This design comes from an exercise in tuning for small area on the open sky130 flow, not from production work.
The RTL was checked by simulation tests, not by an equivalence proof against the original design.
Some runs may be left out. An edit can pass the tests and still lose a function that they never use.

==> flow/design.v, too long to show whole: its modules and the start of the top module <==
// module mag_dig_top: 374 lines
// module mul24b: 777 lines
module mag_dig_top #(
  parameter ADC_BITS=10,
  parameter W=24,
  parameter FRAC=12,
  parameter LOG2_OSR_MAX=8
)(
  input                 clk,
  input                 rst_n,
  input  [ADC_BITS-1:0] adc_code,
  input                 adc_valid,
  input  [1:0]          mux_sel,
  input  sclk,
  input  cs_n,
  input  mosi,
  output miso,
  input  [31:0]         version_id
);
  // ...
==> flow/run.sh <==
#!/bin/bash
# synth_recipe.tcl (not shown) runs the flow's synth.tcl, then flattens the netlist and writes it again
# the make line also repeats each setting of config.mk as NAME=value (left out here)
make -C /OpenROAD-flow-scripts/flow DESIGN_CONFIG=/design/flow/config.mk WORK_HOME=/design/flow/orfs CLKGATE_MAP_FILE= SYNTH_SCRIPT=/design/flow/synth_recipe.tcl finish
==> flow/config.mk <==
export PLATFORM = sky130hd
export DESIGN_NAME = mag_dig_top
export DESIGN_NICKNAME = mag_dig_top
export VERILOG_FILES = /design/flow/design.v
export SDC_FILE = /design/flow/constraint.sdc
export NUM_CORES = 8
export LEC_CHECK = 0
export ABC_AREA = 1
export CAP_MARGIN = 20
export CORE_MARGIN = 2
export CORE_UTILIZATION = 45
export CTS_CLUSTER_DIAMETER = 80
export CTS_CLUSTER_SIZE = 26
export GPL_TIMING_DRIVEN = 0
export PLACE_DENSITY = 0.6
export SLEW_MARGIN = 20
==> flow/constraint.sdc <==
create_clock -name core_clock -period 55.0 [get_ports {clk}]
set_input_delay 11.0000 -clock core_clock [delete_from_list [all_inputs] [get_ports {clk}]]
set_output_delay 11.0000 -clock core_clock [all_outputs]
set_load 0.01 [all_outputs]
Fig. 1: run 1, signal wires by layer
Drawn at 1 px/um. Two of the layers only.
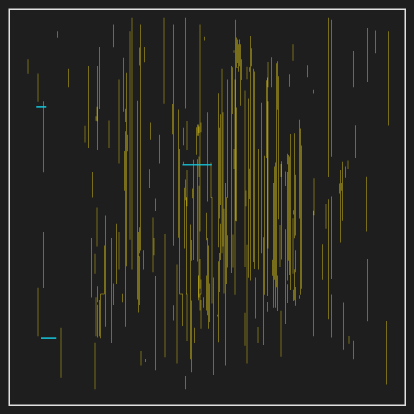
- metal 4: yellow (wire length 14,700 um)
- metal 5: cyan (wire length 49.7 um)
Total GRT Usage: 0.330
average wire per standard cell: 30.4 um
WL final: 260 mm
via count: 48.5k

Fig. 2: run 1, wire density map
Drawn at 1 px/um. The die is cut into 39 by 39 equal tiles; black is low, pale yellow is high, scaled to the fullest tile. Values are wire area over tile area, all layers added.
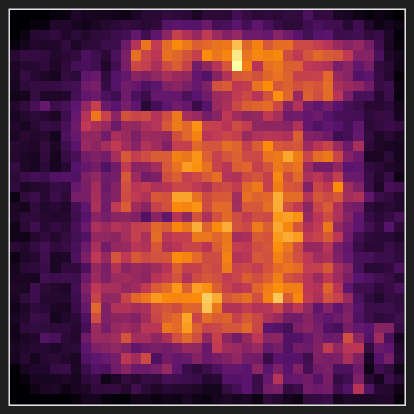
- mean over tiles: 0.28
- nearly empty tiles: 1.6%
- fullest tile: 0.84
- densest ninth of the die: centre
- tiles over half the peak: 27%

Fig. 3: run 1, clock network drawn from the DEF
Drawn at 1.5 px/um.
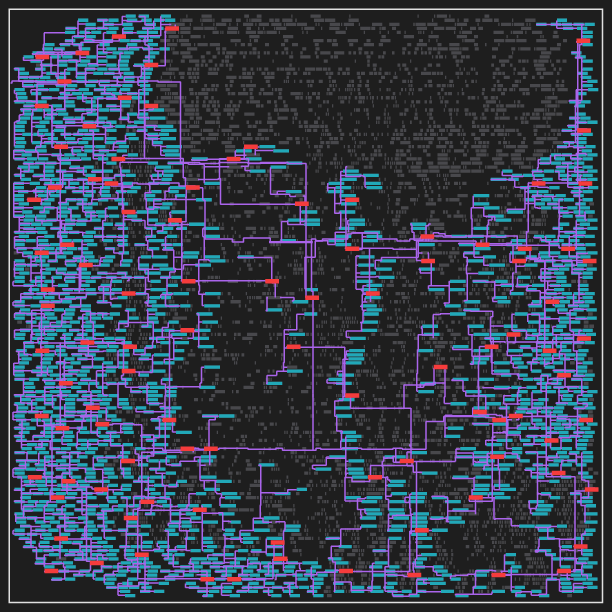
- flip-flops: cyan (count 1,894)
- clock drivers: red (count 100)
- clock wires: purple (length 18,500 um)
- flops lie: all over the die
- routed clock nets: 101

==> run_results.csv, run 1 <==
group,metric,value,unit
outcome,status,"timing/DRC/antenna clean",
sta,setup_ws,27.61,ns
synthesis,syn_area,68600,um^2
synthesis,synthMostInstantiatedCell,"dfxtp_1",
critical_path,cpMostUsedCell,"fa_1",
sta,clock.fmax,0.0365,GHz
placed_design,io_buffers,50,
critical_path,critical_path.max_stage_delay,0.76,ns
placed_design,placed_cell_area,72300,um^2
floorplanning,num_rows,143,
cells_and_area,fin_nets,6862,
synthesis,synth_area_per_cell,11.0,um^2
critical_path,worstPathArrival,28.14,ns
synthesis,async_flop_share,0.0238,
sta,fin_crit,27.39,ns
route,drc,0,
clock_tree,cts_buffer_depth,3,
floorplanning,fp.dieW,394,um
critical_path,reg2reg_slack,27.61,ns
route,drt_first_iter_violations,5886,
sta,min_period_over_period,0.498,
placed_design,place_ws,28.17,ns
cells_and_area,final_core_util,0.499,
critical_path,cp-start-kind,"register",
sta,rsz0062_at_grt,"no",
clock_tree,post_cts_buffers,0,
grt,grt_pass1_wl,359,mm
synthesis,synthCells,6262,
grt,overflow,0,
critical_path,rr_worst_depth,75,
critical_path,cp-end-kind,"register",
clock_tree,htreeDepth,3,
sta,fin_skew,0.0780,ns
sta,finalHoldViolCount,0,
clock_tree,cts-buffers-inserted,100,
synthesis,yosysSeqAreaShare,0.598,
critical_path,cp_max_fo,10,
floorplanning,die-area,156000,um^2
floorplanning,die_h,394,um
cells_and_area,syn2layout_area_growth,10.3,%
critical_path,required,55.75,ns
cells_and_area,nFillCells,14094,
floorplanning,io_pins,51,
cells_and_area,finalInstanceArea,75700,um^2
grt,grt_max_degree,28,
placed_design,dp_hpwl,209,mm
sta,fin_setup_tns,0,ns
clock_tree,root_buffer,"clkbuf_16",
route,firstDrtPassIters,6,
grt,antenna_found_initial,15,
floorplanning,core,152000,um^2
route,ant_nets,0,
synthesis,synth_area_leaders,"dfxtp_1, edfxtp_1, fa_1",
sta,slew_viol_final,0,
synthesis,synth_top_area_share,0.455,
clock_tree,clk_pin_slew_worst_paths,0.10,ns
clock_tree,cts_hold_buf,0,
route,via_per_inst,5.67,
run,maxCapViolCount,0,
synthesis,yosysTopAreaCell,"dfxtp_1",
clock_tree,cts_tree,"built",
clock_tree,clk_latency,0.81,ns
synthesis,ys_types,77,
synthesis,synth_ff_type,"dfxtp_1",
synthesis,ys_top_cells_by_count,"dfxtp_1, nand2_1, inv_1",
sta,setup_viol,0,
min_path,hold_depth,0,
clock_tree,ctsResizeCount,0,
sta,slew_headroom,0.196,
min_path,min_path_type,"register to register",
floorplanning,initial_core_util,0.452,
grt,grt_pass1_vias,45889,
critical_path,cpMaxStageDelayCell,"clkbuf_1",
cells_and_area,layout-drive-gt1-share,0.0564,
synthesis,synth_edf_count,289,
sta,tightest_slew,1.20,ns
critical_path,path_class,"register to register",
synthesis,ys_warn_count,2,
synthesis,ys_seq_elements,1894,
placed_design,place.gp.congestion,1.07,
clock_tree,cts.sinks,1894,
==> run 1: layout by cell type, fill, tap and decap left out, drive strengths merged, types with 25 or more instances in the layout <==
cell / count
nand3: 194
a21oi: 111
a22oi: 25
a211oi: 30
xor2: 286
dfrtp: 39
a221oi: 77
nor2: 316
fa: 277
clkdlybuf4s50: 49
clkbuf: 348
nor3: 42
o221ai: 56
inv: 695
ha: 85
o21ai: 269
xnor2: 65
nand2: 919
a2111oi: 32
edfxtp: 289
o22ai: 387
buf: 101
dfxtp: 1560
o211ai: 39
==> run 1: cells by family (layout without fill, tap and decap cells) <==
| group | count (synthesis) | in the layout | synth area share |
|---|---|---|---|
| AOI/OAI and AO/OA | 1150 | 1150 | 0.111 |
| xor gates and xnor gates | 351 | 351 | 0.0448 |
| adders and majority gates | 362 | 362 | 0.0963 |
| buffers and inverters | 973 | 1217 | 0.0550 |
| DFF | 1894 | 1894 | 0.598 |
| muxes | 2 | 2 | 0.000310 |
| other | 0 | 16 | 0 |
| and+or+nand+nor | 1530 | 1530 | 0.0942 |
==> run 1: worst max-delay path, delay by kind of cell, from the launching register on <==
family	cells	cell delay, ns
adders and majority gates	37	15.21
buffers and inverters	13	4.62
and+or+nand+nor	12	3.75
xor gates and xnor gates	7	1.94
AOI/OAI and AO/OA	6	1.35
DFF	1	0.46
==> run 1: per-layer routing <==
metal | track usage | vias up | wire [um]
met5 | 0 | - | 49
met4 | 0.156 | 6 | 14700
met3 | 0.0782 | 481 | 26100
met2 | 0.467 | 2700 | 105000
met1 | 0.475 | 24053 | 114000
li1 | - | 21218 | -
==> run 1: stage by stage <==
step                cells  hold slack [ns]
finish               8552            0.298
global route         8536            0.306
CTS                  8536            0.283
detailed placement   8378            0.312
global placement     8342            0.310
floorplan            6262            0.310
==> run 1: cell type report <==
class,count,area [um^2],share of cell area
Clock buffer,118,2620,0.0347
Multi-Input combinational cell,3395,24000,0.317
Sequential cell,1894,41000,0.542
Tap cell,2030,2540,0.0336
Timing Repair Buffer,86,945,0.0125
Clock inverter,40,722,0.00954
Inverter,678,2550,0.0337
Buffer,295,1220,0.0162
Antenna cell,16,40.0,0.000529
==> inputs of run 2 (changes only) <==
--- a/flow/config.mk
+++ b/flow/config.mk
@@ -8,3 +8,3 @@
 export ABC_AREA = 1
-export CAP_MARGIN = 20
+export CAP_MARGIN = 12
 export CORE_MARGIN = 2
@@ -15,2 +15,2 @@
 export PLACE_DENSITY = 0.6
-export SLEW_MARGIN = 20
+export SLEW_MARGIN = 12
==> run 2 against run 1 <==
Net effect:
- clock-buffer cell count is 2 lower
- critical endpoint unchanged
- utilization down 0.056 points
- synthesized area is the same
==> run_results.csv, run 2 <==
group,metric,value,unit
outcome,status,"timing/DRC/antenna clean",
critical_path,required,55.73,ns
grt,grt_pass1_wl,358,mm
grt,grt_max_degree,47,
cells_and_area,nFillCells,14098,
clock_tree,htreeDepth,3,
route,ant_nets,0,
run,maxCapViolCount,0,
cells_and_area,layout_common_cells,"dfxtp_1, nand2_1, inv_1, o22ai_1, nor2_1",
clock_tree,cts_buffer_depth,3,
clock_tree,ctsResizeCount,0,
sta,fin_setup_tns,0,ns
synthesis,ys_types,77,
synthesis,ys_warn_count,2,
floorplanning,initial_core_util,0.452,
grt,antenna_found_initial,20,
critical_path,crit_buf_inv,13,
synthesis,synthMostInstantiatedCell,"dfxtp_1",
clock_tree,cts.sinks,1894,
cells_and_area,layout-drive-gt1-share,0.0552,
clock_tree,clk_pin_slew_worst_paths,0.10,ns
critical_path,reg2reg_slack,27.20,ns
floorplanning,io_pins,51,
sta,whs,0.300,ns
synthesis,synth_top_area_share,0.455,
clock_tree,cts_hold_buf,0,
cells_and_area,fin_nets,6859,
synthesis,synth_edf_count,289,
min_path,hold_depth,0,
synthesis,synth_area_leaders,"dfxtp_1, edfxtp_1, fa_1",
synthesis,yosysTopAreaCell,"dfxtp_1",
clock_tree,root_buffer,"clkbuf_16",
min_path,min_path_type,"register to register",
critical_path,critical_path.max_stage_delay,1.00,ns
critical_path,cp.depth,75,
critical_path,cpMaxStageDelayCell,"xor2_1",
critical_path,path_class,"register to register",
route,vias,48183,
grt,grt_pass1_vias,45746,
route,via_per_inst,5.64,
synthesis,synthCells,6262,
grt,grt_usage,0.329,
cells_and_area,ff_latch_area,41000,um^2
clock_tree,post_cts_buffers,0,
route,drt_first_iter_violations,5966,
route,wl_per_cell,30.5,um
route,drc,0,
floorplanning,fp.dieW,394,um
synthesis,syn_area,68600,um^2
floorplanning,die-area,156000,um^2
synthesis,synth_ff_type,"dfxtp_1",
sta,clock.fmax,0.0360,GHz
critical_path,cp_top_family,"adder cells",
sta,setup_viol,0,
grt,overflow,0,
floorplanning,num_rows,143,
sta,slew_headroom,0.135,
synthesis,synth_area_per_cell,11.0,um^2
route,totalWireLength,260,mm
critical_path,cp_max_fo,10,
synthesis,async_flop_share,0.0238,
sta,min_period_over_period,0.505,
clock_tree,cts-buffers-inserted,100,
floorplanning,die_h,394,um
synthesis,yosysSeqAreaShare,0.598,
sta,fin_crit,27.80,ns
cells_and_area,final_common_cell,"dfxtp_1",
floorplanning,core,152000,um^2
route,firstDrtPassIters,6,
placed_design,place.gp.congestion,1.07,
clock_tree,cts_tree,"built",
synthesis,ys_top_cells_by_count,"dfxtp_1, nand2_1, inv_1",
critical_path,rr_worst_depth,75,
placed_design,io_buffers,50,
sta,tightest_slew,1.30,ns
cells_and_area,syn2layout_area_growth,10.2,%
critical_path,cp-end-kind,"register",
sta,slew_viol_final,0,
synthesis,ys_seq_elements,1894,
critical_path,cpMostUsedCell,"fa_1",
sta,rsz0062_at_grt,"no",
placed_design,dp_hpwl,208,mm
cells_and_area,multi_input_area,24000,um^2
critical_path,cp-start-kind,"register",
critical_path,worstPathArrival,28.53,ns
sta,finalHoldViolCount,0,
## run 2: cell counts after synthesis
No cell type changed its count.
## run 2: cells by family (layout without fill, tap and decap cells)
kind of cell	Yosys count	after routing	synth area share
flip-flops	1894	1894	0.598
AND/OR/NAND/NOR	1530	1530	0.0942
AO/OA/AOI/OAI	1150	1150	0.111
buffers and inverters	973	1212	0.0550
adder cells (fa/ha/maj)	362	362	0.0963
XOR/XNOR	351	351	0.0448
multiplexers	2	2	0.000310
other	0	8	0
## run 2: final cells by class
class / instances / area share
flip-flops and latches: 1894 / 0.543
multi-input cells: 3395 / 0.317
clock buffers: 116 / 0.0343
inverters: 678 / 0.0337
well taps: 2030 / 0.0336
plain buffers: 295 / 0.0162
repair buffers: 83 / 0.0117
clock inverters: 40 / 0.0101
diodes: 8 / 0.000265
## run 2: per-layer routing
layer  global-route usage  wire [um]  up-vias
met4                0.141      13200        8
met3               0.0794      25400      442
met2                0.470     106000     2615
li1                     -          -    21206
met1                0.475     115000    23912
met5                    0         62        -
## run 2: through the flow
step / worst slack (ns) / util / cell area (um^2) / cells
6_report: 27.20 / 0.498 / 75600 / 8539
5_1_grt: 26.89 / 0.498 / 75600 / 8531
4_1_cts: 27.69 / 0.498 / 75600 / 8531
3_5_place_dp: 27.82 / 0.476 / 72200 / 8375
3_3_place_gp: 27.09 / 0.472 / 71600 / 8342
2_1_floorplan: 33.21 / - / 68600 / 6262
Fig. 4: run 2, wire density map
Drawn at 1 px/um. The die is cut into 39 by 39 equal tiles; black is low, pale yellow is high, scaled to the fullest tile. Values are wire area over tile area, all layers added.
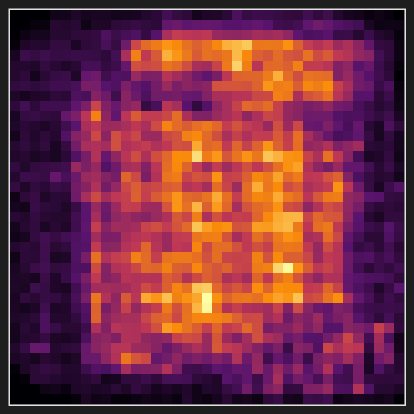
- densest ninth of the die: centre
- nearly empty tiles: 1.7%
- tiles over half the peak: 30%
- mean over tiles: 0.28

Fig. 5: run 2, clock network drawn from the DEF
Drawn at 1.5 px/um.
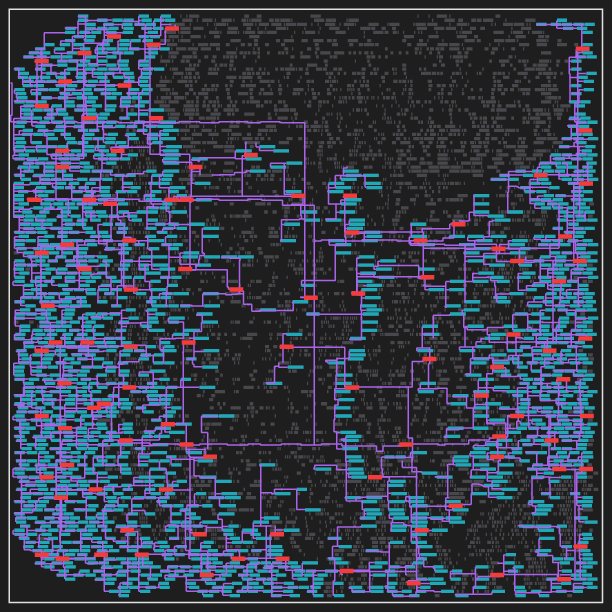
- clock wires: purple (length 18,200 um)
- flip-flops: cyan (count 1,894)
- clock drivers: red (count 100)
- routed clock nets: 101
clk_skew: 0.0713 ns
Clk Latency, worst-skew pair: 0.79 ns

==> inputs of run 3 (changes only) <==
--- a/flow/design.v
+++ b/flow/design.v
@@ -71,5 +71,8 @@
   reg         ev_r, sl_r, cond_r, flo;
-  reg  [23:0] PY, PZ;           
+  reg  [23:0] PY;               
   reg  [23:0] OUT0, OUT1, OUT2;
-  reg  [31:0] MAG;
+  reg  [1:0]  mq;
+  wire        mseq = (mq != 2'd0);
+  reg         mab;              
+  wire        mw = ~rtCR & ~mab & ~mseq;    
   reg  [23:0] MA, MB;
@@ -86,5 +89,5 @@
   wire        ocap = cap & cap_o & P[13];
-  wire [23:0] OSEL = ({24{P[9]  | (ocap & (cap_ax == 2'd0))}} & OUT0) |
-                     ({24{P[11] | (ocap & (cap_ax == 2'd1))}} & OUT1) |
-                     ({24{P[12] | (ocap & (cap_ax == 2'd2))}} & OUT2);
+  wire [23:0] OSEL = ({24{(mq == 2'd1) | (ocap & (cap_ax == 2'd0))}} & OUT0) |
+                     ({24{(mq == 2'd2) | (ocap & (cap_ax == 2'd1))}} & OUT1) |
+                     ({24{(mq == 2'd3) | (ocap & (cap_ax == 2'd2))}} & OUT2);
   wire [4:0]  osh = P[0] ? dsh : ash;
@@ -94,4 +97,4 @@
   wire mGN2  = rtCR & ~(P[0] | P[4] | P[7] | P[15]);
-  wire mOSL  = ~rtCR & (P[9] | P[11] | P[12]);
-  wire mGH   = ~rtCR & ~(P[9] | P[11] | P[12]);
+  wire mOSL  = mseq | ocap;
+  wire mGH   = ~rtCR & ~mseq & ~ocap;
   wire nOH   = rtCR & (P[0] | P[7] | P[15]);
@@ -100,5 +103,5 @@
   wire nHEAD = rtCR & (P[10] | P[11] | P[12] | P[13] | P[14]);
-  wire nPX   = ~rtCR & ~st & (P[1] | P[4] | P[7]);
-  wire nPY   = ~rtCR & ~st & (P[2] | P[5] | P[8]);
-  wire nPZ   = ~rtCR & ~st & (P[3] | P[6] | P[10]);
+  wire nPX   = ~rtCR & ~mseq & ~st & (P[1] | P[4] | P[7]);
+  wire nPY   = ~rtCR & ~mseq & ~st & (P[2] | P[5] | P[8]);
+  wire nPZ   = ~rtCR & ~mseq & ~st & (P[3] | P[6] | P[10]);
   always @* begin
@@ -108,3 +111,3 @@
     MB = ({24{nOH}} & OH) | ({24{nT | nPX}} & T) | ({24{nX1B}} & cwd_cp) |
-         ({24{nHEAD}} & HEAD) | ({24{nPY}} & PY) | ({24{nPZ}} & PZ) |
+         ({24{nHEAD}} & HEAD) | ({24{nPY}} & PY) | ({24{nPZ}} & S[23:0]) |
          ({24{mOSL}} & OSEL);
@@ -136,4 +139,4 @@
   wire [20:0] s21 = {{11{bs[9]}}, bs};
-  wire mprod = ~rtCR & (P[1] | P[2] | P[3] | P[4] | P[5] | P[6] | P[7] | P[8] | P[10]);
-  wire a1S  = (rtCR & (P[10] | P[11] | P[12])) | (~rtCR & (P[11] | P[12]));
+  wire mprod = ~rtCR & ~mseq & (P[1] | P[2] | P[3] | P[4] | P[5] | P[6] | P[7] | P[8] | P[10]);
+  wire a1S  = (rtCR & (P[10] | P[11] | P[12])) | (mq == 2'd2) | (mq == 2'd3);
   wire a1T  = rtCR & (P[8] | P[15]);
@@ -141,3 +144,3 @@
   wire b1H  = rtCR & P[8];
-  wire b1sq = ~rtCR & (P[9] | P[11] | P[12]);
+  wire b1sq = mseq;
   wire a2H  = rtCR & (P[0] | P[1] | P[7] | P[9]);
@@ -148,3 +151,3 @@
   wire a2N2 = rtCR & P[5];
-  wire a2S2 = (rtCR & (P[12] | P[13] | P[14])) | (~rtCR & (P[2] | P[3] | P[5] | P[6] | P[8] | P[10]));
+  wire a2S2 = (rtCR & (P[12] | P[13] | P[14])) | (~rtCR & ~mseq & (P[2] | P[3] | P[5] | P[6] | P[8] | P[10]));
   wire b2s  = rtCR & P[0];
@@ -190,12 +193,10 @@
       if (P[0]) T <= n60 ? LX[47:24] : n50 ? LX[95:72] : LX[23:0];
-      if (P[1] | P[2] | P[4] | P[5] | P[7] | P[8]) S2 <= sx25(sat25(R2));
-      if (P[3])  OUT0 <= sat25(R2);
-      if (P[6])  OUT1 <= sat25(R2);
-      if (P[10]) OUT2 <= sat25(R2);
-      if (P[9] | P[11]) S <= R1;
-      if (P[12]) MAG <= R1;
-    end
-    if (n60 ? P[15] : n50 ? P[13] : P[0]) begin
-      PY <= LY[23:0]; PZ <= LZ[23:0];
+      if (P[0] & ~mseq) S <= {8'd0, n60 ? LZ[47:24] : n50 ? LZ[95:72] : LZ[23:0]};
+      if (mw & (P[1] | P[2] | P[4] | P[5] | P[7] | P[8])) S2 <= sx25(sat25(R2));
+      if (mw & P[3])  OUT0 <= sat25(R2);
+      if (mw & P[6])  OUT1 <= sat25(R2);
+      if (mw & P[10]) OUT2 <= sat25(R2);
     end
+    if ((mq == 2'd1) | (mq == 2'd2)) S <= R1;
+    if (n60 ? P[15] : n50 ? P[13] : P[0]) PY <= LY[23:0];
   end
@@ -245,3 +246,2 @@
       7'h52: begin rring = 1'b1; ro = 1'b1; rslot = 4'd13; rsgn_l = OUT2[23]; end
-      7'h53: rv = MAG;
       7'h10, 7'h11, 7'h12: begin rring = 1'b1; rslot = 4'd3; rsgn_l = offs[ra[1:0]]; end
@@ -302,5 +302,6 @@
   wire rd_dec = ~cs_n & srise & (fc == 6'd7) & cmd[6];
-  wire cmd_ld = rd_dec;
+  wire rd53   = rd_dec & (ra == 7'h53);
+  wire cmd_ld = rd_dec & ~rd53;
   wire cmd_sh = ~cs_n & ~rd_dec & ((srise & (fc < 6'd8)) | (sfall & rw & (fc >= 6'd8) & (fc < 6'd16)));
-  wire sh_ld  = rd_dec & ~rring;
+  wire sh_ld  = rd_dec & ~rring & ~rd53;
   wire sh_cap = cap & (ph == cap_slot);
@@ -316,3 +317,3 @@
       alpha <= 8'd18; osr <= 8'd3; crc_error <= 1'b0;
-      wp <= 1'b0; cap <= 1'b0; rp <= 1'b0;
+      wp <= 1'b0; cap <= 1'b0; rp <= 1'b0; mq <= 2'd0; mab <= 1'b0;
       offs <= 3'd0; gains <= 3'd0; slope24 <= 3'd0;
@@ -320,2 +321,5 @@
       sclk_d <= sclk; sclk_dd <= sclk_d; cs_d <= cs_n;
+      mq <= rd53 ? 2'd1 : mseq ? mq + 2'd1 : 2'd0;
+      if (rd53) mab <= 1'b1;
+      else if (P[15] & ~mseq) mab <= 1'b0;
       if (commit_cyc) begin
@@ -356,6 +360,7 @@
     end
-    if (cmd_ld | cmd_sh)
-      cmd <= ({8{cmd_ld & rring}} & {8{rsgn}}) | ({8{cmd_ld & ~rring}} & rv[31:24]) | ({8{cmd_sh}} & {cmd[6:0], mosi});
-    if (sh_ld | sh_cap | sh_sh)
-      SH <= ({24{sh_ld}} & rv[23:0]) | ({24{sh_cap & cap_g}} & GH) | ({24{sh_cap & cap_o}} & OSEL) | ({24{sh_cap & ~cap_g & ~cap_o}} & HEAD) |
+    if (cmd_ld | cmd_sh | (mq == 2'd3))
+      cmd <= ({8{cmd_ld & rring}} & {8{rsgn}}) | ({8{cmd_ld & ~rring}} & rv[31:24]) | ({8{cmd_sh}} & {cmd[6:0], mosi}) |
+             ({8{mq == 2'd3}} & R1[31:24]);
+    if (sh_ld | sh_cap | sh_sh | (mq == 2'd3))
+      SH <= ({24{sh_ld}} & rv[23:0]) | ({24{mq == 2'd3}} & R1[23:0]) | ({24{sh_cap & (cap_g | cap_o)}} & MA) | ({24{sh_cap & ~cap_g & ~cap_o}} & HEAD) |
             ({24{sh_sh}} & {SH[22:0], mosi});
--- a/flow/config.mk
+++ b/flow/config.mk
@@ -8,3 +8,3 @@
 export ABC_AREA = 1
-export CAP_MARGIN = 12
+export CAP_MARGIN = 20
 export CORE_MARGIN = 2
@@ -13,4 +13,4 @@
 export CTS_CLUSTER_SIZE = 26
-export GPL_TIMING_DRIVEN = 0
+export GPL_TIMING_DRIVEN = 1
 export PLACE_DENSITY = 0.6
-export SLEW_MARGIN = 12
+export SLEW_MARGIN = 20
==> run 3 against run 2 <==
Net effect:
- clock-buffer cell count increased by 1
- fmax is 10% higher
- worst hold slack worse by 0.0028 ns
- sequential share of layout area shrank 1.0 points
- synthesized area decreased by 1.3%
- synthesized cell count is 2.8% higher
- register-to-register slack better by 2.5 ns
- first-iteration DRC count is 9.1% lower
==> run_results.csv, run 3 <==
group,metric,value,unit
outcome,status,"timing/DRC/antenna clean",
sta,clock.fmax,0.0396,GHz
cells_and_area,multi_input_area,24900,um^2
clock_tree,root_buffer,"clkbuf_16",
sta,fin_skew,0.0971,ns
critical_path,rr_worst_depth,76,
cells_and_area,final_core_util,0.495,
placed_design,dp_hpwl,180,mm
critical_path,cpMostUsedCell,"fa_1",
cells_and_area,final_common_cell,"dfxtp_1",
synthesis,synthMostInstantiatedCell,"dfxtp_1",
sta,slew_headroom,0.235,
cells_and_area,syn2layout_area_growth,9.33,%
clock_tree,cts_buffer_depth,3,
grt,grt_pass1_vias,45195,
cells_and_area,fin_nets,6849,
synthesis,ys_top_cells_by_count,"dfxtp_1, nand2_1, inv_1",
clock_tree,clk_latency,0.81,ns
cells_and_area,layout_common_cells,"dfxtp_1, nand2_1, inv_1, xor2_1, o22ai_1",
sta,setup_viol,0,
synthesis,async_flop_share,0.0261,
critical_path,path_class,"register to register",
clock_tree,htreeDepth,3,
grt,antenna_found_initial,8,
route,highest_layer,"met5",
route,m1WireLength,108,mm
sta,whs,0.298,ns
floorplanning,fp.dieW,392,um
clock_tree,cts_tree,"built",
sta,setup_ws,29.72,ns
critical_path,cp-end-kind,"register",
critical_path,worstPathArrival,25.97,ns
synthesis,synth_area_leaders,"dfxtp_1, edfxtp_1, fa_1",
critical_path,cp-start-kind,"register",
route,via_per_inst,5.62,
min_path,min_path_type,"register to register",
route,wl_met2,99.7,mm
sta,rsz0062_at_grt,"no",
synthesis,ys_seq_elements,1841,
sta,min_period_over_period,0.460,
cells_and_area,nFillCells,13833,
critical_path,cp_max_fo,24,
sta,slew_viol_final,0,
synthesis,synth_top_area_share,0.461,
cells_and_area,layout-drive-gt1-share,0.0685,
grt,overflow,0,
synthesis,ys_warn_count,2,
floorplanning,io_pins,51,
placed_design,place_ws,29.95,ns
clock_tree,clk_pin_slew_worst_paths,0.10,ns
floorplanning,initial_core_util,0.453,
floorplanning,die_h,392,um
floorplanning,die-area,154000,um^2
critical_path,reg2reg_slack,29.72,ns
clock_tree,cts-buffers-inserted,98,
synthesis,synth_ff_type,"dfxtp_1",
floorplanning,num_rows,142,
cells_and_area,ff_latch_area,39400,um^2
critical_path,critical_path.max_stage_delay,0.73,ns
critical_path,cpMaxStageDelayCell,"dfrtp_1",
synthesis,ys_types,78,
placed_design,place.gp.congestion,1.02,
min_path,hold_depth,0,
sta,tightest_slew,1.15,ns
sta,finalHoldViolCount,0,
placed_design,io_buffers,50,
route,wl_met3,23.5,mm
synthesis,yosysTopAreaCell,"dfxtp_1",
[run 3: changes by cell type in the layout (fill, tap and decap cells not counted), moves of 36 or more]
cell	before	now
clkbuf_1	244	14
edfxtp_1	289	233
nor2_1	301	245
buf_4	21	154
a21oi_1	105	149
o22ai_1	386	295
nand2_1	887	1187
nand3_1	187	273
o21ai_0	248	288
xor2_1	286	322
inv_1	643	561
[run 3: cells by family (layout without fill, tap and decap cells)]
family / after synthesis / after routing / share of synthesized area
buffers and inverters: 909 / 960 / 0.0525
muxes: 2 / 2 / 0.000314
and+or+nand+nor: 1859 / 1859 / 0.114
adders and majority gates: 366 / 366 / 0.0983
other: 0 / 10 / 0
xor gates and xnor gates: 364 / 364 / 0.0472
DFF: 1841 / 1841 / 0.582
AOI/OAI and AO/OA: 1094 / 1094 / 0.105
[run 3: layer usage]
layer | up-vias | GRT usage
met4 | 4 | 0.113
met3 | 405 | 0.0760
met5 | - | 0
li1 | 21211 | -
met2 | 2354 | 0.449
met1 | 23821 | 0.456
[run 3: stage by stage]
stage | instance area, um^2 | cells
floorplan | 67700 | 6435
global placement | 70800 | 8349
detailed placement | 70800 | 8349
CTS | 74000 | 8502
global route | 74000 | 8502
finish | 74000 | 8512
[run 3: area by class of cell]
| class | count | area share |
|---|---|---|
| Multi-Input combinational cell | 3685 | 0.336 |
| Clock inverter | 36 | 0.00869 |
| Inverter | 603 | 0.0306 |
| Antenna cell | 10 | 0.000338 |
| Tap cell | 2016 | 0.0341 |
| Clock buffer | 117 | 0.0352 |
| Sequential cell | 1841 | 0.533 |
| Timing Repair Buffer | 204 | 0.0223 |
[run 3: critical path, delay by kind of cell (launching register included)]
| family | cells | cell delay [ns] |
|---|---|---|
| AOI/OAI and AO/OA | 10 | 2.12 |
| and+or+nand+nor | 11 | 2.84 |
| adders and majority gates | 41 | 16.53 |
| buffers and inverters | 8 | 1.42 |
| xor gates and xnor gates | 6 | 1.53 |
| DFF | 1 | 0.73 |
Fig. 6: run 3, signal wires by layer
Drawn at 1 px/um. Two of the layers only.
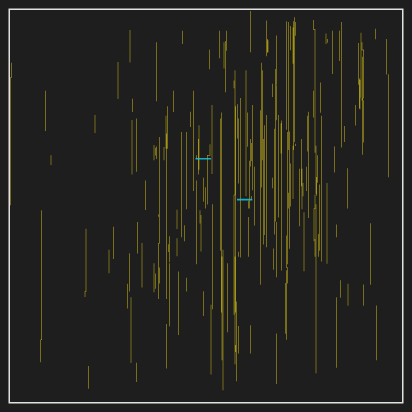
- metal 5: cyan (wire length 27.6 um)
- metal 4: yellow (wire length 9,910 um)
average wire per standard cell: 28.4 um
WL final: 242 mm

Fig. 7: run 3, wire density map
Drawn at 1 px/um. The die is cut into 39 by 39 equal tiles; black is low, pale yellow is high, scaled to the fullest tile. Values are wire area over tile area, all layers added.
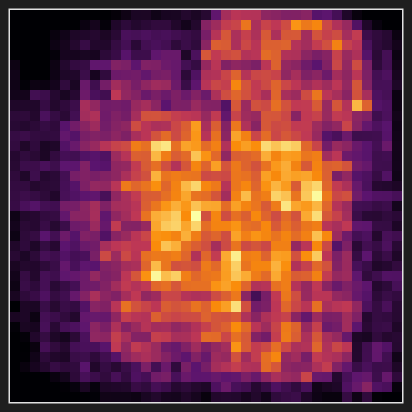
- fullest tile: 0.72
- tiles over half the peak: 31%
- mean over tiles: 0.26
- nearly empty tiles: 5.0%
- densest ninth of the die: centre
- emptiest ninth of the die: upper left
via count: 47.8k
Total GRT Usage: 0.313

==> inputs of run 4 (changes only) <==
--- a/flow/config.mk
+++ b/flow/config.mk
@@ -11,2 +11,3 @@
 export CORE_UTILIZATION = 45
+export CTS_BUF_LIST = sky130_fd_sc_hd__clkbuf_8 sky130_fd_sc_hd__clkbuf_16
 export CTS_CLUSTER_DIAMETER = 80
Fig. 8: run 4, wires at chosen ports, followed through buffers
Drawn at 1 px/um.
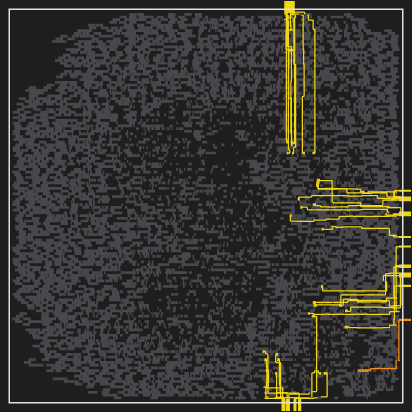
- `miso`: orange (bits 1; direction output; edge right; end cells 1; buffers 1; wire 83.7 um)
- `version_id`: yellow (bits 32; direction input; edge 15 right, 9 bottom, 8 top; end cells 32; buffers 32; wire 3,490 um)
IO buf count: 50
Ports: 51

==> run 4 against run 3 <==
Net effect:
- still clean
- first-iteration DRC count is 4.3% higher
- critical path depth stayed put
- worst hold slack better by 0.00083 ns
- sequential share of layout area hardly changed
- register-to-register slack better by 0.05 ns
- clock skew is 0.0011 ns lower
- die area stayed put
- cell area hardly changed
- critical path type unchanged
==> run_results.csv, run 4 <==
group,metric,value,unit
outcome,status,"timing/DRC/antenna clean",
synthesis,yosysTopAreaCell,"dfxtp_1",
synthesis,ys_top_cells_by_count,"dfxtp_1, nand2_1, inv_1",
sta,fin_skew,0.0961,ns
route,via_per_inst,5.60,
critical_path,cp-start-kind,"register",
floorplanning,die_h,392,um
synthesis,async_flop_share,0.0261,
critical_path,cp.depth,76,
route,wl_per_cell,28.3,um
synthesis,synth_area_leaders,"dfxtp_1, edfxtp_1, fa_1",
critical_path,cp_top_family,"adder cells",
critical_path,rr_worst_depth,76,
route,ant_nets,0,
min_path,hold_depth,0,
clock_tree,post_cts_buffers,0,
placed_design,place.gp.congestion,1.02,
grt,overflow,0,
floorplanning,core,150000,um^2
cells_and_area,final_core_util,0.495,
clock_tree,clk_latency,0.81,ns
clock_tree,root_buffer,"clkbuf_16",
synthesis,yosysSeqAreaShare,0.582,
cells_and_area,syn2layout_area_growth,9.34,%
clock_tree,cts_hold_buf,0,
sta,fin_setup_tns,0,ns
sta,setup_ws,29.77,ns
synthesis,synth_area_per_cell,10.5,um^2
synthesis,ys_types,78,
synthesis,synth_top_area_share,0.461,
clock_tree,cts_tree,"built",
clock_tree,cts.sinks,1841,
synthesis,synthMostInstantiatedCell,"dfxtp_1",
critical_path,worstPathArrival,25.92,ns
floorplanning,initial_core_util,0.453,
grt,grt_pass1_wl,341,mm
synthesis,ys_seq_elements,1841,
critical_path,cp_max_fo,24,
sta,min_period_over_period,0.459,
run,maxCapViolCount,0,
cells_and_area,final_common_cell,"dfxtp_1",
floorplanning,num_rows,142,
cells_and_area,layout_common_cells,"dfxtp_1, nand2_1, inv_1, xor2_1, o22ai_1",
synthesis,synthCells,6435,
critical_path,critical_path.max_stage_delay,0.73,ns
cells_and_area,layout-drive-gt1-share,0.0685,
sta,clock.fmax,0.0396,GHz
clock_tree,htreeDepth,3,
sta,fin_crit,25.23,ns
sta,tightest_slew,1.13,ns
sta,slew_headroom,0.248,
synthesis,ys_warn_count,2,
route,totalWireLength,241,mm
route,drt_first_iter_violations,5657,
placed_design,dp_hpwl,180,mm
route,firstDrtPassIters,8,
critical_path,cp-end-kind,"register",
grt,grt_pass1_vias,45196,
sta,setup_viol,0,
critical_path,required,55.69,ns
critical_path,crit_buf_inv,8,
route,drc,0,
cells_and_area,fin_nets,6849,
clock_tree,ctsResizeCount,0,
clock_tree,cts-buffers-inserted,98,
placed_design,place_ws,29.95,ns
clock_tree,cts_buffer_depth,3,
grt,grt_max_degree,68,
sta,rsz0062_at_grt,"no",
grt,grt_usage,0.313,
critical_path,reg2reg_slack,29.77,ns
clock_tree,clk_pin_slew_worst_paths,0.10,ns
critical_path,cpMaxStageDelayCell,"dfrtp_1",
synthesis,syn_area,67700,um^2
floorplanning,fp.dieW,392,um
synthesis,synth_ff_type,"dfxtp_1",
sta,finalHoldViolCount,0,
min_path,min_path_type,"register to register",
critical_path,path_class,"register to register",
grt,antenna_found_initial,8,
route,vias,47639,
critical_path,cpMostUsedCell,"fa_1",
sta,slew_viol_final,0,
synthesis,synth_edf_count,233,
floorplanning,die-area,154000,um^2
Fig. 9: run 4, wire density map
Drawn at 1 px/um. The die is cut into 39 by 39 equal tiles; black is low, pale yellow is high, scaled to the fullest tile. Values are wire area over tile area, all layers added.
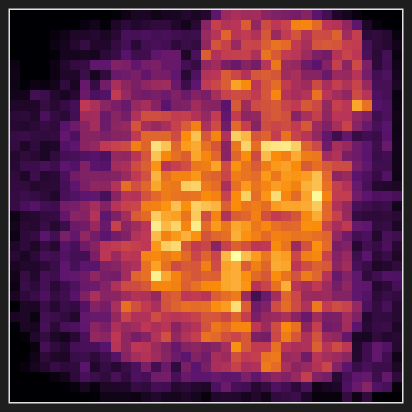
- nearly empty tiles: 5.0%
- fullest tile: 0.72
- densest ninth of the die: centre
- emptiest ninth of the die: upper left

==> run 4: routing by layer <==
layer | track usage | share of wire | up-vias
li1 | - | - | 21210
met1 | 0.456 | 0.45 | 23586
met2 | 0.449 | 0.41 | 2397
met3 | 0.0760 | 0.10 | 442
met4 | 0.113 | 0.044 | 4
met5 | 0 | 0.00011 | -
==> run 4: logic make-up after synthesis <==
kind of cell    count (synthesis)  share of synthesized area
simple gates                 1859                      0.114
flops                        1841                      0.582
compound gates               1094                      0.105
buf+inv                       909                     0.0525
fa+ha+maj                     366                     0.0983
xor+xnor                      364                     0.0472
mux                             2                   0.000314
==> run 4: worst reg2reg max path, delay by kind of cell, from the launching register on <==
kind / cells / cell delay, ns
AOI/OAI and AO/OA: 10 / 2.10
xor gates and xnor gates: 6 / 1.53
adders and majority gates: 41 / 16.50
buffers and inverters: 8 / 1.44
DFF: 1 / 0.73
and+or+nand+nor: 11 / 2.85
==> run 4: stage by stage <==
stage | instance area, um^2 | hold slack [ns] | instances
after floorplan | 67700 | 0.310 | 6435
after CTS | 74000 | 0.292 | 8502
after global routing | 74000 | 0.313 | 8502
after detailed placement | 70800 | 0.312 | 8349
after global placement | 70800 | 0.310 | 8349
final | 74000 | 0.298 | 8513
==> run 4: final cells by class <==
| class | instances | area [um^2] |
|---|---|---|
| antenna | 11 | 27.5 |
| clock buffer | 103 | 2550 |
| inverter | 603 | 2270 |
| timing repair buffer | 204 | 1650 |
| tap | 2016 | 2520 |
| multi-input combinational | 3685 | 24900 |
| fill | 13832 | 75600 |
| clock inverter | 50 | 696 |
| sequential | 1841 | 39400 |
==> inputs of run 5 (changes only) <==
--- a/flow/config.mk
+++ b/flow/config.mk
@@ -11,6 +11,5 @@
 export CORE_UTILIZATION = 45
-export CTS_BUF_LIST = sky130_fd_sc_hd__clkbuf_8 sky130_fd_sc_hd__clkbuf_16
 export CTS_CLUSTER_DIAMETER = 80
 export CTS_CLUSTER_SIZE = 26
-export GPL_TIMING_DRIVEN = 1
+export GPL_TIMING_DRIVEN = 0
 export PLACE_DENSITY = 0.6
Fig. 10: run 5, clock network drawn from the DEF
Drawn at 1.5 px/um.
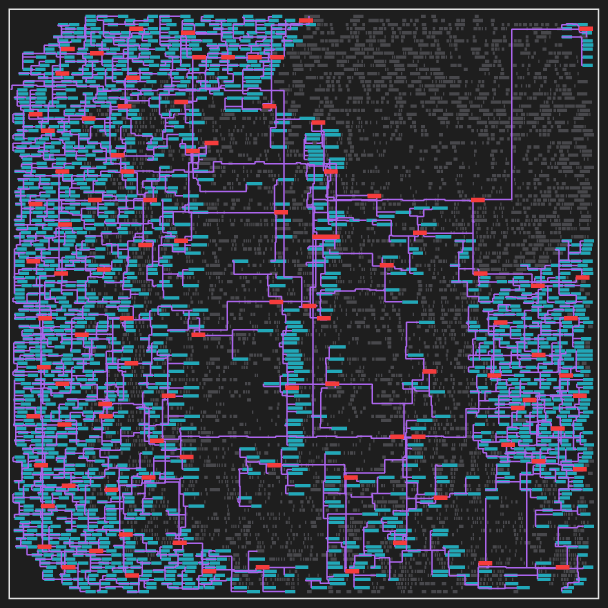
- clock wires: purple (length 18,100 um)
- clock drivers: red (count 98)
- flip-flops: cyan (count 1,841)
- flops lie: all over the die
Clk Latency, worst-skew pair: 0.82 ns
clk_skew: 0.0938 ns

Fig. 11: run 5, wires at chosen ports, followed through buffers
Drawn at 1 px/um.
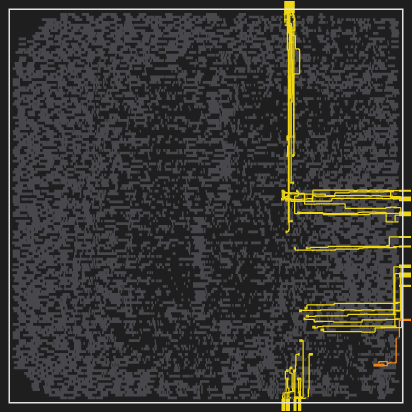
- `miso`: orange (bits 1; direction output; edge right; end cells 1; buffers 1; wire 70.9 um)
- `version_id`: yellow (bits 32; direction input; edge 15 right, 9 bottom, 8 top; end cells 32; buffers 32; wire 3,750 um)

==> run 5 against run 4 <==
Net effect:
- clock-buffer cell count increased by 10
- first-iteration DRC count decreased by 6.8%
- routed wire length increased by 9.7%
- worst hold slack got worse by 0.035 ns
- critical path depth increased by 1
- flip-flop and latch count unchanged
- synthesized area unchanged
- final cell count increased by 2.0%
- non-clock buffer count increased by 178
==> run_results.csv, run 5 <==
group,metric,value,unit
placed_design,io_buffers,50,
synthesis,synth_area_per_cell,10.5,um^2
critical_path,required,55.70,ns
synthesis,yosysSeqAreaShare,0.582,
synthesis,synth_ff_type,"dfxtp_1",
critical_path,worstPathArrival,27.42,ns
critical_path,reg2reg_slack,28.28,ns
critical_path,cpMostUsedCell,"fa_1",
cells_and_area,layout_common_cells,"dfxtp_1, nand2_1, inv_1, xor2_1, o22ai_1",
floorplanning,initial_core_util,0.453,
synthesis,ys_seq_elements,1841,
route,vias,48704,
grt,grt_pass1_wl,364,mm
sta,fin_setup_tns,0,ns
synthesis,synth_area_leaders,"dfxtp_1, edfxtp_1, fa_1",
cells_and_area,layout.cells.non_filler,8685,
synthesis,ys_warn_count,2,
synthesis,async_flop_share,0.0261,
floorplanning,core,150000,um^2
synthesis,yosysTopAreaCell,"dfxtp_1",
clock_tree,cts-buffers-inserted,98,
sta,clock.fmax,0.0374,GHz
synthesis,ys_top_cells_by_count,"dfxtp_1, nand2_1, inv_1",
route,totalWireLength,264,mm
grt,grt_max_degree,50,
floorplanning,die_h,392,um
synthesis,synth-adder-area-share,0.0983,
synthesis,synth_xor_area_frac,0.0472,
cells_and_area,fin_nets,7027,
floorplanning,io_pins,51,
grt,antenna_found_initial,19,
synthesis,synthMostInstantiatedCell,"dfxtp_1",
synthesis,ys_types,78,
critical_path,cp-start-kind,"register",
route,firstDrtPassIters,8,
synthesis,synthMuxAreaShare,0.000314,
cells_and_area,layout-drive-gt1-share,0.0528,
route,wl_met3,22.1,mm
placed_design,dp_cells,8524,
cells_and_area,syn2layout_area_growth,9.90,%
synthesis,synth_top_family_by_area,"simple AND/OR/NAND/NOR gates",
floorplanning,num_rows,142,
critical_path,cpMaxStageDelayCell,"clkbuf_1",
clock_tree,cts_tree,"built",
clock_tree,root_buffer,"clkbuf_16",
route,wl_met2,114,mm
sta,slew_headroom,0.150,
clock_tree,htreeDepth,3,
critical_path,critical_path.max_stage_delay,0.74,ns
critical_path,cp_max_fo,10,
cells_and_area,final_common_cell,"dfxtp_1",
min_path,hold_depth,0,
placed_design,place.gp.congestion,1.07,
sta,tightest_slew,1.28,ns
synthesis,synthCells,6435,
critical_path,rr_worst_depth,77,
route,ant_nets,0,
route,via_per_inst,5.61,
grt,overflow,0,
floorplanning,die-area,154000,um^2
route,highest_layer,"met5",
floorplanning,fp.dieW,392,um
grt,grt_pass1_vias,46134,
synthesis,yosys.area_share.simple,0.114,
clock_tree,post_cts_buffers,0,
route,drc,0,
clock_tree,cts.sinks,1841,
sta,min_period_over_period,0.486,
synthesis,synth_compound_area_frac,0.105,
synthesis,synth_edf_count,233,
synthesis,synth_top_area_share,0.461,
route,m1WireLength,113,mm
grt,grt_usage,0.342,
critical_path,cp-end-kind,"register",
run,maxCapViolCount,0,
min_path,min_path_type,"register to register",
outcome,status,"timing/DRC/antenna clean",
synthesis,syn_area,67700,um^2
route,wl_per_cell,30.5,um
sta,rsz0062_at_grt,"no",
clock_tree,ctsResizeCount,0,
run 5: cell counts after synthesis:
Identical to the previous run, type by type.
run 5: layer usage:
layer	up-vias	GRT usage
met5	-	0
met4	8	0.168
met3	532	0.0642
met2	2411	0.519
met1	24179	0.470
li1	21574	-
run 5: metrics by stage:
step	worst slack, ns	cell area (um^2)	utilization	hold slack [ns]
floorplan	33.70	67700	-	0.310
CTS	28.32	74400	0.497	0.256
global route	27.84	74400	0.497	0.258
detailed placement	28.39	71100	0.475	0.312
finish	28.28	74400	0.497	0.264
global placement	28.28	70700	0.473	0.310
run 5: critical path: cells and delay by family (launching register included):
| family | cells | cell delay (ns) |
|---|---|---|
| buf+inv | 11 | 3.36 |
| simple gates | 10 | 2.03 |
| fa+ha+maj | 40 | 16.37 |
| compound gates | 10 | 2.63 |
| xor+xnor | 6 | 1.64 |
| flops | 1 | 0.53 |
run 5: cell type report:
cell class                 count  area (um^2)  share of cell area
clock inverter                38          723             0.00972
sequential                  1841        39400               0.530
buffer                       306         1290              0.0173
clock buffer                 113         2530              0.0340
multi-input combinational   3685        24800               0.334
tap                         2016         2520              0.0339
timing repair buffer          76          776              0.0104
inverter                     603         2270              0.0305
antenna                        7         17.5            0.000235
run 5: cell families (layout without fill, tap and decap cells):
family	count (synthesis)	after routing
compound gates	1094	1094
xor+xnor	364	364
fa+ha+maj	366	366
buf+inv	909	1136
flops	1841	1841
mux	2	2
other cells	0	7
simple gates	1859	1859
==> inputs of run 6 (changes only) <==
--- a/flow/config.mk
+++ b/flow/config.mk
@@ -11,5 +11,5 @@
 export CORE_UTILIZATION = 45
-export CTS_CLUSTER_DIAMETER = 80
-export CTS_CLUSTER_SIZE = 26
-export GPL_TIMING_DRIVEN = 0
+export CTS_CLUSTER_DIAMETER = 84
+export CTS_CLUSTER_SIZE = 28
+export GPL_TIMING_DRIVEN = 1
 export PLACE_DENSITY = 0.6
Fig. 12: run 6, clock network drawn from the DEF
Drawn at 1.5 px/um.
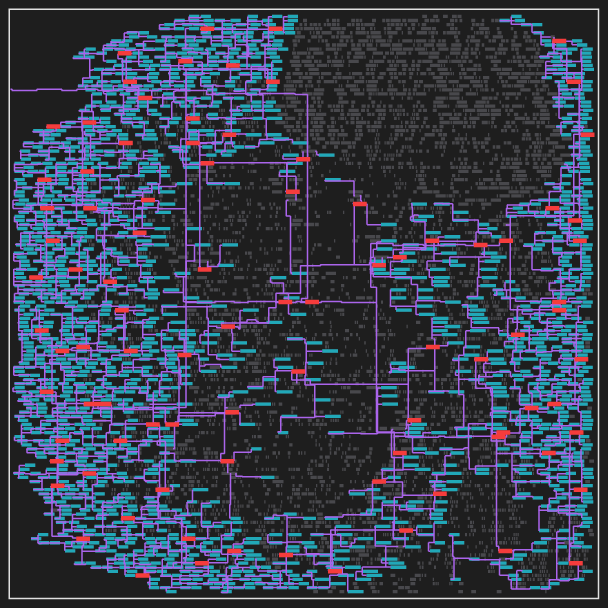
- clock wires: purple (length 17,700 um)
- clock drivers: red (count 91)
- flip-flops: cyan (count 1,841)
- flops lie: all over the die
- routed clock nets: 92
clk_skew: 0.0793 ns
Clk Latency, worst-skew pair: 0.78 ns

==> run 6 against run 5 <==
Net effect:
- still clean on timing, DRC and antenna
- synthesized area did not move
- cell area decreased by 0.84%
- synthesized cell count unchanged
- routed wire length shrank 9.0%
- worst hold slack better by 0.047 ns
- utilization is 0.42 points lower
- die area did not move
- largest cell class unchanged
==> run_results.csv, run 6 <==
group,metric,value,unit
outcome,status,"timing/DRC/antenna clean",
synthesis,synth_edf_count,233,
grt,groute.layer.met3.usage,0.0764,
cells_and_area,fin_nets,6842,
critical_path,critical_path.max_stage_delay,0.73,ns
clock_tree,cts_tree,"built",
critical_path,cpMaxStageDelayCell,"dfrtp_1",
synthesis,synthMostInstantiatedCell,"dfxtp_1",
sta,clock.fmax,0.0397,GHz
grt,grt.busiest_layer,"met1",
synthesis,syn_area,67700,um^2
synthesis,synth_area_per_cell,10.5,um^2
critical_path,cpMostUsedCell,"fa_1",
placed_design,place_ws,29.95,ns
synthesis,synth_area_leaders,"dfxtp_1, edfxtp_1, fa_1",
run,maxCapViolCount,0,
route,wl_per_cell,28.3,um
grt,antenna_found_initial,7,
grt,grt_max_degree,68,
synthesis,ys_seq_elements,1841,
sta,slew_viol_final,0,
floorplanning,io_pins,51,
cells_and_area,layout-drive-gt1-share,0.0673,
grt,use_met1,0.452,
clock_tree,ctsResizeCount,0,
grt,grt_usage,0.312,
route,drt_first_iter_violations,5763,
sta,setup_ws,29.80,ns
placed_design,dp_cells,8349,
critical_path,worstPathArrival,25.88,ns
critical_path,cp-start-kind,"register",
grt,grt_pass1_vias,45187,
critical_path,cp-end-kind,"register",
min_path,hold_depth,0,
route,totalWireLength,241,mm
sta,fin_crit,25.20,ns
route,vias,47655,
sta,fin_setup_tns,0,ns
floorplanning,die_h,392,um
route,firstDrtPassIters,8,
cells_and_area,layout.cells.non_filler,8499,
floorplanning,fp.dieW,392,um
floorplanning,core,150000,um^2
critical_path,cp_max_fo,24,
cells_and_area,final_common_cell,"dfxtp_1",
grt,grt_pass1_wl,340,mm
clock_tree,post_cts_buffers,0,
critical_path,cp.depth,78,
synthesis,yosysSeqAreaShare,0.582,
sta,rsz0062_at_grt,"no",
clock_tree,cts_hold_buf,0,
synthesis,synthCells,6435,
grt,overflow,0,
clock_tree,cts.sinks,1841,
synthesis,async_flop_share,0.0261,
clock_tree,htreeDepth,3,
floorplanning,initial_core_util,0.453,
sta,slew_headroom,0.259,
route,via_per_inst,5.61,
placed_design,place.gp.congestion,1.02,
sta,setup_viol,0,
Fig. 13: run 6, wires at chosen ports, followed through buffers
Drawn at 1 px/um.
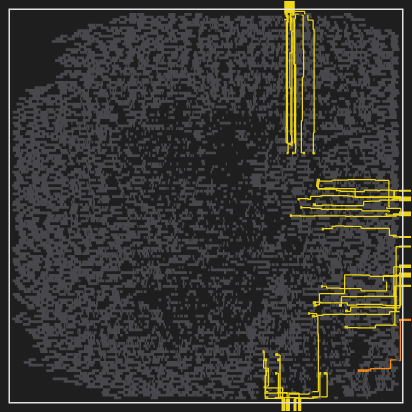
- `version_id`: yellow (bits 32; direction input; edge 15 right, 9 bottom, 8 top; end cells 32; buffers 32; wire 3,450 um)
- `miso`: orange (bits 1; direction output; edge right; end cells 1; buffers 1; wire 82.1 um)

run 6: cell counts after synthesis:
Identical to the previous run, type by type.
run 6: worst reg2reg max path, delay by kind of cell (launching register included):
kind	cells	cell delay, ns
DFF	1	0.73
AOI/OAI and AO/OA	10	1.98
xor gates and xnor gates	6	1.51
and+or+nand+nor	12	2.89
adders and majority gates	41	16.48
buffers and inverters	9	1.53
run 6: final cells by class:
| cell class | count | area [um^2] | area share |
|---|---|---|---|
| clock buffer | 107 | 2390 | 0.0324 |
| antenna | 7 | 17.5 | 0.000237 |
| inverter | 603 | 2270 | 0.0307 |
| clock inverter | 36 | 628 | 0.00851 |
| sequential | 1841 | 39400 | 0.534 |
| timing repair buffer | 204 | 1650 | 0.0224 |
| tap | 2016 | 2520 | 0.0342 |
| multi-input combinational | 3685 | 24900 | 0.337 |
run 6: cells by family (layout without fill, tap and decap cells):
family | after synthesis | in the layout | synth area share
buffers and inverters | 909 | 950 | 0.0525
flip-flops | 1841 | 1841 | 0.582
XOR/XNOR | 364 | 364 | 0.0472
multiplexers | 2 | 2 | 0.000314
other | 0 | 7 | 0
adder cells (fa/ha/maj) | 366 | 366 | 0.0983
AND/OR/NAND/NOR | 1859 | 1859 | 0.114
AO/OA/AOI/OAI | 1094 | 1094 | 0.105
run 6: through the flow:
| step | hold WS [ns] | area (um^2) |
|---|---|---|
| floorplan | 0.310 | 67700 |
| global placement | 0.310 | 70800 |
| detailed placement | 0.312 | 70800 |
| CTS | 0.314 | 73800 |
| global route | 0.324 | 73800 |
| finish | 0.311 | 73800 |
run 6: routing by layer:
metal  vias to the layer above  routed length [um]  share of wire
met2                      2313               99200           0.41
met1                     23710              108000           0.45
met5                         -                  11       0.000046
met3                       434               23400          0.097
met4                         2               10500          0.044
li1                      21196                   -              -
==> inputs of run 7 (changes only) <==
==> flow/flow/run.sh (new file) <==
#!/bin/bash
# Own layout flow: the standard ORFS flow (standard.sh, standard synthesis) with two
# changes to how the layout is made:
#  - the port buffers are sky130_fd_sc_hd__buf_1 (every port still gets a buffer);
#  - clock tree synthesis adds no dummy loads (the H-tree is still balanced by its
#    clustering; no register's clock is delayed on purpose).
set -euo pipefail
export BUFFER_PORTS_ARGS="-buffer_cell sky130_fd_sc_hd__buf_1"
export CTS_ARGS="-sink_clustering_enable -repair_clock_nets -sink_clustering_size 28 -sink_clustering_max_diameter 84 -dont_use_dummy_load"
bash standard.sh finish > flow_standard.log 2>&1
==> flow/standard.sh (new file) <==
#!/bin/bash
# synth_recipe.tcl (not shown) runs the flow's synth.tcl, then flattens the netlist and writes it again
# the make line also repeats each setting of config.mk as NAME=value (left out here)
make -C /OpenROAD-flow-scripts/flow DESIGN_CONFIG=/design/flow/config.mk WORK_HOME=/design/flow/orfs CLKGATE_MAP_FILE= SYNTH_SCRIPT=/design/flow/synth_recipe.tcl "${@:-finish}"
--- a/flow/config.mk
+++ b/flow/config.mk
@@ -8,3 +8,3 @@
 export ABC_AREA = 1
-export CAP_MARGIN = 20
+export CAP_MARGIN = 10
 export CORE_MARGIN = 2
@@ -15,2 +15,2 @@
 export PLACE_DENSITY = 0.6
-export SLEW_MARGIN = 20
+export SLEW_MARGIN = 10
removed: flow/run.sh
==> run 7 against run 6 <==
Net effect:
- setup slack improved by 0.088 ns
- sequential share of layout area increased by 0.78 points
- global-route usage decreased by 0.39 points
- clock skew increased by 0.066 ns
- synthesized cell count unchanged
- critical path depth unchanged
- die area unchanged
- largest cell class unchanged
- non-clock buffer count increased by 2
- still clean
- highest routed layer unchanged
- register-to-register slack improved by 0.09 ns
==> run_results.csv, run 7 <==
group,metric,value,unit
floorplanning,die_h,392,um
grt,grt_pass1_wl,336,mm
clock_tree,clk_latency,0.78,ns
sta,finalHoldViolCount,0,
critical_path,cp_top_family,"adder cells",
cells_and_area,syn2layout_area_growth,7.41,%
placed_design,io_buffers,50,
critical_path,cpMostUsedCell,"fa_1",
floorplanning,initial_core_util,0.453,
min_path,min_path_type,"register to register",
synthesis,yosysSeqAreaShare,0.582,
critical_path,reg2reg_slack,29.89,ns
outcome,status,"timing/DRC/antenna clean",
sta,setup_viol,0,
synthesis,synth_area_per_cell,10.5,um^2
critical_path,cp-end-kind,"register",
critical_path,cp.depth,78,
grt,antenna_found_initial,19,
clock_tree,root_buffer,"clkbuf_16",
cells_and_area,fin_nets,6843,
sta,rsz0062_at_grt,"no",
clock_tree,htreeDepth,3,
grt,overflow,0,
route,drc,0,
synthesis,synthMuxAreaShare,0.000314,
sta,tightest_slew,1.22,ns
cells_and_area,nFillCells,13907,
synthesis,yosys.area_share.simple,0.114,
critical_path,rr_worst_depth,78,
critical_path,critical_path.max_stage_delay,0.65,ns
placed_design,placed_cell_area,70500,um^2
synthesis,synth_edf_count,233,
synthesis,ys_top_cells_by_count,"dfxtp_1, nand2_1, inv_1",
route,firstDrtPassIters,6,
clock_tree,cts_buffer_depth,3,
critical_path,cpMaxStageDelayCell,"nand2_1",
critical_path,required,55.63,ns
clock_tree,clk_pin_slew_worst_paths,0.09,ns
clock_tree,cts_hold_buf,0,
route,wl_met2,96.2,mm
route,ant_nets,0,
clock_tree,ctsResizeCount,0,
floorplanning,num_rows,142,
cells_and_area,finalInstanceArea,72700,um^2
critical_path,crit_buf_inv,11,
synthesis,ys_warn_count,2,
sta,slew_viol_final,0,
route,m1WireLength,107,mm
floorplanning,die-area,154000,um^2
critical_path,cp-start-kind,"register",
route,drt_first_iter_violations,5855,
sta,whs,0.256,ns
placed_design,place.gp.congestion,1.01,
synthesis,synth_top_area_share,0.461,
cells_and_area,layout-drive-gt1-share,0.0618,
clock_tree,cts-buffers-inserted,90,
synthesis,async_flop_share,0.0261,
synthesis,synth_area_leaders,"dfxtp_1, edfxtp_1, fa_1",
synthesis,synthMostInstantiatedCell,"dfxtp_1",
synthesis,synth-adder-area-share,0.0983,
synthesis,synthCells,6435,
sta,clock.fmax,0.0398,GHz
sta,min_period_over_period,0.457,
cells_and_area,final_common_cell,"dfxtp_1",
placed_design,dp_hpwl,179,mm
cells_and_area,layout_common_cells,"dfxtp_1, nand2_1, inv_1, xor2_1, o22ai_1",
critical_path,worstPathArrival,25.74,ns
synthesis,synth_top_family_by_area,"simple AND/OR/NAND/NOR gates",
route,via_per_inst,5.64,
sta,slew_headroom,0.167,
synthesis,synth_compound_area_frac,0.105,
sta,fin_skew,0.145,ns
sta,fin_setup_tns,0,ns
synthesis,syn_area,67700,um^2
critical_path,path_class,"register to register",
route,highest_layer,"met5",
grt,grt_max_degree,70,
sta,fin_crit,25.11,ns
synthesis,synth_xor_area_frac,0.0472,
clock_tree,cts.sinks,1841,
route,wl_met3,23.2,mm
floorplanning,io_pins,51,
floorplanning,core,150000,um^2
run,maxCapViolCount,0,
min_path,hold_depth,0,
clock_tree,cts_tree,"built",
synthesis,ys_seq_elements,1841,
synthesis,ys_types,78,
synthesis,yosysTopAreaCell,"dfxtp_1",
grt,grt_pass1_vias,44683,
floorplanning,fp.dieW,392,um
clock_tree,post_cts_buffers,0,
synthesis,synth_ff_type,"dfxtp_1",
critical_path,cp_max_fo,24,
cells_and_area,final_core_util,0.486,
run 7: routing by layer:
layer  track usage  vias to the layer above
met5      0.000319                        -
met1         0.458                    23629
li1              -                    21145
met4         0.133                        6
met3        0.0647                      407
met2         0.429                     2434
run 7: cell families (layout without fill, tap and decap cells):
family / Yosys count / count (layout)
and+or+nand+nor: 1859 / 1859
DFF: 1841 / 1841
AOI/OAI and AO/OA: 1094 / 1094
buffers and inverters: 909 / 899
adders and majority gates: 366 / 366
xor gates and xnor gates: 364 / 364
muxes: 2 / 2
other: 0 / 5
run 7: final cells by class:
type / instances / area, um^2 / area share
antenna: 5 / 12.5 / 0.000172
clock buffer: 90 / 2250 / 0.0310
inverter: 603 / 2270 / 0.0312
multi-input combinational: 3685 / 24900 / 0.342
sequential: 1841 / 39400 / 0.542
tap: 2016 / 2520 / 0.0347
timing repair buffer: 206 / 1360 / 0.0187
run 7: per-stage QoR:
stage	std cells	worst slack [ns]
global placement	8351	30.48
global route	8443	28.93
finish	8446	29.89
CTS	8441	30.14
detailed placement	8351	30.26
floorplan	6435	33.70
Fig. 14: run 7, wire density map
Drawn at 1 px/um. The die is cut into 39 by 39 equal tiles; black is low, pale yellow is high, scaled to the fullest tile. Values are wire area over tile area, all layers added.
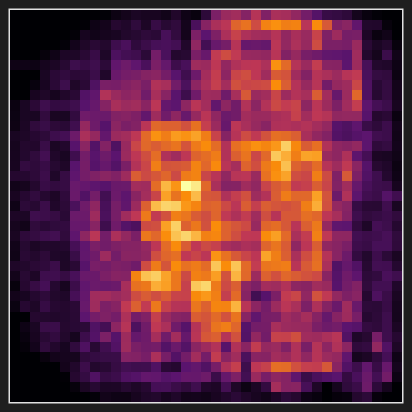
- densest ninth of the die: centre
- nearly empty tiles: 6.0%
- fullest tile: 0.80
via count: 47.6k
Total GRT Usage: 0.308
WL final: 238 mm
average wire per standard cell: 28.1 um

Fig. 15: run 7, wires at chosen ports, followed through buffers
Drawn at 1 px/um.
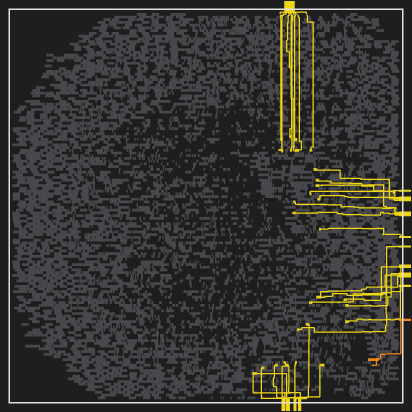
- `version_id`: yellow (bits 32; direction input; edge 15 right, 9 bottom, 8 top; end cells 32; buffers 32; wire 3,390 um)
- `miso`: orange (bits 1; direction output; edge right; end cells 1; buffers 1; wire 73.0 um)

==> inputs of run 8 (changes only) <==
--- a/flow/config.mk
+++ b/flow/config.mk
@@ -8,3 +8,3 @@
 export ABC_AREA = 1
-export CAP_MARGIN = 10
+export CAP_MARGIN = 20
 export CORE_MARGIN = 2
@@ -15,2 +15,2 @@
 export PLACE_DENSITY = 0.6
-export SLEW_MARGIN = 10
+export SLEW_MARGIN = 20
Fig. 16: run 8, wires at chosen ports, followed through buffers
Drawn at 1 px/um.
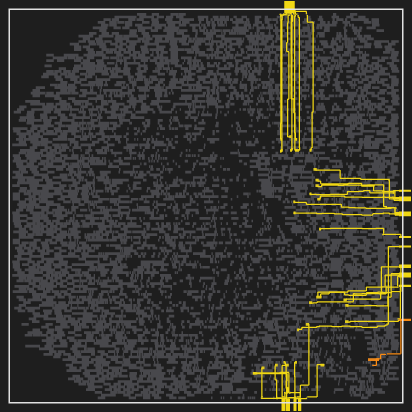
- `version_id`: yellow (bits 32; direction input; edge 15 right, 9 bottom, 8 top; end cells 32; buffers 32; wire 3,350 um)
- `miso`: orange (bits 1; direction output; edge right; end cells 1; buffers 1; wire 73.0 um)

==> run 8 against run 7 <==
Net effect:
- largest cell class unchanged
- critical path type unchanged
- first-iteration DRC count about the same
- clock-buffer cell count unchanged
- die area unchanged
- clock skew down 0.0032 ns
- fmax down 0.11%
- still clean
- worst hold slack about the same
==> run_results.csv, run 8 <==
group,metric,value,unit
grt,met2_usage,0.429,
run,maxCapViolCount,0,
sta,finalHoldViolCount,0,
cells_and_area,layout_common_cells,"dfxtp_1, nand2_1, inv_1, xor2_1, o22ai_1",
route,drc,0,
critical_path,cp-start-kind,"register",
placed_design,place_ws,30.26,ns
sta,rsz0062_at_grt,"no",
synthesis,ys_types,78,
critical_path,reg2reg_slack,29.86,ns
grt,use_met1,0.458,
placed_design,io_buffers,50,
critical_path,cpMostUsedCell,"fa_1",
floorplanning,core,150000,um^2
cells_and_area,syn2layout_area_growth,7.45,%
synthesis,synthCells,6435,
clock_tree,clk_latency,0.78,ns
synthesis,ys_warn_count,2,
sta,setup_viol,0,
synthesis,synth_top_area_share,0.461,
grt,grt_pass1_vias,44683,
cells_and_area,multi_input_area,24900,um^2
synthesis,synth_ff_type,"dfxtp_1",
grt,antenna_found_initial,19,
synthesis,yosysTopAreaCell,"dfxtp_1",
clock_tree,cts-buffers-inserted,90,
synthesis,syn_area,67700,um^2
placed_design,placed_cell_area,70500,um^2
route,wl_per_cell,28.2,um
floorplanning,io_pins,51,
outcome,status,"timing/DRC/antenna clean",
cells_and_area,layout-drive-gt1-share,0.0619,
cells_and_area,final_common_cell,"dfxtp_1",
sta,min_period_over_period,0.457,
cells_and_area,layout.cells.non_filler,8448,
route,firstDrtPassIters,6,
sta,fin_setup_tns,0,ns
cells_and_area,finalInstanceArea,72800,um^2
critical_path,path_class,"register to register",
sta,clock.fmax,0.0398,GHz
clock_tree,htreeDepth,3,
synthesis,yosys.area_share.simple,0.114,
floorplanning,die-area,154000,um^2
synthesis,async_flop_share,0.0261,
synthesis,synth_area_leaders,"dfxtp_1, edfxtp_1, fa_1",
sta,slew_headroom,0.161,
grt,grt_max_degree,70,
sta,fin_skew,0.142,ns
clock_tree,cts_tree,"built",
route,totalWireLength,238,mm
route,drt_first_iter_violations,5853,
sta,tightest_slew,1.23,ns
critical_path,cpMaxStageDelayCell,"nand2_1",
synthesis,synth_edf_count,233,
Fig. 17: run 8, clock network drawn from the DEF
Drawn at 1.5 px/um.
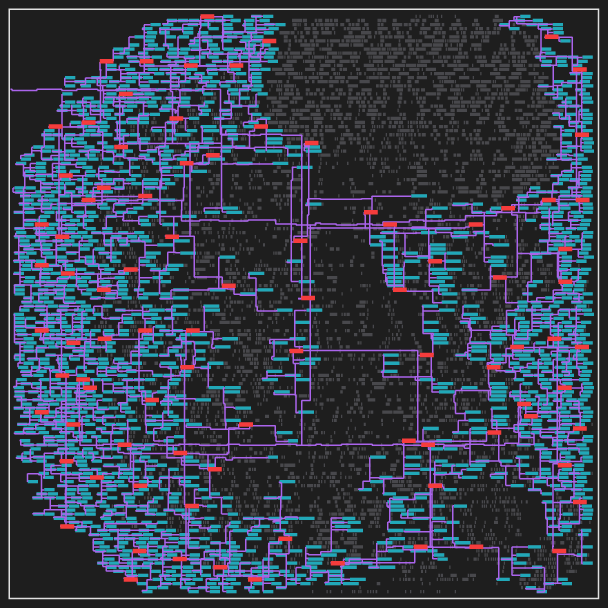
- clock wires: purple (length 17,600 um)
- clock drivers: red (count 90)
- flip-flops: cyan (count 1,841)
- routed clock nets: 91

run 8: final cells by class:
type / instances / area share
inverters: 603 / 0.0312
flip-flops and latches: 1841 / 0.542
diodes: 6 / 0.000206
clock buffers: 90 / 0.0310
repair buffers: 207 / 0.0191
well taps: 2016 / 0.0347
multi-input cells: 3685 / 0.342
run 8: worst max-delay path: cells and delay by family, from the launching register on:
family                   cells  cell delay [ns]
AND/OR/NAND/NOR             11             2.91
flip-flops                   1             0.46
AO/OA/AOI/OAI               10             2.17
buffers and inverters       11             2.02
adder cells (fa/ha/maj)     40            15.91
XOR/XNOR                     6             1.50
run 8: layer usage:
metal / wire length [um] / up-vias / share of wire
li1: - / 21143 / -
met1: 107000 / 23640 / 0.45
met2: 96000 / 2472 / 0.40
met3: 23400 / 413 / 0.098
met4: 11400 / 6 / 0.048
met5: 32 / - / 0.00013
run 8: metrics by stage:
stage / hold slack [ns] / util
CTS: 0.252 / 0.486
floorplan: 0.310 / -
detailed placement: 0.312 / 0.471
global route: 0.254 / 0.486
finish: 0.256 / 0.486
global placement: 0.310 / 0.471
run 8: cell families (layout without fill, tap and decap cells):
| group | Yosys count | after routing |
|---|---|---|
| adders and majority gates | 366 | 366 |
| xor gates and xnor gates | 364 | 364 |
| and+or+nand+nor | 1859 | 1859 |
| muxes | 2 | 2 |
| AOI/OAI and AO/OA | 1094 | 1094 |
| other | 0 | 6 |
| DFF | 1841 | 1841 |
| buffers and inverters | 909 | 900 |
==> inputs of run 9 (changes only) <==
--- a/flow/flow/run.sh
+++ b/flow/flow/run.sh
@@ -8,3 +8,3 @@
 export BUFFER_PORTS_ARGS="-buffer_cell sky130_fd_sc_hd__buf_1"
-export CTS_ARGS="-sink_clustering_enable -repair_clock_nets -sink_clustering_size 28 -sink_clustering_max_diameter 84 -dont_use_dummy_load"
+export CTS_ARGS="-sink_clustering_enable -repair_clock_nets -sink_clustering_size 17 -sink_clustering_max_diameter 62 -sink_clustering_buffer sky130_fd_sc_hd__clkbuf_8 -dont_use_dummy_load"
 bash standard.sh finish > flow_standard.log 2>&1
Fig. 18: run 9, wire density map
Drawn at 1 px/um. The die is cut into 39 by 39 equal tiles; black is low, pale yellow is high, scaled to the fullest tile. Values are wire area over tile area, all layers added.
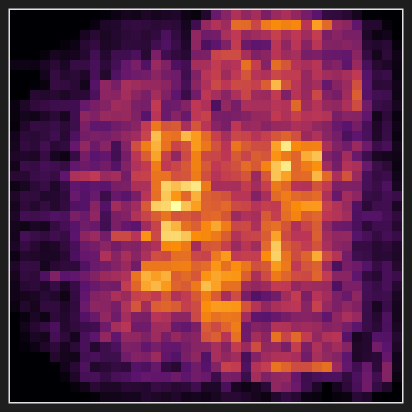
- mean over tiles: 0.26
- emptiest ninth of the die: upper left
- nearly empty tiles: 6.0%
average wire per standard cell: 28.1 um
via count: 48.1k
WL final: 239 mm
Total GRT Usage: 0.310

==> run 9 against run 8 <==
Net effect:
- cell area about the same
- clock-buffer cell count rose by 58
- global-route usage up 0.20 points
- setup slack better by 0.093 ns
==> run_results.csv, run 9 <==
group,metric,value,unit
floorplanning,fp.dieW,392,um
sta,setup_viol,0,
route,firstDrtPassIters,6,
critical_path,cp_max_fo,24,
route,drc,0,
synthesis,synth_compound_area_frac,0.105,
clock_tree,clk_pin_slew_worst_paths,0.09,ns
route,via_per_inst,5.64,
synthesis,yosysSeqAreaShare,0.582,
synthesis,synth_area_per_cell,10.5,um^2
cells_and_area,fin_nets,6902,
synthesis,synth_ff_type,"dfxtp_1",
grt,antenna_found_initial,16,
sta,setup_ws,29.96,ns
cells_and_area,syn2layout_area_growth,7.45,%
sta,slew_headroom,0.140,
sta,fin_setup_tns,0,ns
route,wl_met3,23.9,mm
placed_design,dp_hpwl,179,mm
cells_and_area,nFillCells,13931,
synthesis,yosysTopAreaCell,"dfxtp_1",
cells_and_area,layout_common_cells,"dfxtp_1, nand2_1, inv_1, xor2_1, o22ai_1",
synthesis,synthMostInstantiatedCell,"dfxtp_1",
min_path,hold_depth,0,
synthesis,yosys.area_share.simple,0.114,
clock_tree,root_buffer,"clkbuf_16",
synthesis,synth_top_area_share,0.461,
critical_path,cpMostUsedCell,"fa_1",
grt,grt_max_degree,70,
synthesis,syn_area,67700,um^2
critical_path,cp-end-kind,"register",
critical_path,critical_path.max_stage_delay,0.63,ns
clock_tree,ctsResizeCount,0,
clock_tree,cts-buffers-inserted,148,
cells_and_area,multi_input_area,24900,um^2
outcome,status,"timing/DRC/antenna clean",
route,ant_nets,0,
route,wl_met2,97.0,mm
clock_tree,clk_latency,0.78,ns
floorplanning,initial_core_util,0.453,
floorplanning,die_h,392,um
synthesis,ys_top_cells_by_count,"dfxtp_1, nand2_1, inv_1",
critical_path,path_class,"register to register",
min_path,min_path_type,"register to register",
cells_and_area,layout-drive-gt1-share,0.0703,
synthesis,synth_xor_area_frac,0.0472,
clock_tree,cts_buffer_depth,3,
placed_design,io_buffers,50,
cells_and_area,final_common_cell,"dfxtp_1",
critical_path,reg2reg_slack,29.96,ns
synthesis,synthCells,6435,
critical_path,cp-start-kind,"register",
run,maxCapViolCount,0,
critical_path,cpMaxStageDelayCell,"nand2_1",
synthesis,synth_area_leaders,"dfxtp_1, edfxtp_1, fa_1",
clock_tree,post_cts_buffers,0,
floorplanning,num_rows,142,
grt,overflow,0,
synthesis,synth-adder-area-share,0.0983,
clock_tree,cts.sinks,1841,
synthesis,ys_warn_count,2,
grt,grt_pass1_wl,338,mm
sta,finalHoldViolCount,0,
route,highest_layer,"met5",
placed_design,place.gp.congestion,1.01,
synthesis,ys_seq_elements,1841,
cells_and_area,ff_latch_area,39400,um^2
route,m1WireLength,107,mm
clock_tree,cts_tree,"built",
sta,clock.fmax,0.0399,GHz
critical_path,rr_worst_depth,78,
sta,rsz0062_at_grt,"no",
synthesis,synthMuxAreaShare,0.000314,
clock_tree,htreeDepth,4,
Fig. 19: run 9, wires at chosen ports, followed through buffers
Drawn at 1 px/um.
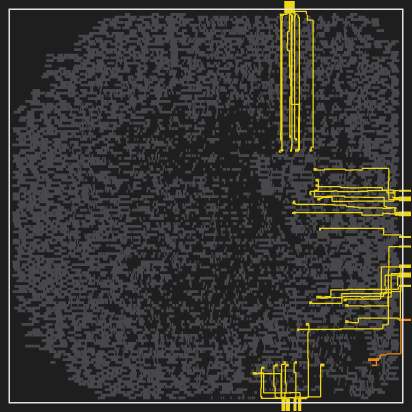
- `miso`: orange (bits 1; direction output; edge right; end cells 1; buffers 1; wire 73.0 um)
- `version_id`: yellow (bits 32; direction input; edge 15 right, 9 bottom, 8 top; end cells 32; buffers 32; wire 3,380 um)

## run 9: cell count changes in the layout (fill, tap and decap cells not counted), sizes merged
cell,before,now
diode,6,13
clkbuf,91,149
## run 9: final cells by class
| type | instances | area share |
|---|---|---|
| clock buffer | 148 | 0.0306 |
| multi-input combinational | 3685 | 0.342 |
| sequential | 1841 | 0.542 |
| tap | 2016 | 0.0347 |
| antenna | 13 | 0.000447 |
| timing repair buffer | 207 | 0.0191 |
| inverter | 603 | 0.0312 |
## run 9: logic make-up (layout without fill, tap and decap cells)
logic type / Yosys count / in the layout
compound gates: 1094 / 1094
xor+xnor: 364 / 364
fa+ha+maj: 366 / 366
buf+inv: 909 / 958
flops: 1841 / 1841
mux: 2 / 2
other cells: 0 / 13
simple gates: 1859 / 1859
## run 9: layer usage
metal | vias up | GRT usage
li1 | 21243 | -
met1 | 23790 | 0.456
met2 | 2561 | 0.436
met3 | 458 | 0.0712
met4 | 2 | 0.126
met5 | - | 0.000319
## run 9: critical path, delay by kind of cell, from the launching register on
kind | cells | cell delay [ns]
adders and majority gates | 42 | 16.73
and+or+nand+nor | 11 | 2.39
AOI/OAI and AO/OA | 10 | 2.14
buffers and inverters | 9 | 1.67
xor gates and xnor gates | 6 | 1.54
DFF | 1 | 0.44
## run 9: through the flow
stage / instances / hold slack, ns / instance area [um^2] / utilization
6_report: 8513 / 0.241 / 72700 / 0.486
5_1_grt: 8501 / 0.243 / 72700 / 0.486
4_1_cts: 8499 / 0.235 / 72700 / 0.486
3_5_place_dp: 8351 / 0.312 / 70500 / 0.471
3_3_place_gp: 8351 / 0.310 / 70500 / 0.471
2_1_floorplan: 6435 / 0.310 / 67700 / -
==> inputs of run 10 (changes only) <==
==> flow/flow/run.sh (replaced) <==
#!/bin/bash
# Own layout flow: the standard ORFS flow (standard.sh) with three changes to how
# the layout is made:
#  - the buffers ABC inserted during synthesis are removed at floorplan
#    (REMOVE_ABC_BUFFERS=1) and repair_design re-buffers only where needed;
#  - the port buffers are sky130_fd_sc_hd__buf_1 (every port still gets a buffer);
#  - clock tree synthesis does not add dummy loads (the tree stays balanced by
#    clustering; no register's clock is delayed on purpose).
# Synthesis is the standard one (standard.sh runs synth_recipe.tcl unchanged).
set -euo pipefail
export REMOVE_ABC_BUFFERS=1
export BUFFER_PORTS_ARGS="-buffer_cell sky130_fd_sc_hd__buf_1"
export CTS_ARGS="-sink_clustering_enable -repair_clock_nets -sink_clustering_size 26 -sink_clustering_max_diameter 80 -dont_use_dummy_load"
bash standard.sh finish > flow_standard.log 2>&1
--- a/flow/config.mk
+++ b/flow/config.mk
@@ -11,5 +11,5 @@
 export CORE_UTILIZATION = 45
-export CTS_CLUSTER_DIAMETER = 84
-export CTS_CLUSTER_SIZE = 28
-export GPL_TIMING_DRIVEN = 1
+export CTS_CLUSTER_DIAMETER = 80
+export CTS_CLUSTER_SIZE = 26
+export GPL_TIMING_DRIVEN = 0
 export PLACE_DENSITY = 0.6
Fig. 20: run 10, signal wires by layer
Drawn at 1 px/um. Two of the layers only.
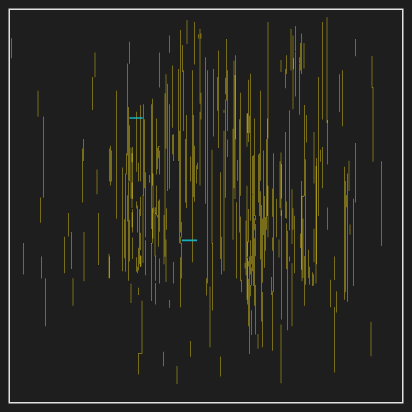
- metal 5: cyan (wire length 25.8 um)
- metal 4: yellow (wire length 14,000 um)
average wire per standard cell: 27.5 um
via count: 47.9k
Total GRT Usage: 0.299
WL final: 231 mm

==> run 10 against run 9 <==
Net effect:
- sequential share of layout area is 0.96 points lower
- global-route usage is 1.1 points lower
- setup slack worse by 2.3 ns
- still clean
- clock-buffer cell count is 54 lower
- highest routed layer unchanged
==> run_results.csv, run 10 <==
group,metric,value,unit
floorplanning,die-area,154000,um^2
synthesis,ys_top_cells_by_count,"dfxtp_1, nand2_1, inv_1",
grt,grt_max_degree,74,
synthesis,yosys.area_share.simple,0.114,
critical_path,path_class,"register to register",
sta,rsz0062_at_grt,"no",
critical_path,critical_path.max_stage_delay,0.95,ns
cells_and_area,final_common_cell,"dfxtp_1",
synthesis,synthCells,6435,
critical_path,cp-start-kind,"register",
clock_tree,cts_hold_buf,0,
sta,fin_skew,0.113,ns
synthesis,yosysSeqAreaShare,0.582,
synthesis,synth_top_family_by_area,"simple AND/OR/NAND/NOR gates",
floorplanning,die_h,392,um
synthesis,synthMostInstantiatedCell,"dfxtp_1",
synthesis,synth_area_leaders,"dfxtp_1, edfxtp_1, fa_1",
synthesis,synth_ff_type,"dfxtp_1",
cells_and_area,layout-drive-gt1-share,0.0661,
synthesis,synth_edf_count,233,
clock_tree,cts-buffers-inserted,94,
clock_tree,clk_pin_slew_worst_paths,0.09,ns
placed_design,placed_cell_area,71700,um^2
critical_path,cpMaxStageDelayCell,"clkinv_1",
synthesis,synth_top_area_share,0.461,
placed_design,place.gp.congestion,1.03,
min_path,hold_depth,0,
synthesis,ys_warn_count,2,
clock_tree,cts_buffer_depth,3,
sta,min_period_over_period,0.497,
outcome,status,"timing/DRC/antenna clean",
route,firstDrtPassIters,8,
cells_and_area,layout.cells.non_filler,8406,
clock_tree,post_cts_buffers,0,
floorplanning,num_rows,142,
synthesis,ys_types,78,
cells_and_area,fin_nets,6806,
placed_design,dp_cells,8309,
clock_tree,clk_latency,0.76,ns
critical_path,cp-end-kind,"register",
floorplanning,initial_core_util,0.453,
clock_tree,root_buffer,"clkbuf_16",
sta,fin_crit,27.32,ns
route,drc,0,
grt,grt_pass1_vias,45090,
sta,clock.fmax,0.0366,GHz
synthesis,synth-adder-area-share,0.0983,
placed_design,place_ws,28.33,ns
synthesis,ys_seq_elements,1841,
clock_tree,ctsResizeCount,0,
critical_path,cpMostUsedCell,"fa_1",
critical_path,required,55.62,ns
clock_tree,cts_tree,"built",
critical_path,rr_worst_depth,71,
route,drt_first_iter_violations,5609,
synthesis,synth_area_per_cell,10.5,um^2
sta,tightest_slew,1.20,ns
synthesis,async_flop_share,0.0261,
run,maxCapViolCount,0,
cells_and_area,syn2layout_area_growth,9.39,%
placed_design,dp_hpwl,172,mm
sta,fin_setup_tns,0,ns
clock_tree,cts.sinks,1841,
critical_path,worstPathArrival,27.94,ns
critical_path,cp_max_fo,24,
cells_and_area,nFillCells,13654,
cells_and_area,finalInstanceArea,74100,um^2
grt,overflow,0,
sta,finalHoldViolCount,0,
critical_path,reg2reg_slack,27.68,ns
synthesis,yosysTopAreaCell,"dfxtp_1",
route,via_per_inst,5.70,
sta,slew_viol_final,0,
sta,slew_headroom,0.192,
synthesis,synth_xor_area_frac,0.0472,
grt,antenna_found_initial,13,
synthesis,syn_area,67700,um^2
min_path,min_path_type,"register to register",
sta,setup_ws,27.68,ns
cells_and_area,layout_common_cells,"dfxtp_1, nand2_1, inv_1, xor2_1, o22ai_1",
synthesis,synth_compound_area_frac,0.105,
cells_and_area,final_core_util,0.495,
floorplanning,fp.dieW,392,um
route,ant_nets,0,
floorplanning,core,150000,um^2
grt,grt_pass1_wl,327,mm
synthesis,synthMuxAreaShare,0.000314,
floorplanning,io_pins,51,
clock_tree,htreeDepth,3,
placed_design,io_buffers,50,
sta,setup_viol,0,
Fig. 21: run 10, wire density map
Drawn at 1 px/um. The die is cut into 39 by 39 equal tiles; black is low, pale yellow is high, scaled to the fullest tile. Values are wire area over tile area, all layers added.
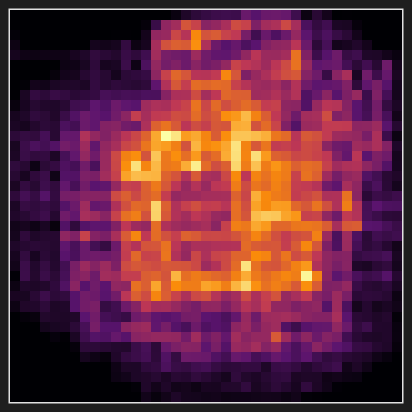
- nearly empty tiles: 12%
- emptiest ninth of the die: upper left
- fullest tile: 0.83
- tiles over half the peak: 25%

==> run 10: cell type report <==
class	count	area [um^2]	share of cell area
Sequential cell	1841	39400	0.533
Antenna cell	2	5.00	0.0000676
Clock buffer	94	2350	0.0318
Inverter	603	2290	0.0309
Multi-Input combinational cell	3685	25300	0.341
Tap cell	2016	2520	0.0341
Timing Repair Buffer	165	2200	0.0297
==> run 10: worst max-delay path: cells and delay by family, from the launching register on <==
kind / cells / cell delay [ns]
adder cells (fa/ha/maj): 42 / 17.05
AND/OR/NAND/NOR: 8 / 3.94
buffers and inverters: 8 / 2.94
XOR/XNOR: 6 / 1.58
AO/OA/AOI/OAI: 7 / 1.16
flip-flops: 1 / 0.48
==> run 10: routing by layer <==
layer	part of all wire	global-route usage
met3	0.10	0.0721
met2	0.42	0.441
met5	0.00011	0
met4	0.060	0.151
met1	0.42	0.408
==> run 10: cells by family (layout without fill, tap and decap cells) <==
family | count (synthesis) | in the layout
muxes | 2 | 2
other | 0 | 2
AOI/OAI and AO/OA | 1094 | 1094
xor gates and xnor gates | 364 | 364
DFF | 1841 | 1841
adders and majority gates | 366 | 366
buffers and inverters | 909 | 862
and+or+nand+nor | 1859 | 1859
==> run 10: per-stage QoR <==
stage	hold slack, ns
after floorplan	0.310
after global placement	0.310
after detailed placement	0.312
after CTS	0.287
after global routing	0.285
final	0.282
==> inputs of run 11 (changes only) <==
--- a/flow/design.v
+++ b/flow/design.v
@@ -25,4 +25,4 @@
   reg        bv;
-  reg  [1:0] bax;
-  reg  [9:0] bs;                
+  wire [1:0] bax;
+  wire [9:0] bs;
   reg        rp;
@@ -50,5 +50,2 @@
   end
-  always @(posedge clk) begin
-    if (adc_ok) begin bax <= mux_sel; bs <= {~adc_code[9], adc_code[8:0]}; end
-  end
   reg        n50, n60, st;
@@ -71,3 +68,3 @@
   reg         ev_r, sl_r, cond_r, flo;
-  reg  [23:0] PY;               
+  reg         pyok;             
   reg  [23:0] OUT0, OUT1, OUT2;
@@ -111,3 +108,3 @@
     MB = ({24{nOH}} & OH) | ({24{nT | nPX}} & T) | ({24{nX1B}} & cwd_cp) |
-         ({24{nHEAD}} & HEAD) | ({24{nPY}} & PY) | ({24{nPZ}} & S[23:0]) |
+         ({24{nHEAD}} & HEAD) | ({24{nPY}} & SH) | ({24{nPZ}} & S[23:0]) |
          ({24{mOSL}} & OSEL);
@@ -200,3 +197,2 @@
     if ((mq == 2'd1) | (mq == 2'd2)) S <= R1;
-    if (n60 ? P[15] : n50 ? P[13] : P[0]) PY <= LY[23:0];
   end
@@ -225,3 +221,5 @@
   wire        crc_in = (fc < 6'd8 || !rw) ? mosi : miso_r;
-  wire [7:0]  lf_next = crc_step(lf, crc_in);
+  wire [7:0]  lf_next = crc_step((fc == 6'd0) ? 8'd0 : lf, crc_in);
+  assign bs  = {lf[1:0], cmd};
+  assign bax = lf[3:2];
   wire [6:0]  ra = {cmd[5:0], mosi};
@@ -307,2 +305,4 @@
   wire sh_cap = cap & (ph == cap_slot);
+  wire shbusy = (~cs_n & (fc >= 6'd8)) | wp | cap | rd_dec | mseq;
+  wire pyld   = ~shbusy & (n60 ? P[15] : n50 ? P[13] : P[0]);
   wire sh_sh  = ~cs_n & ~sh_cap & ((srise & ~rw & (fc >= 6'd8) & (fc < 6'd40)) | (sfall & rw & (fc >= 6'd16) & (fc < 6'd40)));
@@ -317,3 +317,3 @@
       alpha <= 8'd18; osr <= 8'd3; crc_error <= 1'b0;
-      wp <= 1'b0; cap <= 1'b0; rp <= 1'b0; mq <= 2'd0; mab <= 1'b0;
+      wp <= 1'b0; cap <= 1'b0; rp <= 1'b0; mq <= 2'd0; mab <= 1'b1; pyok <= 1'b0;
       offs <= 3'd0; gains <= 3'd0; slope24 <= 3'd0;
@@ -322,4 +322,6 @@
       mq <= rd53 ? 2'd1 : mseq ? mq + 2'd1 : 2'd0;
-      if (rd53) mab <= 1'b1;
-      else if (P[15] & ~mseq) mab <= 1'b0;
+      if (rd53 | shbusy) mab <= 1'b1;
+      else if (P[0] & ~mseq & (pyok | pyld)) mab <= 1'b0;
+      if (shbusy) pyok <= 1'b0;
+      else if (pyld) pyok <= 1'b1;
       if (commit_cyc) begin
@@ -347,3 +349,4 @@
     if (cs_n) begin
-      fc <= 6'd0; lf <= 8'd0;
+      fc <= 6'd0;
+      if (adc_ok) lf[3:0] <= {mux_sel, ~adc_code[9], adc_code[8]};
     end else begin
@@ -360,7 +363,8 @@
     end
-    if (cmd_ld | cmd_sh | (mq == 2'd3))
+    if (cmd_ld | cmd_sh | (mq == 2'd3) | adc_ok)
       cmd <= ({8{cmd_ld & rring}} & {8{rsgn}}) | ({8{cmd_ld & ~rring}} & rv[31:24]) | ({8{cmd_sh}} & {cmd[6:0], mosi}) |
+             ({8{adc_ok}} & adc_code[7:0]) |
              ({8{mq == 2'd3}} & R1[31:24]);
-    if (sh_ld | sh_cap | sh_sh | (mq == 2'd3))
-      SH <= ({24{sh_ld}} & rv[23:0]) | ({24{mq == 2'd3}} & R1[23:0]) | ({24{sh_cap & (cap_g | cap_o)}} & MA) | ({24{sh_cap & ~cap_g & ~cap_o}} & HEAD) |
+    if (sh_ld | sh_cap | sh_sh | (mq == 2'd3) | pyld)
+      SH <= ({24{sh_ld}} & rv[23:0]) | ({24{pyld}} & LY[23:0]) | ({24{mq == 2'd3}} & R1[23:0]) | ({24{sh_cap & (cap_g | cap_o)}} & MA) | ({24{sh_cap & ~cap_g & ~cap_o}} & HEAD) |
             ({24{sh_sh}} & {SH[22:0], mosi});
==> flow/flow/run.sh (replaced) <==
#!/bin/bash
# Own layout flow: the standard ORFS flow (standard.sh, standard synthesis) with two
# changes to how the layout is made:
#  - the port buffers are sky130_fd_sc_hd__buf_1 (every port still gets a buffer);
#  - clock tree synthesis adds no dummy loads (the H-tree is still balanced by its
#    clustering; no register's clock is delayed on purpose).
set -euo pipefail
export BUFFER_PORTS_ARGS="-buffer_cell sky130_fd_sc_hd__buf_1"
export CTS_ARGS="-sink_clustering_enable -repair_clock_nets -sink_clustering_size 28 -sink_clustering_max_diameter 84 -dont_use_dummy_load"
bash standard.sh finish > flow_standard.log 2>&1
--- a/flow/config.mk
+++ b/flow/config.mk
@@ -11,5 +11,5 @@
 export CORE_UTILIZATION = 45
-export CTS_CLUSTER_DIAMETER = 80
-export CTS_CLUSTER_SIZE = 26
-export GPL_TIMING_DRIVEN = 0
+export CTS_CLUSTER_DIAMETER = 84
+export CTS_CLUSTER_SIZE = 28
+export GPL_TIMING_DRIVEN = 1
 export PLACE_DENSITY = 0.6
Fig. 22: run 11, signal wires by layer
Drawn at 1 px/um. Two of the layers only.
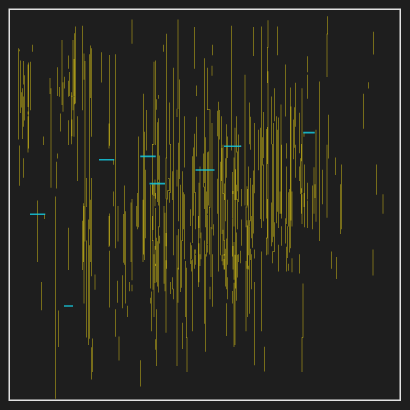
- metal 5: cyan (wire length 106 um)
- metal 4: yellow (wire length 17,100 um)

Fig. 23: run 11, clock network drawn from the DEF
Drawn at 1.5 px/um.
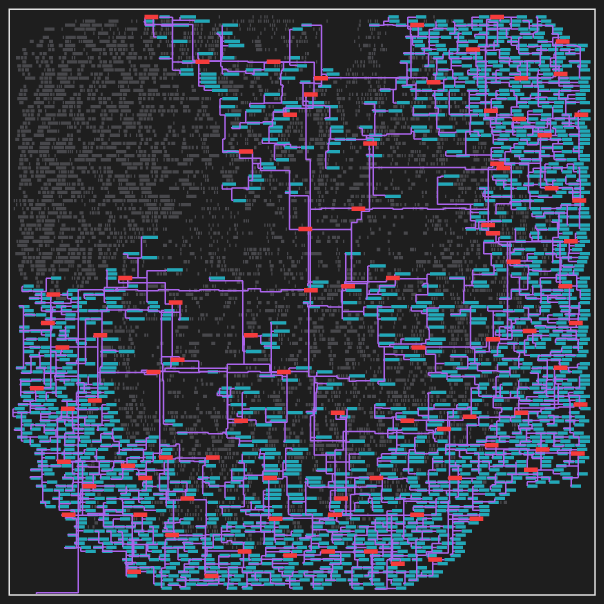
- clock drivers: red (count 88)
- flip-flops: cyan (count 1,806)
- clock wires: purple (length 17,400 um)
- routed clock nets: 89
Clk Latency, worst-skew pair: 0.75 ns
clk_skew: 0.118 ns

==> run 11 against run 10 <==
Net effect:
- sequential share of layout area grew 0.28 points
- register-to-register slack gained 1.9 ns
- cell area shrank 2.9%
- synthesized cell count is essentially flat
- first-iteration DRC count grew 9.8%
- die area shrank 1.2%
- worst hold slack gained 0.0039 ns
- critical path type unchanged
- fmax grew 7.6%
- utilization shrank 0.83 points
==> run_results.csv, run 11 <==
group,metric,value,unit
outcome,status,"timing/DRC/antenna clean",
sta,slew_viol_final,0,
clock_tree,cts_hold_buf,0,
min_path,hold_depth,0,
critical_path,cp-start-kind,"register",
placed_design,placed_cell_area,69600,um^2
synthesis,synthCells,6438,
synthesis,synth_area_per_cell,10.4,um^2
sta,finalHoldViolCount,0,
synthesis,ys_top_cells_by_count,"dfxtp_1, nand2_1, inv_1",
clock_tree,ctsResizeCount,0,
critical_path,path_class,"register to register",
synthesis,synthMuxAreaShare,0.000150,
synthesis,synth_top_family_by_area,"simple AND/OR/NAND/NOR gates",
sta,fin_setup_tns,0,ns
route,drc,0,
grt,overflow,0,
route,ant_nets,0,
floorplanning,fp.dieW,390,um
synthesis,synth_xor_area_frac,0.0475,
cells_and_area,layout_common_cells,"dfxtp_1, nand2_1, inv_1, xor2_1, o21ai_0",
route,drt_first_iter_violations,6159,
synthesis,synth_top_area_share,0.464,
critical_path,cpMaxStageDelayCell,"inv_2",
synthesis,synth_compound_area_frac,0.112,
synthesis,synth_edf_count,207,
clock_tree,cts_buffer_depth,3,
clock_tree,root_buffer,"clkbuf_16",
clock_tree,cts.sinks,1806,
floorplanning,io_pins,51,
critical_path,cp_max_fo,45,
clock_tree,htreeDepth,3,
cells_and_area,fin_nets,6848,
clock_tree,cts-buffers-inserted,88,
cells_and_area,nFillCells,13666,
sta,fin_crit,25.39,ns
route,wl_per_cell,30.3,um
synthesis,yosys.area_share.simple,0.114,
synthesis,synthMostInstantiatedCell,"dfxtp_1",
placed_design,io_buffers,50,
synthesis,ys_seq_elements,1806,
critical_path,cp-end-kind,"register",
floorplanning,num_rows,141,
synthesis,async_flop_share,0.0271,
critical_path,reg2reg_slack,29.61,ns
sta,tightest_slew,1.25,ns
placed_design,place.gp.congestion,1.07,
floorplanning,initial_core_util,0.453,
synthesis,yosysSeqAreaShare,0.575,
route,totalWireLength,253,mm
sta,slew_headroom,0.156,
cells_and_area,syn2layout_area_growth,7.49,%
placed_design,dp_hpwl,184,mm
route,vias,49141,
clock_tree,cts_tree,"built",
grt,grt_pass1_vias,46566,
run,maxCapViolCount,0,
synthesis,ys_warn_count,2,
critical_path,required,55.57,ns
grt,antenna_found_initial,19,
route,via_per_inst,5.87,
critical_path,rr_worst_depth,74,
sta,setup_viol,0,
cells_and_area,layout-drive-gt1-share,0.0585,
synthesis,yosysTopAreaCell,"dfxtp_1",
synthesis,synth_ff_type,"dfxtp_1",
sta,min_period_over_period,0.462,
cells_and_area,final_common_cell,"dfxtp_1",
floorplanning,die_h,390,um
sta,clock.fmax,0.0394,GHz
==> run 11: cell count changes in the layout (fill, tap and decap cells not counted), moves of 22 or more <==
cell	previous run	this run
buf_4	20	159
nor2_4	31	9
edfxtp_1	233	207
nand2_2	45	19
buf_12	24	0
o21ai_0	289	319
buf_16	35	0
==> run 11: final cells by class <==
class                           instances  area (um^2)  area share
Antenna cell                            8         20.0    0.000278
Clock buffer                           88         2200      0.0306
Inverter                              602         2260      0.0315
Timing Repair Buffer                  211         1390      0.0194
Sequential cell                      1806        38500       0.535
Multi-Input combinational cell       3723        25100       0.349
Tap cell                             1930         2410      0.0336
==> run 11: through the flow <==
| step | utilization | setup WS (ns) | hold WS, ns |
|---|---|---|---|
| final | 0.487 | 29.61 | 0.286 |
| after global routing | 0.487 | 28.64 | 0.295 |
| after CTS | 0.487 | 29.94 | 0.290 |
| after detailed placement | 0.472 | 29.97 | 0.312 |
| after global placement | 0.472 | 30.14 | 0.309 |
| after floorplan | - | 33.00 | 0.310 |
==> run 11: logic make-up after synthesis <==
logic type	count (synthesis)
AOI/OAI and AO/OA	1169
xor gates and xnor gates	363
adders and majority gates	366
buffers and inverters	909
DFF	1806
muxes	1
and+or+nand+nor	1824
==> run 11: worst max-delay path, delay by kind of cell, from the launching register on <==
| family | cells | cell delay, ns |
|---|---|---|
| fa+ha+maj | 41 | 16.43 |
| compound gates | 10 | 2.77 |
| buf+inv | 7 | 2.23 |
| simple gates | 9 | 1.91 |
| xor+xnor | 7 | 1.47 |
| flops | 1 | 0.43 |
==> run 11: routing by layer <==
metal | part of all wire | wire, um | GRT usage | up-vias
met5 | 0.00041 | 105 | 0 | -
met3 | 0.11 | 26600 | 0.0753 | 770
li1 | - | - | - | 21222
met2 | 0.42 | 107000 | 0.486 | 3039
met1 | 0.40 | 102000 | 0.441 | 24094
met4 | 0.067 | 17100 | 0.188 | 16
==> inputs of run 12 (changes only) <==
--- a/flow/design.v
+++ b/flow/design.v
@@ -66,6 +66,7 @@
   reg  [31:0] S;
-  reg  [24:0] S2;
   reg         ev_r, sl_r, cond_r, flo;
   reg         pyok;             
-  reg  [23:0] OUT0, OUT1, OUT2;
+  reg  [23:0] OUT0, OUT1;
+  reg  [24:0] OUT2;
+  reg  [1:0]  dcnt;
   reg  [1:0]  mq;
@@ -73,3 +74,3 @@
   reg         mab;              
-  wire        mw = ~rtCR & ~mab & ~mseq;    
+  wire        mw = ~rtCR & ~mab & ~mseq & (dcnt != 2'd0);    
   reg  [23:0] MA, MB;
@@ -86,5 +87,8 @@
   wire        ocap = cap & cap_o & P[13];
-  wire [23:0] OSEL = ({24{(mq == 2'd1) | (ocap & (cap_ax == 2'd0))}} & OUT0) |
-                     ({24{(mq == 2'd2) | (ocap & (cap_ax == 2'd1))}} & OUT1) |
-                     ({24{(mq == 2'd3) | (ocap & (cap_ax == 2'd2))}} & OUT2);
+  wire mrow = ~rtCR & ~mseq;
+  wire [24:0] OSEL25 = ({25{(mq == 2'd1) | (ocap & (cap_ax == 2'd0)) | (mrow & (P[2] | P[3]))}} & sx25(OUT0)) |
+                       ({25{(mq == 2'd2) | (ocap & (cap_ax == 2'd1)) | (mrow & (P[5] | P[6]))}} & sx25(OUT1)) |
+                       ({25{(mq == 2'd3) | (ocap & (cap_ax == 2'd2)) | (mrow & (P[8] | P[10])) |
+                            (rtCR & (P[12] | P[13] | P[14]))}} & OUT2);
+  wire [23:0] OSEL = OSEL25[23:0];
   wire [4:0]  osh = P[0] ? dsh : ash;
@@ -159,3 +163,3 @@
     B1 = ({32{b1rq}} & rq32) | ({32{b1H}} & sx32(HEAD)) | ({32{b1sq}} & sq);
-    A2 = ({25{a2H}} & a2Hm & sx25(HEAD)) | ({25{a2T}} & sx25(T)) | ({25{a2N2}} & sx25(NEXT2)) | ({25{a2S2}} & S2);
+    A2 = ({25{a2H}} & a2Hm & sx25(HEAD)) | ({25{a2T}} & sx25(T)) | ({25{a2N2}} & sx25(NEXT2)) | ({25{a2S2}} & OSEL25);
     B2 = ({25{b2s}} & sx25({s21, 3'b0})) | ({25{b2H}} & sx25(HEAD)) | ({25{b2N}} & sx25(NEXT)) |
@@ -186,3 +190,3 @@
       if (P[8] | P[10] | P[11]) S <= R1;
-      if (P[9] | P[12] | P[13]) S2 <= R2;
+      if (P[9] | P[12] | P[13]) OUT2 <= R2;
     end else begin
@@ -191,6 +195,5 @@
       if (P[0] & ~mseq) S <= {8'd0, n60 ? LZ[47:24] : n50 ? LZ[95:72] : LZ[23:0]};
-      if (mw & (P[1] | P[2] | P[4] | P[5] | P[7] | P[8])) S2 <= sx25(sat25(R2));
-      if (mw & P[3])  OUT0 <= sat25(R2);
-      if (mw & P[6])  OUT1 <= sat25(R2);
-      if (mw & P[10]) OUT2 <= sat25(R2);
+      if (mw & (P[1] | P[2] | P[3]))  OUT0 <= sat25(R2);
+      if (mw & (P[4] | P[5] | P[6]))  OUT1 <= sat25(R2);
+      if (mw & (P[7] | P[8] | P[10])) OUT2 <= sx25(sat25(R2));
     end
@@ -317,3 +320,3 @@
       alpha <= 8'd18; osr <= 8'd3; crc_error <= 1'b0;
-      wp <= 1'b0; cap <= 1'b0; rp <= 1'b0; mq <= 2'd0; mab <= 1'b1; pyok <= 1'b0;
+      wp <= 1'b0; cap <= 1'b0; rp <= 1'b0; mq <= 2'd0; mab <= 1'b1; pyok <= 1'b0; dcnt <= 2'd2;
       offs <= 3'd0; gains <= 3'd0; slope24 <= 3'd0;
@@ -322,2 +325,5 @@
       mq <= rd53 ? 2'd1 : mseq ? mq + 2'd1 : 2'd0;
+      if ((commit_cyc & crc_ok & (wa == 7'h02)) | gland) dcnt <= 2'd2;
+      else if (P[15] & rtCR) begin if (dcnt == 2'd0) dcnt <= 2'd1; end
+      else if (P[15] & ~mab & ~mseq & (dcnt != 2'd0)) dcnt <= dcnt - 2'd1;
       if (rd53 | shbusy) mab <= 1'b1;
Fig. 24: run 12, wires at chosen ports, followed through buffers
Drawn at 1 px/um.
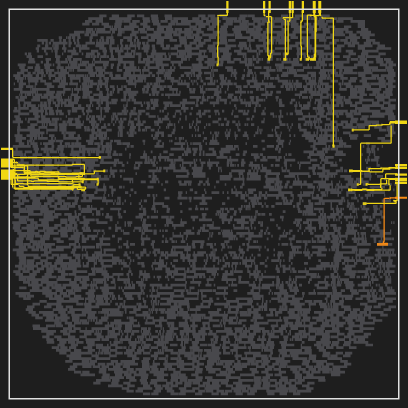
- `miso`: orange (bits 1; direction output; edge right; end cells 1; buffers 1; wire 64.3 um)
- `version_id`: yellow (bits 32; direction input; edge 14 left, 10 top, 8 right; end cells 32; buffers 32; wire 2,390 um)

==> run 12 against run 11 <==
Net effect:
- cell area is 1.0% lower
- synthesized area fell by 0.77%
- die area down 0.76%
- final cell count fell by 1.2%
- via count is 3.3% lower
- fmax is 4.4% lower
- synthesized cell count down 1.0%
- routed wire length fell by 6.1%
- critical path type unchanged
==> run_results.csv, run 12 <==
group,metric,value,unit
clock_tree,htreeDepth,3,
synthesis,ys_warn_count,2,
grt,grt_max_degree,69,
placed_design,place.gp.congestion,1.03,
cells_and_area,nFillCells,13471,
floorplanning,fp.dieW,388,um
cells_and_area,layout_common_cells,"dfxtp_1, nand2_1, inv_1, o22ai_1, xor2_1",
sta,finalHoldViolCount,0,
route,via_per_inst,5.74,
placed_design,dp_hpwl,175,mm
synthesis,synthCells,6371,
synthesis,yosysSeqAreaShare,0.570,
critical_path,required,55.65,ns
synthesis,synth_area_per_cell,10.4,um^2
floorplanning,io_pins,51,
grt,antenna_found_initial,13,
critical_path,cpMaxStageDelayCell,"a211oi_1",
synthesis,yosysTopAreaCell,"dfxtp_1",
sta,clock.fmax,0.0377,GHz
critical_path,cp-end-kind,"register",
synthesis,synthMostInstantiatedCell,"dfxtp_1",
synthesis,ys_seq_elements,1784,
critical_path,cp_max_fo,47,
outcome,status,"timing/DRC/antenna clean",
grt,grt_pass1_wl,335,mm
sta,rsz0062_at_grt,"no",
sta,tightest_slew,1.24,ns
synthesis,async_flop_share,0.0286,
run,maxCapViolCount,0,
route,wl_per_cell,28.8,um
placed_design,placed_cell_area,69000,um^2
sta,fin_setup_tns,0,ns
clock_tree,cts_buffer_depth,3,
clock_tree,ctsResizeCount,0,
clock_tree,cts.sinks,1784,
min_path,min_path_type,"register to register",
clock_tree,cts-buffers-inserted,85,
cells_and_area,final_core_util,0.487,
route,drt_first_iter_violations,5923,
synthesis,ys_types,68,
critical_path,cpMostUsedCell,"fa_1",
critical_path,worstPathArrival,27.20,ns
sta,min_period_over_period,0.483,
synthesis,synth_top_area_share,0.468,
placed_design,io_buffers,50,
grt,grt_usage,0.310,
sta,slew_headroom,0.170,
critical_path,rr_worst_depth,77,
synthesis,synth_ff_type,"dfxtp_1",
synthesis,synth_edf_count,183,
floorplanning,die_h,388,um
grt,grt_pass1_vias,44932,
clock_tree,cts_hold_buf,0,
floorplanning,die-area,151000,um^2
route,totalWireLength,238,mm
route,firstDrtPassIters,8,
synthesis,ys_top_cells_by_count,"dfxtp_1, nand2_1, inv_1",
critical_path,reg2reg_slack,28.45,ns
clock_tree,cts_tree,"built",
cells_and_area,finalInstanceArea,71200,um^2
sta,slew_viol_final,0,
floorplanning,core,146000,um^2
synthesis,synth_area_leaders,"dfxtp_1, fa_1, edfxtp_1",
floorplanning,num_rows,140,
route,ant_nets,0,
clock_tree,post_cts_buffers,0,
critical_path,cp-start-kind,"register",
route,drc,0,
sta,whs,0.251,ns
cells_and_area,syn2layout_area_growth,7.23,%
cells_and_area,layout-drive-gt1-share,0.0632,
cells_and_area,final_common_cell,"dfxtp_1",
synthesis,syn_area,66400,um^2
min_path,hold_depth,0,
clock_tree,root_buffer,"clkbuf_16",
grt,overflow,0,
critical_path,critical_path.max_stage_delay,0.91,ns
floorplanning,initial_core_util,0.454,
route,vias,47495,
sta,setup_viol,0,
sta,fin_crit,26.55,ns
Fig. 25: run 12, clock network drawn from the DEF
Drawn at 1.5 px/um.
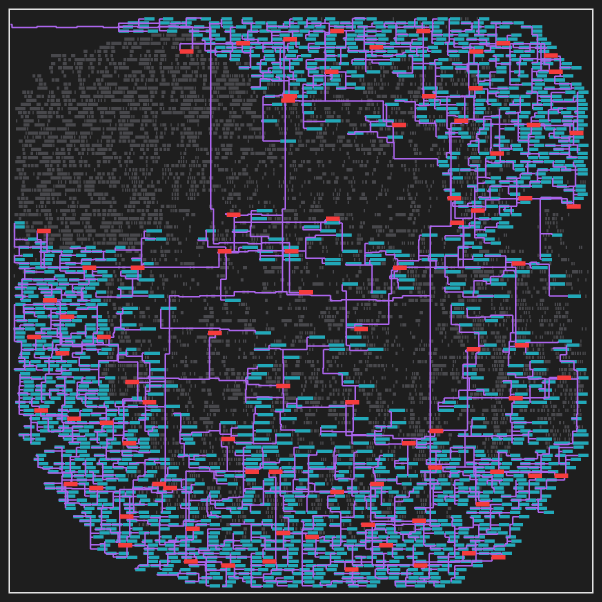
- clock wires: purple (length 17,000 um)
- clock drivers: red (count 85)
- flip-flops: cyan (count 1,784)
- flops lie: all over the die
Clk Latency, worst-skew pair: 0.77 ns
clk_skew: 0.118 ns

## run 12: cell type report
cell class | instances | area [um^2] | share of cell area
antenna | 4 | 10.0 | 0.000141
clock buffer | 85 | 2130 | 0.0299
inverter | 688 | 2580 | 0.0363
multi-input combinational | 3594 | 24900 | 0.350
sequential | 1784 | 37800 | 0.531
tap | 1917 | 2400 | 0.0337
timing repair buffer | 198 | 1300 | 0.0183
## run 12: metal layers
| layer | part of all wire | wire length [um] | vias to the layer above | track usage |
|---|---|---|---|---|
| met5 | 0.00035 | 83 | - | 0 |
| met4 | 0.055 | 13100 | 14 | 0.149 |
| met3 | 0.096 | 22700 | 545 | 0.0659 |
| met2 | 0.43 | 102000 | 2574 | 0.468 |
| met1 | 0.42 | 99700 | 23341 | 0.425 |
| li1 | - | - | 21021 | - |
## run 12: cells by family after synthesis
logic type                 Yosys count  synth area share
AOI/OAI and AO/OA                 1183             0.118
xor gates and xnor gates           366            0.0483
adders and majority gates          369             0.101
buffers and inverters              993            0.0581
DFF                               1784             0.570
muxes                                1          0.000151
and+or+nand+nor                   1675             0.105
## run 12: critical path, delay by kind of cell, from the launching register on
family / cells / cell delay (ns)
adders and majority gates: 40 / 16.13
and+or+nand+nor: 12 / 3.07
AOI/OAI and AO/OA: 9 / 2.51
buffers and inverters: 9 / 2.36
xor gates and xnor gates: 7 / 1.87
DFF: 1 / 0.47
## run 12: metrics by stage
| step | worst slack, ns | instances |
|---|---|---|
| 2_1_floorplan | 32.35 | 6371 |
| 3_3_place_gp | 29.42 | 8181 |
| 3_5_place_dp | 29.04 | 8181 |
| 4_1_cts | 28.94 | 8266 |
| 5_1_grt | 27.68 | 8266 |
| 6_report | 28.45 | 8270 |
==> inputs of run 13 (changes only) <==
--- a/flow/design.v
+++ b/flow/design.v
@@ -68,2 +68,3 @@
   reg         pyok;             
+  wire        pyld;             
   reg  [23:0] OUT0, OUT1;
@@ -194,3 +195,2 @@
       if (P[0]) T <= n60 ? LX[47:24] : n50 ? LX[95:72] : LX[23:0];
-      if (P[0] & ~mseq) S <= {8'd0, n60 ? LZ[47:24] : n50 ? LZ[95:72] : LZ[23:0]};
       if (mw & (P[1] | P[2] | P[3]))  OUT0 <= sat25(R2);
@@ -200,2 +200,3 @@
     if ((mq == 2'd1) | (mq == 2'd2)) S <= R1;
+    if (pyld) S <= {8'd0, LZ[23:0]};
   end
@@ -309,3 +310,3 @@
   wire shbusy = (~cs_n & (fc >= 6'd8)) | wp | cap | rd_dec | mseq;
-  wire pyld   = ~shbusy & (n60 ? P[15] : n50 ? P[13] : P[0]);
+  assign pyld = ~shbusy & (n60 ? P[15] : n50 ? P[13] : P[0]);
   wire sh_sh  = ~cs_n & ~sh_cap & ((srise & ~rw & (fc >= 6'd8) & (fc < 6'd40)) | (sfall & rw & (fc >= 6'd16) & (fc < 6'd40)));
==> run 13 against run 12 <==
Net effect:
- still clean
- flip-flop and latch count stayed put
- critical path depth decreased by 3
- setup slack improved by 1.3 ns
- critical path type unchanged
- largest cell class unchanged
- highest routed layer unchanged
==> run_results.csv, run 13 <==
group,metric,value,unit
sta,fin_setup_tns,0,ns
synthesis,async_flop_share,0.0286,
synthesis,ys_top_cells_by_count,"dfxtp_1, nand2_1, inv_1",
cells_and_area,nFillCells,13481,
clock_tree,clk_latency,0.76,ns
sta,slew_viol_final,0,
grt,grt_max_degree,55,
clock_tree,cts_tree,"built",
synthesis,ys_seq_elements,1784,
critical_path,crit_buf_inv,7,
synthesis,ys_warn_count,2,
route,drt_first_iter_violations,6360,
placed_design,io_buffers,50,
cells_and_area,layout-drive-gt1-share,0.0651,
sta,rsz0062_at_grt,"no",
critical_path,cp-start-kind,"register",
sta,tightest_slew,1.31,ns
placed_design,dp_cells,8114,
synthesis,syn_area,66000,um^2
sta,slew_headroom,0.127,
sta,clock.fmax,0.0396,GHz
clock_tree,cts_hold_buf,0,
floorplanning,initial_core_util,0.453,
sta,whs,0.233,ns
clock_tree,cts-buffers-inserted,86,
cells_and_area,fin_nets,6706,
critical_path,required,55.57,ns
cells_and_area,multi_input_area,25000,um^2
floorplanning,fp.dieW,387,um
grt,grt_usage,0.328,
synthesis,synth_area_leaders,"dfxtp_1, fa_1, edfxtp_1",
clock_tree,cts.sinks,1784,
sta,finalHoldViolCount,0,
cells_and_area,syn2layout_area_growth,7.58,%
synthesis,ys_types,76,
placed_design,dp_hpwl,183,mm
floorplanning,core,146000,um^2
route,wl_per_cell,30.4,um
run,maxCapViolCount,0,
grt,grt_pass1_wl,349,mm
critical_path,cpMaxStageDelayCell,"nor2_4",
critical_path,cpMostUsedCell,"fa_1",
critical_path,critical_path.max_stage_delay,0.89,ns
outcome,status,"timing/DRC/antenna clean",
route,ant_nets,0,
critical_path,cp-end-kind,"register",
critical_path,cp_top_family,"adder cells",
placed_design,place.gp.congestion,1.11,
cells_and_area,final_core_util,0.487,
sta,setup_viol,0,
grt,overflow,0,
min_path,min_path_type,"register to register",
critical_path,worstPathArrival,25.79,ns
floorplanning,num_rows,140,
cells_and_area,final_common_cell,"dfxtp_1",
clock_tree,clk_pin_slew_worst_paths,0.09,ns
clock_tree,cts_buffer_depth,3,
route,via_per_inst,5.89,
route,drc,0,
critical_path,cp_max_fo,26,
clock_tree,ctsResizeCount,0,
grt,grt_pass1_vias,46022,
critical_path,path_class,"register to register",
floorplanning,die-area,150000,um^2
synthesis,synth_top_area_share,0.472,
==> run 13: cell count changes in the layout (fill, tap and decap cells not counted), sizes merged, moves of 14 or more <==
cell	before	now
o21ai	253	270
a21boi	0	20
nor2	308	279
inv	671	623
a21oi	186	147
nand2	1034	1098
diode	4	19
o211ai	45	29
o221a	16	0
nand3	226	195
o221ai	55	38
o22ai	342	328
==> run 13: metrics by stage <==
| step | worst slack (ns) | area [um^2] |
|---|---|---|
| 6_report | 29.78 | 71000 |
| 5_1_grt | 29.04 | 71000 |
| 4_1_cts | 30.14 | 71000 |
| 3_5_place_dp | 30.15 | 68800 |
| 3_3_place_gp | 30.49 | 68800 |
| 2_1_floorplan | 33.21 | 66000 |
==> run 13: final cells by class <==
class                      instances  area share
antenna                           19    0.000669
inverter                         639      0.0339
tap                             1917      0.0338
timing repair buffer             198      0.0183
clock buffer                      86      0.0303
sequential                      1784       0.531
multi-input combinational       3578       0.352
==> run 13: cell families (layout without fill, tap and decap cells) <==
| group | Yosys count | after routing | synth area share |
|---|---|---|---|
| buffers and inverters | 932 | 923 | 0.0551 |
| multiplexers | 2 | 2 | 0.000379 |
| AND/OR/NAND/NOR | 1683 | 1683 | 0.108 |
| adder cells (fa/ha/maj) | 369 | 369 | 0.101 |
| XOR/XNOR | 366 | 366 | 0.0485 |
| AO/OA/AOI/OAI | 1158 | 1158 | 0.115 |
| flip-flops | 1784 | 1784 | 0.571 |
| other | 0 | 19 | 0 |
==> run 13: layer usage <==
layer | track usage | vias up | part of all wire
met5 | 0.00383 | - | 0.00053
met4 | 0.189 | 10 | 0.067
met3 | 0.101 | 726 | 0.11
met2 | 0.463 | 3107 | 0.41
met1 | 0.444 | 23797 | 0.41
li1 | - | 20760 | -
Fig. 26: run 13, wires at chosen ports, followed through buffers
Drawn at 1 px/um.
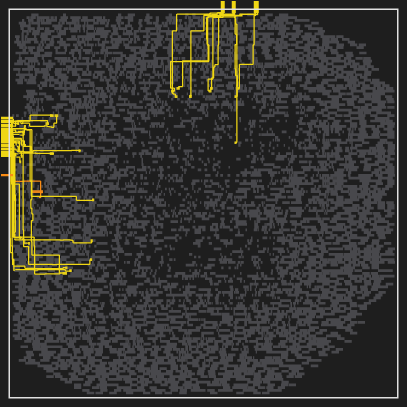
- `miso`: orange (bits 1; direction output; edge left; end cells 1; buffers 1; wire 58.1 um)
- `version_id`: yellow (bits 32; direction input; edge 23 left, 9 top; end cells 32; buffers 32; wire 3,100 um)

Fig. 27: run 13, signal wires by layer
Drawn at 1 px/um. Two of the layers only.
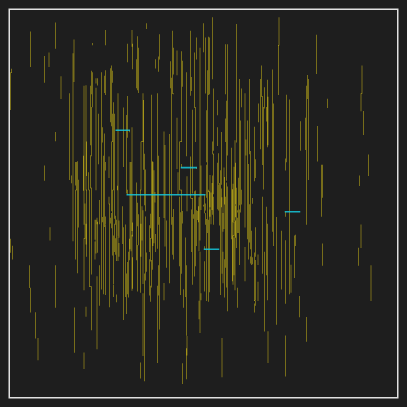
- metal 5: cyan (wire length 133 um)
- metal 4: yellow (wire length 16,700 um)

==> inputs of run 14 (changes only) <==
--- a/flow/design.v
+++ b/flow/design.v
@@ -65,3 +65,3 @@
   reg  [23:0] T;
-  reg  [31:0] S;
+  reg  [24:0] S;
   reg         ev_r, sl_r, cond_r, flo;
@@ -142,3 +142,4 @@
   wire mprod = ~rtCR & ~mseq & (P[1] | P[2] | P[3] | P[4] | P[5] | P[6] | P[7] | P[8] | P[10]);
-  wire a1S  = (rtCR & (P[10] | P[11] | P[12])) | (mq == 2'd2) | (mq == 2'd3);
+  wire a1S  = rtCR & (P[10] | P[11] | P[12]);
+  wire a1M  = (mq == 2'd2) | (mq == 2'd3);    
   wire a1T  = rtCR & (P[8] | P[15]);
@@ -162,3 +163,3 @@
     sub2 = rtCR & (P[3] | P[5] | P[6] | P[13] | P[14]);
-    A1 = ({32{a1S}} & S) | ({32{a1T}} & sx32(T));
+    A1 = ({32{a1S}} & {{7{S[24]}}, S}) | ({32{a1M}} & {cmd, S[23:0]}) | ({32{a1T}} & sx32(T));
     B1 = ({32{b1rq}} & rq32) | ({32{b1H}} & sx32(HEAD)) | ({32{b1sq}} & sq);
@@ -190,3 +191,3 @@
       if (P[7]) cond_r <= cond & ev_r;
-      if (P[8] | P[10] | P[11]) S <= R1;
+      if (P[8] | P[10] | P[11]) S <= R1[24:0];
       if (P[9] | P[12] | P[13]) OUT2 <= R2;
@@ -199,4 +200,4 @@
     end
-    if ((mq == 2'd1) | (mq == 2'd2)) S <= R1;
-    if (pyld) S <= {8'd0, LZ[23:0]};
+    if ((mq == 2'd1) | (mq == 2'd2)) S <= R1[24:0];
+    if (pyld) S <= {1'b0, LZ[23:0]};
   end
@@ -370,6 +371,6 @@
     end
-    if (cmd_ld | cmd_sh | (mq == 2'd3) | adc_ok)
+    if (cmd_ld | cmd_sh | mseq | adc_ok)
       cmd <= ({8{cmd_ld & rring}} & {8{rsgn}}) | ({8{cmd_ld & ~rring}} & rv[31:24]) | ({8{cmd_sh}} & {cmd[6:0], mosi}) |
              ({8{adc_ok}} & adc_code[7:0]) |
-             ({8{mq == 2'd3}} & R1[31:24]);
+             ({8{mseq}} & R1[31:24]);
     if (sh_ld | sh_cap | sh_sh | (mq == 2'd3) | pyld)
Fig. 28: run 14, clock network drawn from the DEF
Drawn at 1.5 px/um.
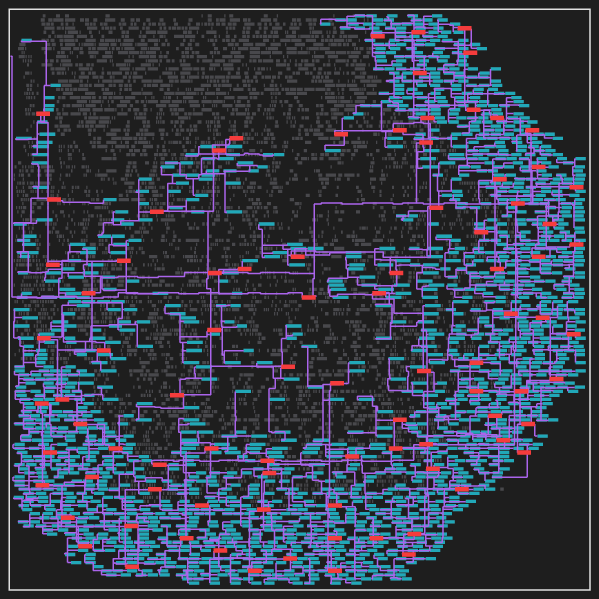
- clock drivers: red (count 88)
- flip-flops: cyan (count 1,777)
- clock wires: purple (length 17,100 um)
- routed clock nets: 89
- flops lie: all over the die
Clk Latency, worst-skew pair: 0.78 ns

==> run 14 against run 13 <==
Net effect:
- synthesized area decreased by 0.50%
- fmax increased by 1.1%
- via count decreased by 2.0%
- die area decreased by 0.50%
- utilization decreased by 0.15 points
- first-iteration DRC count decreased by 6.2%
==> run_results.csv, run 14 <==
group,metric,value,unit
synthesis,ys_warn_count,2,
synthesis,synthMostInstantiatedCell,"dfxtp_1",
synthesis,ys_types,76,
synthesis,synth_top_area_share,0.473,
synthesis,synth_area_leaders,"dfxtp_1, fa_1, edfxtp_1",
critical_path,path_class,"register to register",
synthesis,synth_area_per_cell,10.5,um^2
grt,grt_usage,0.315,
sta,slew_viol_final,0,
min_path,hold_depth,0,
route,drt_first_iter_violations,5968,
cells_and_area,nFillCells,13514,
synthesis,async_flop_share,0.0287,
sta,rsz0062_at_grt,"no",
placed_design,place.gp.congestion,1.05,
sta,min_period_over_period,0.454,
route,drc,0,
critical_path,critical_path.max_stage_delay,0.61,ns
route,firstDrtPassIters,7,
sta,fin_setup_tns,0,ns
route,ant_nets,0,
critical_path,crit_buf_inv,8,
clock_tree,clk_pin_slew_worst_paths,0.11,ns
synthesis,ys_seq_elements,1777,
grt,grt_pass1_wl,332,mm
clock_tree,cts_hold_buf,0,
synthesis,yosys.area_share.simple,0.106,
route,wl_per_cell,29.1,um
critical_path,cp.depth,77,
synthesis,synth_compound_area_frac,0.117,
sta,finalHoldViolCount,0,
floorplanning,die-area,149000,um^2
synthesis,yosysTopAreaCell,"dfxtp_1",
clock_tree,htreeDepth,3,
route,via_per_inst,5.82,
sta,setup_viol,0,
synthesis,synth_ff_type,"dfxtp_1",
grt,overflow,0,
synthesis,synth_top_family_by_area,"compound AO/OA/AOI/OAI gates",
clock_tree,cts.sinks,1777,
critical_path,cp_top_family,"adder cells",
clock_tree,cts_buffer_depth,3,
sta,setup_ws,30.04,ns
route,totalWireLength,237,mm
grt,grt_max_degree,59,
synthesis,synth-adder-area-share,0.102,
synthesis,synth_xor_area_frac,0.0476,
floorplanning,num_rows,140,
cells_and_area,layout_common_cells,"dfxtp_1, nand2_1, inv_1, o22ai_1, xor2_1",
route,vias,47443,
placed_design,place_ws,30.43,ns
floorplanning,fp.dieW,386,um
outcome,status,"timing/DRC/antenna clean",
clock_tree,cts_tree,"built",
run,maxCapViolCount,0,
cells_and_area,layout-drive-gt1-share,0.0647,
sta,clock.fmax,0.0401,GHz
grt,antenna_found_initial,18,
synthesis,synthMuxAreaShare,0.000324,
critical_path,reg2reg_slack,30.04,ns
floorplanning,core,145000,um^2
sta,fin_crit,24.96,ns
critical_path,cp-end-kind,"register",
clock_tree,post_cts_buffers,0,
critical_path,required,55.61,ns
critical_path,rr_worst_depth,77,
sta,slew_headroom,0.193,
critical_path,cpMaxStageDelayCell,"buf_4",
synthesis,yosysSeqAreaShare,0.572,
critical_path,cpMostUsedCell,"fa_1",
synthesis,syn_area,65700,um^2
clock_tree,cts-buffers-inserted,88,
synthesis,synth_edf_count,175,
critical_path,cp_max_fo,56,
cells_and_area,final_common_cell,"dfxtp_1",
cells_and_area,fin_nets,6654,
placed_design,dp_hpwl,171,mm
sta,fin_skew,0.113,ns
critical_path,cp-start-kind,"register",
synthesis,synthCells,6234,
critical_path,worstPathArrival,25.57,ns
sta,tightest_slew,1.20,ns
clock_tree,ctsResizeCount,0,
clock_tree,root_buffer,"clkbuf_16",
placed_design,io_buffers,50,
min_path,min_path_type,"register to register",
cells_and_area,syn2layout_area_growth,7.53,%
grt,grt_pass1_vias,45042,
floorplanning,io_pins,51,
floorplanning,initial_core_util,0.452,
floorplanning,die_h,386,um
synthesis,ys_top_cells_by_count,"dfxtp_1, nand2_1, inv_1",
Fig. 29: run 14, wires at chosen ports, followed through buffers
Drawn at 1 px/um.
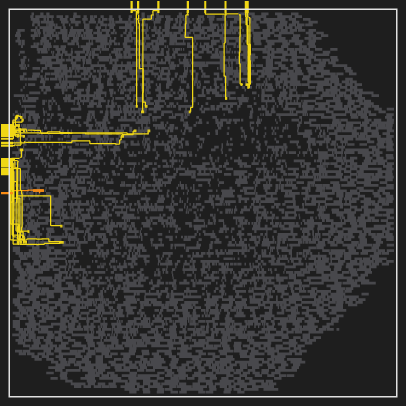
- `miso`: orange (bits 1; direction output; edge left; end cells 1; buffers 1; wire 42.3 um)
- `version_id`: yellow (bits 32; direction input; edge 23 left, 9 top; end cells 32; buffers 32; wire 2,450 um)

[run 14: stage by stage]
step | utilization | cell area, um^2 | std cells | hold WS, ns
3_5_place_dp | 0.471 | 68400 | 8060 | 0.312
6_report | 0.486 | 70700 | 8155 | 0.208
3_3_place_gp | 0.470 | 68400 | 8059 | 0.309
2_1_floorplan | - | 65700 | 6234 | 0.310
5_1_grt | 0.486 | 70600 | 8150 | 0.210
4_1_cts | 0.486 | 70600 | 8148 | 0.214
[run 14: cell families (layout without fill, tap and decap cells)]
| family | after synthesis | count (layout) |
|---|---|---|
| buf+inv | 929 | 927 |
| simple gates | 1638 | 1638 |
| other cells | 0 | 6 |
| mux | 2 | 2 |
| flops | 1777 | 1777 |
| xor+xnor | 357 | 357 |
| fa+ha+maj | 370 | 370 |
| compound gates | 1161 | 1161 |
[run 14: cell type report]
cell class                 instances  area, um^2  share of cell area
timing repair buffer             197        1320              0.0187
multi-input combinational       3528       24700               0.350
clock buffer                      88        2200              0.0312
sequential                      1777       37600               0.532
antenna                            6        15.0            0.000213
tap                             1917        2400              0.0339
inverter                         642        2420              0.0343
[run 14: layer usage]
layer | vias to the layer above | GRT usage | wire [um]
met3 | 674 | 0.0852 | 26600
met1 | 23117 | 0.427 | 96200
li1 | 20637 | - | -
met5 | - | 0 | 98
met4 | 16 | 0.169 | 15500
met2 | 2999 | 0.457 | 98400

## afterwards: timing with drivers on the ports
In the flow no input, the clock included, has a driving cell. The finished layouts below were timed again as built, in two steps.
Step 1 sets driving cells, clkbuf_16 on the clock port and buf_2 on the other inputs (assumed; they add their load-dependent delay and slew).
Step 2 also shifts input and output timing later by t, the mid clock arrival at the registers, as if the neighbouring blocks saw the same clock.
Three values: ideal ports, drivers, drivers and shift; two values: the first two.
run | t (ns) | setup WS [ns] | latest minus earliest clock arrival (ns)
run 1 | 0.849 | 27.609 / 27.609 / 27.609 | 0.080 / 0.080
run 2 | 0.835 | 27.199 / 27.199 / 27.199 | 0.072 / 0.071
run 3 | 0.833 | 29.724 / 29.724 / 29.724 | 0.097 / 0.097
run 4 | 0.835 | 29.770 / 29.770 / 29.770 | 0.096 / 0.096
run 5 | 0.849 | 28.282 / 28.282 / 28.282 | 0.104 / 0.105
run 6 | 0.818 | 29.803 / 29.803 / 29.803 | 0.080 / 0.079
run 7 | 0.790 | 29.891 / 29.891 / 29.891 | 0.145 / 0.145
run 8 | 0.789 | 29.865 / 29.865 / 29.865 | 0.142 / 0.142
run 9 | 0.800 | 29.958 / 29.958 / 29.958 | 0.123 / 0.123
run 10 | 0.787 | 27.678 / 27.678 / 27.678 | 0.113 / 0.113
run 11 | 0.783 | 29.610 / 29.610 / 29.610 | 0.120 / 0.121
run 12 | 0.796 | 28.449 / 28.449 / 28.449 | 0.118 / 0.118
run 13 | 0.773 | 29.775 / 29.775 / 29.775 | 0.134 / 0.134
run 14 | 0.787 | 30.044 / 30.044 / 30.044 | 0.144 / 0.144
After both steps every run listed still meets setup and hold.
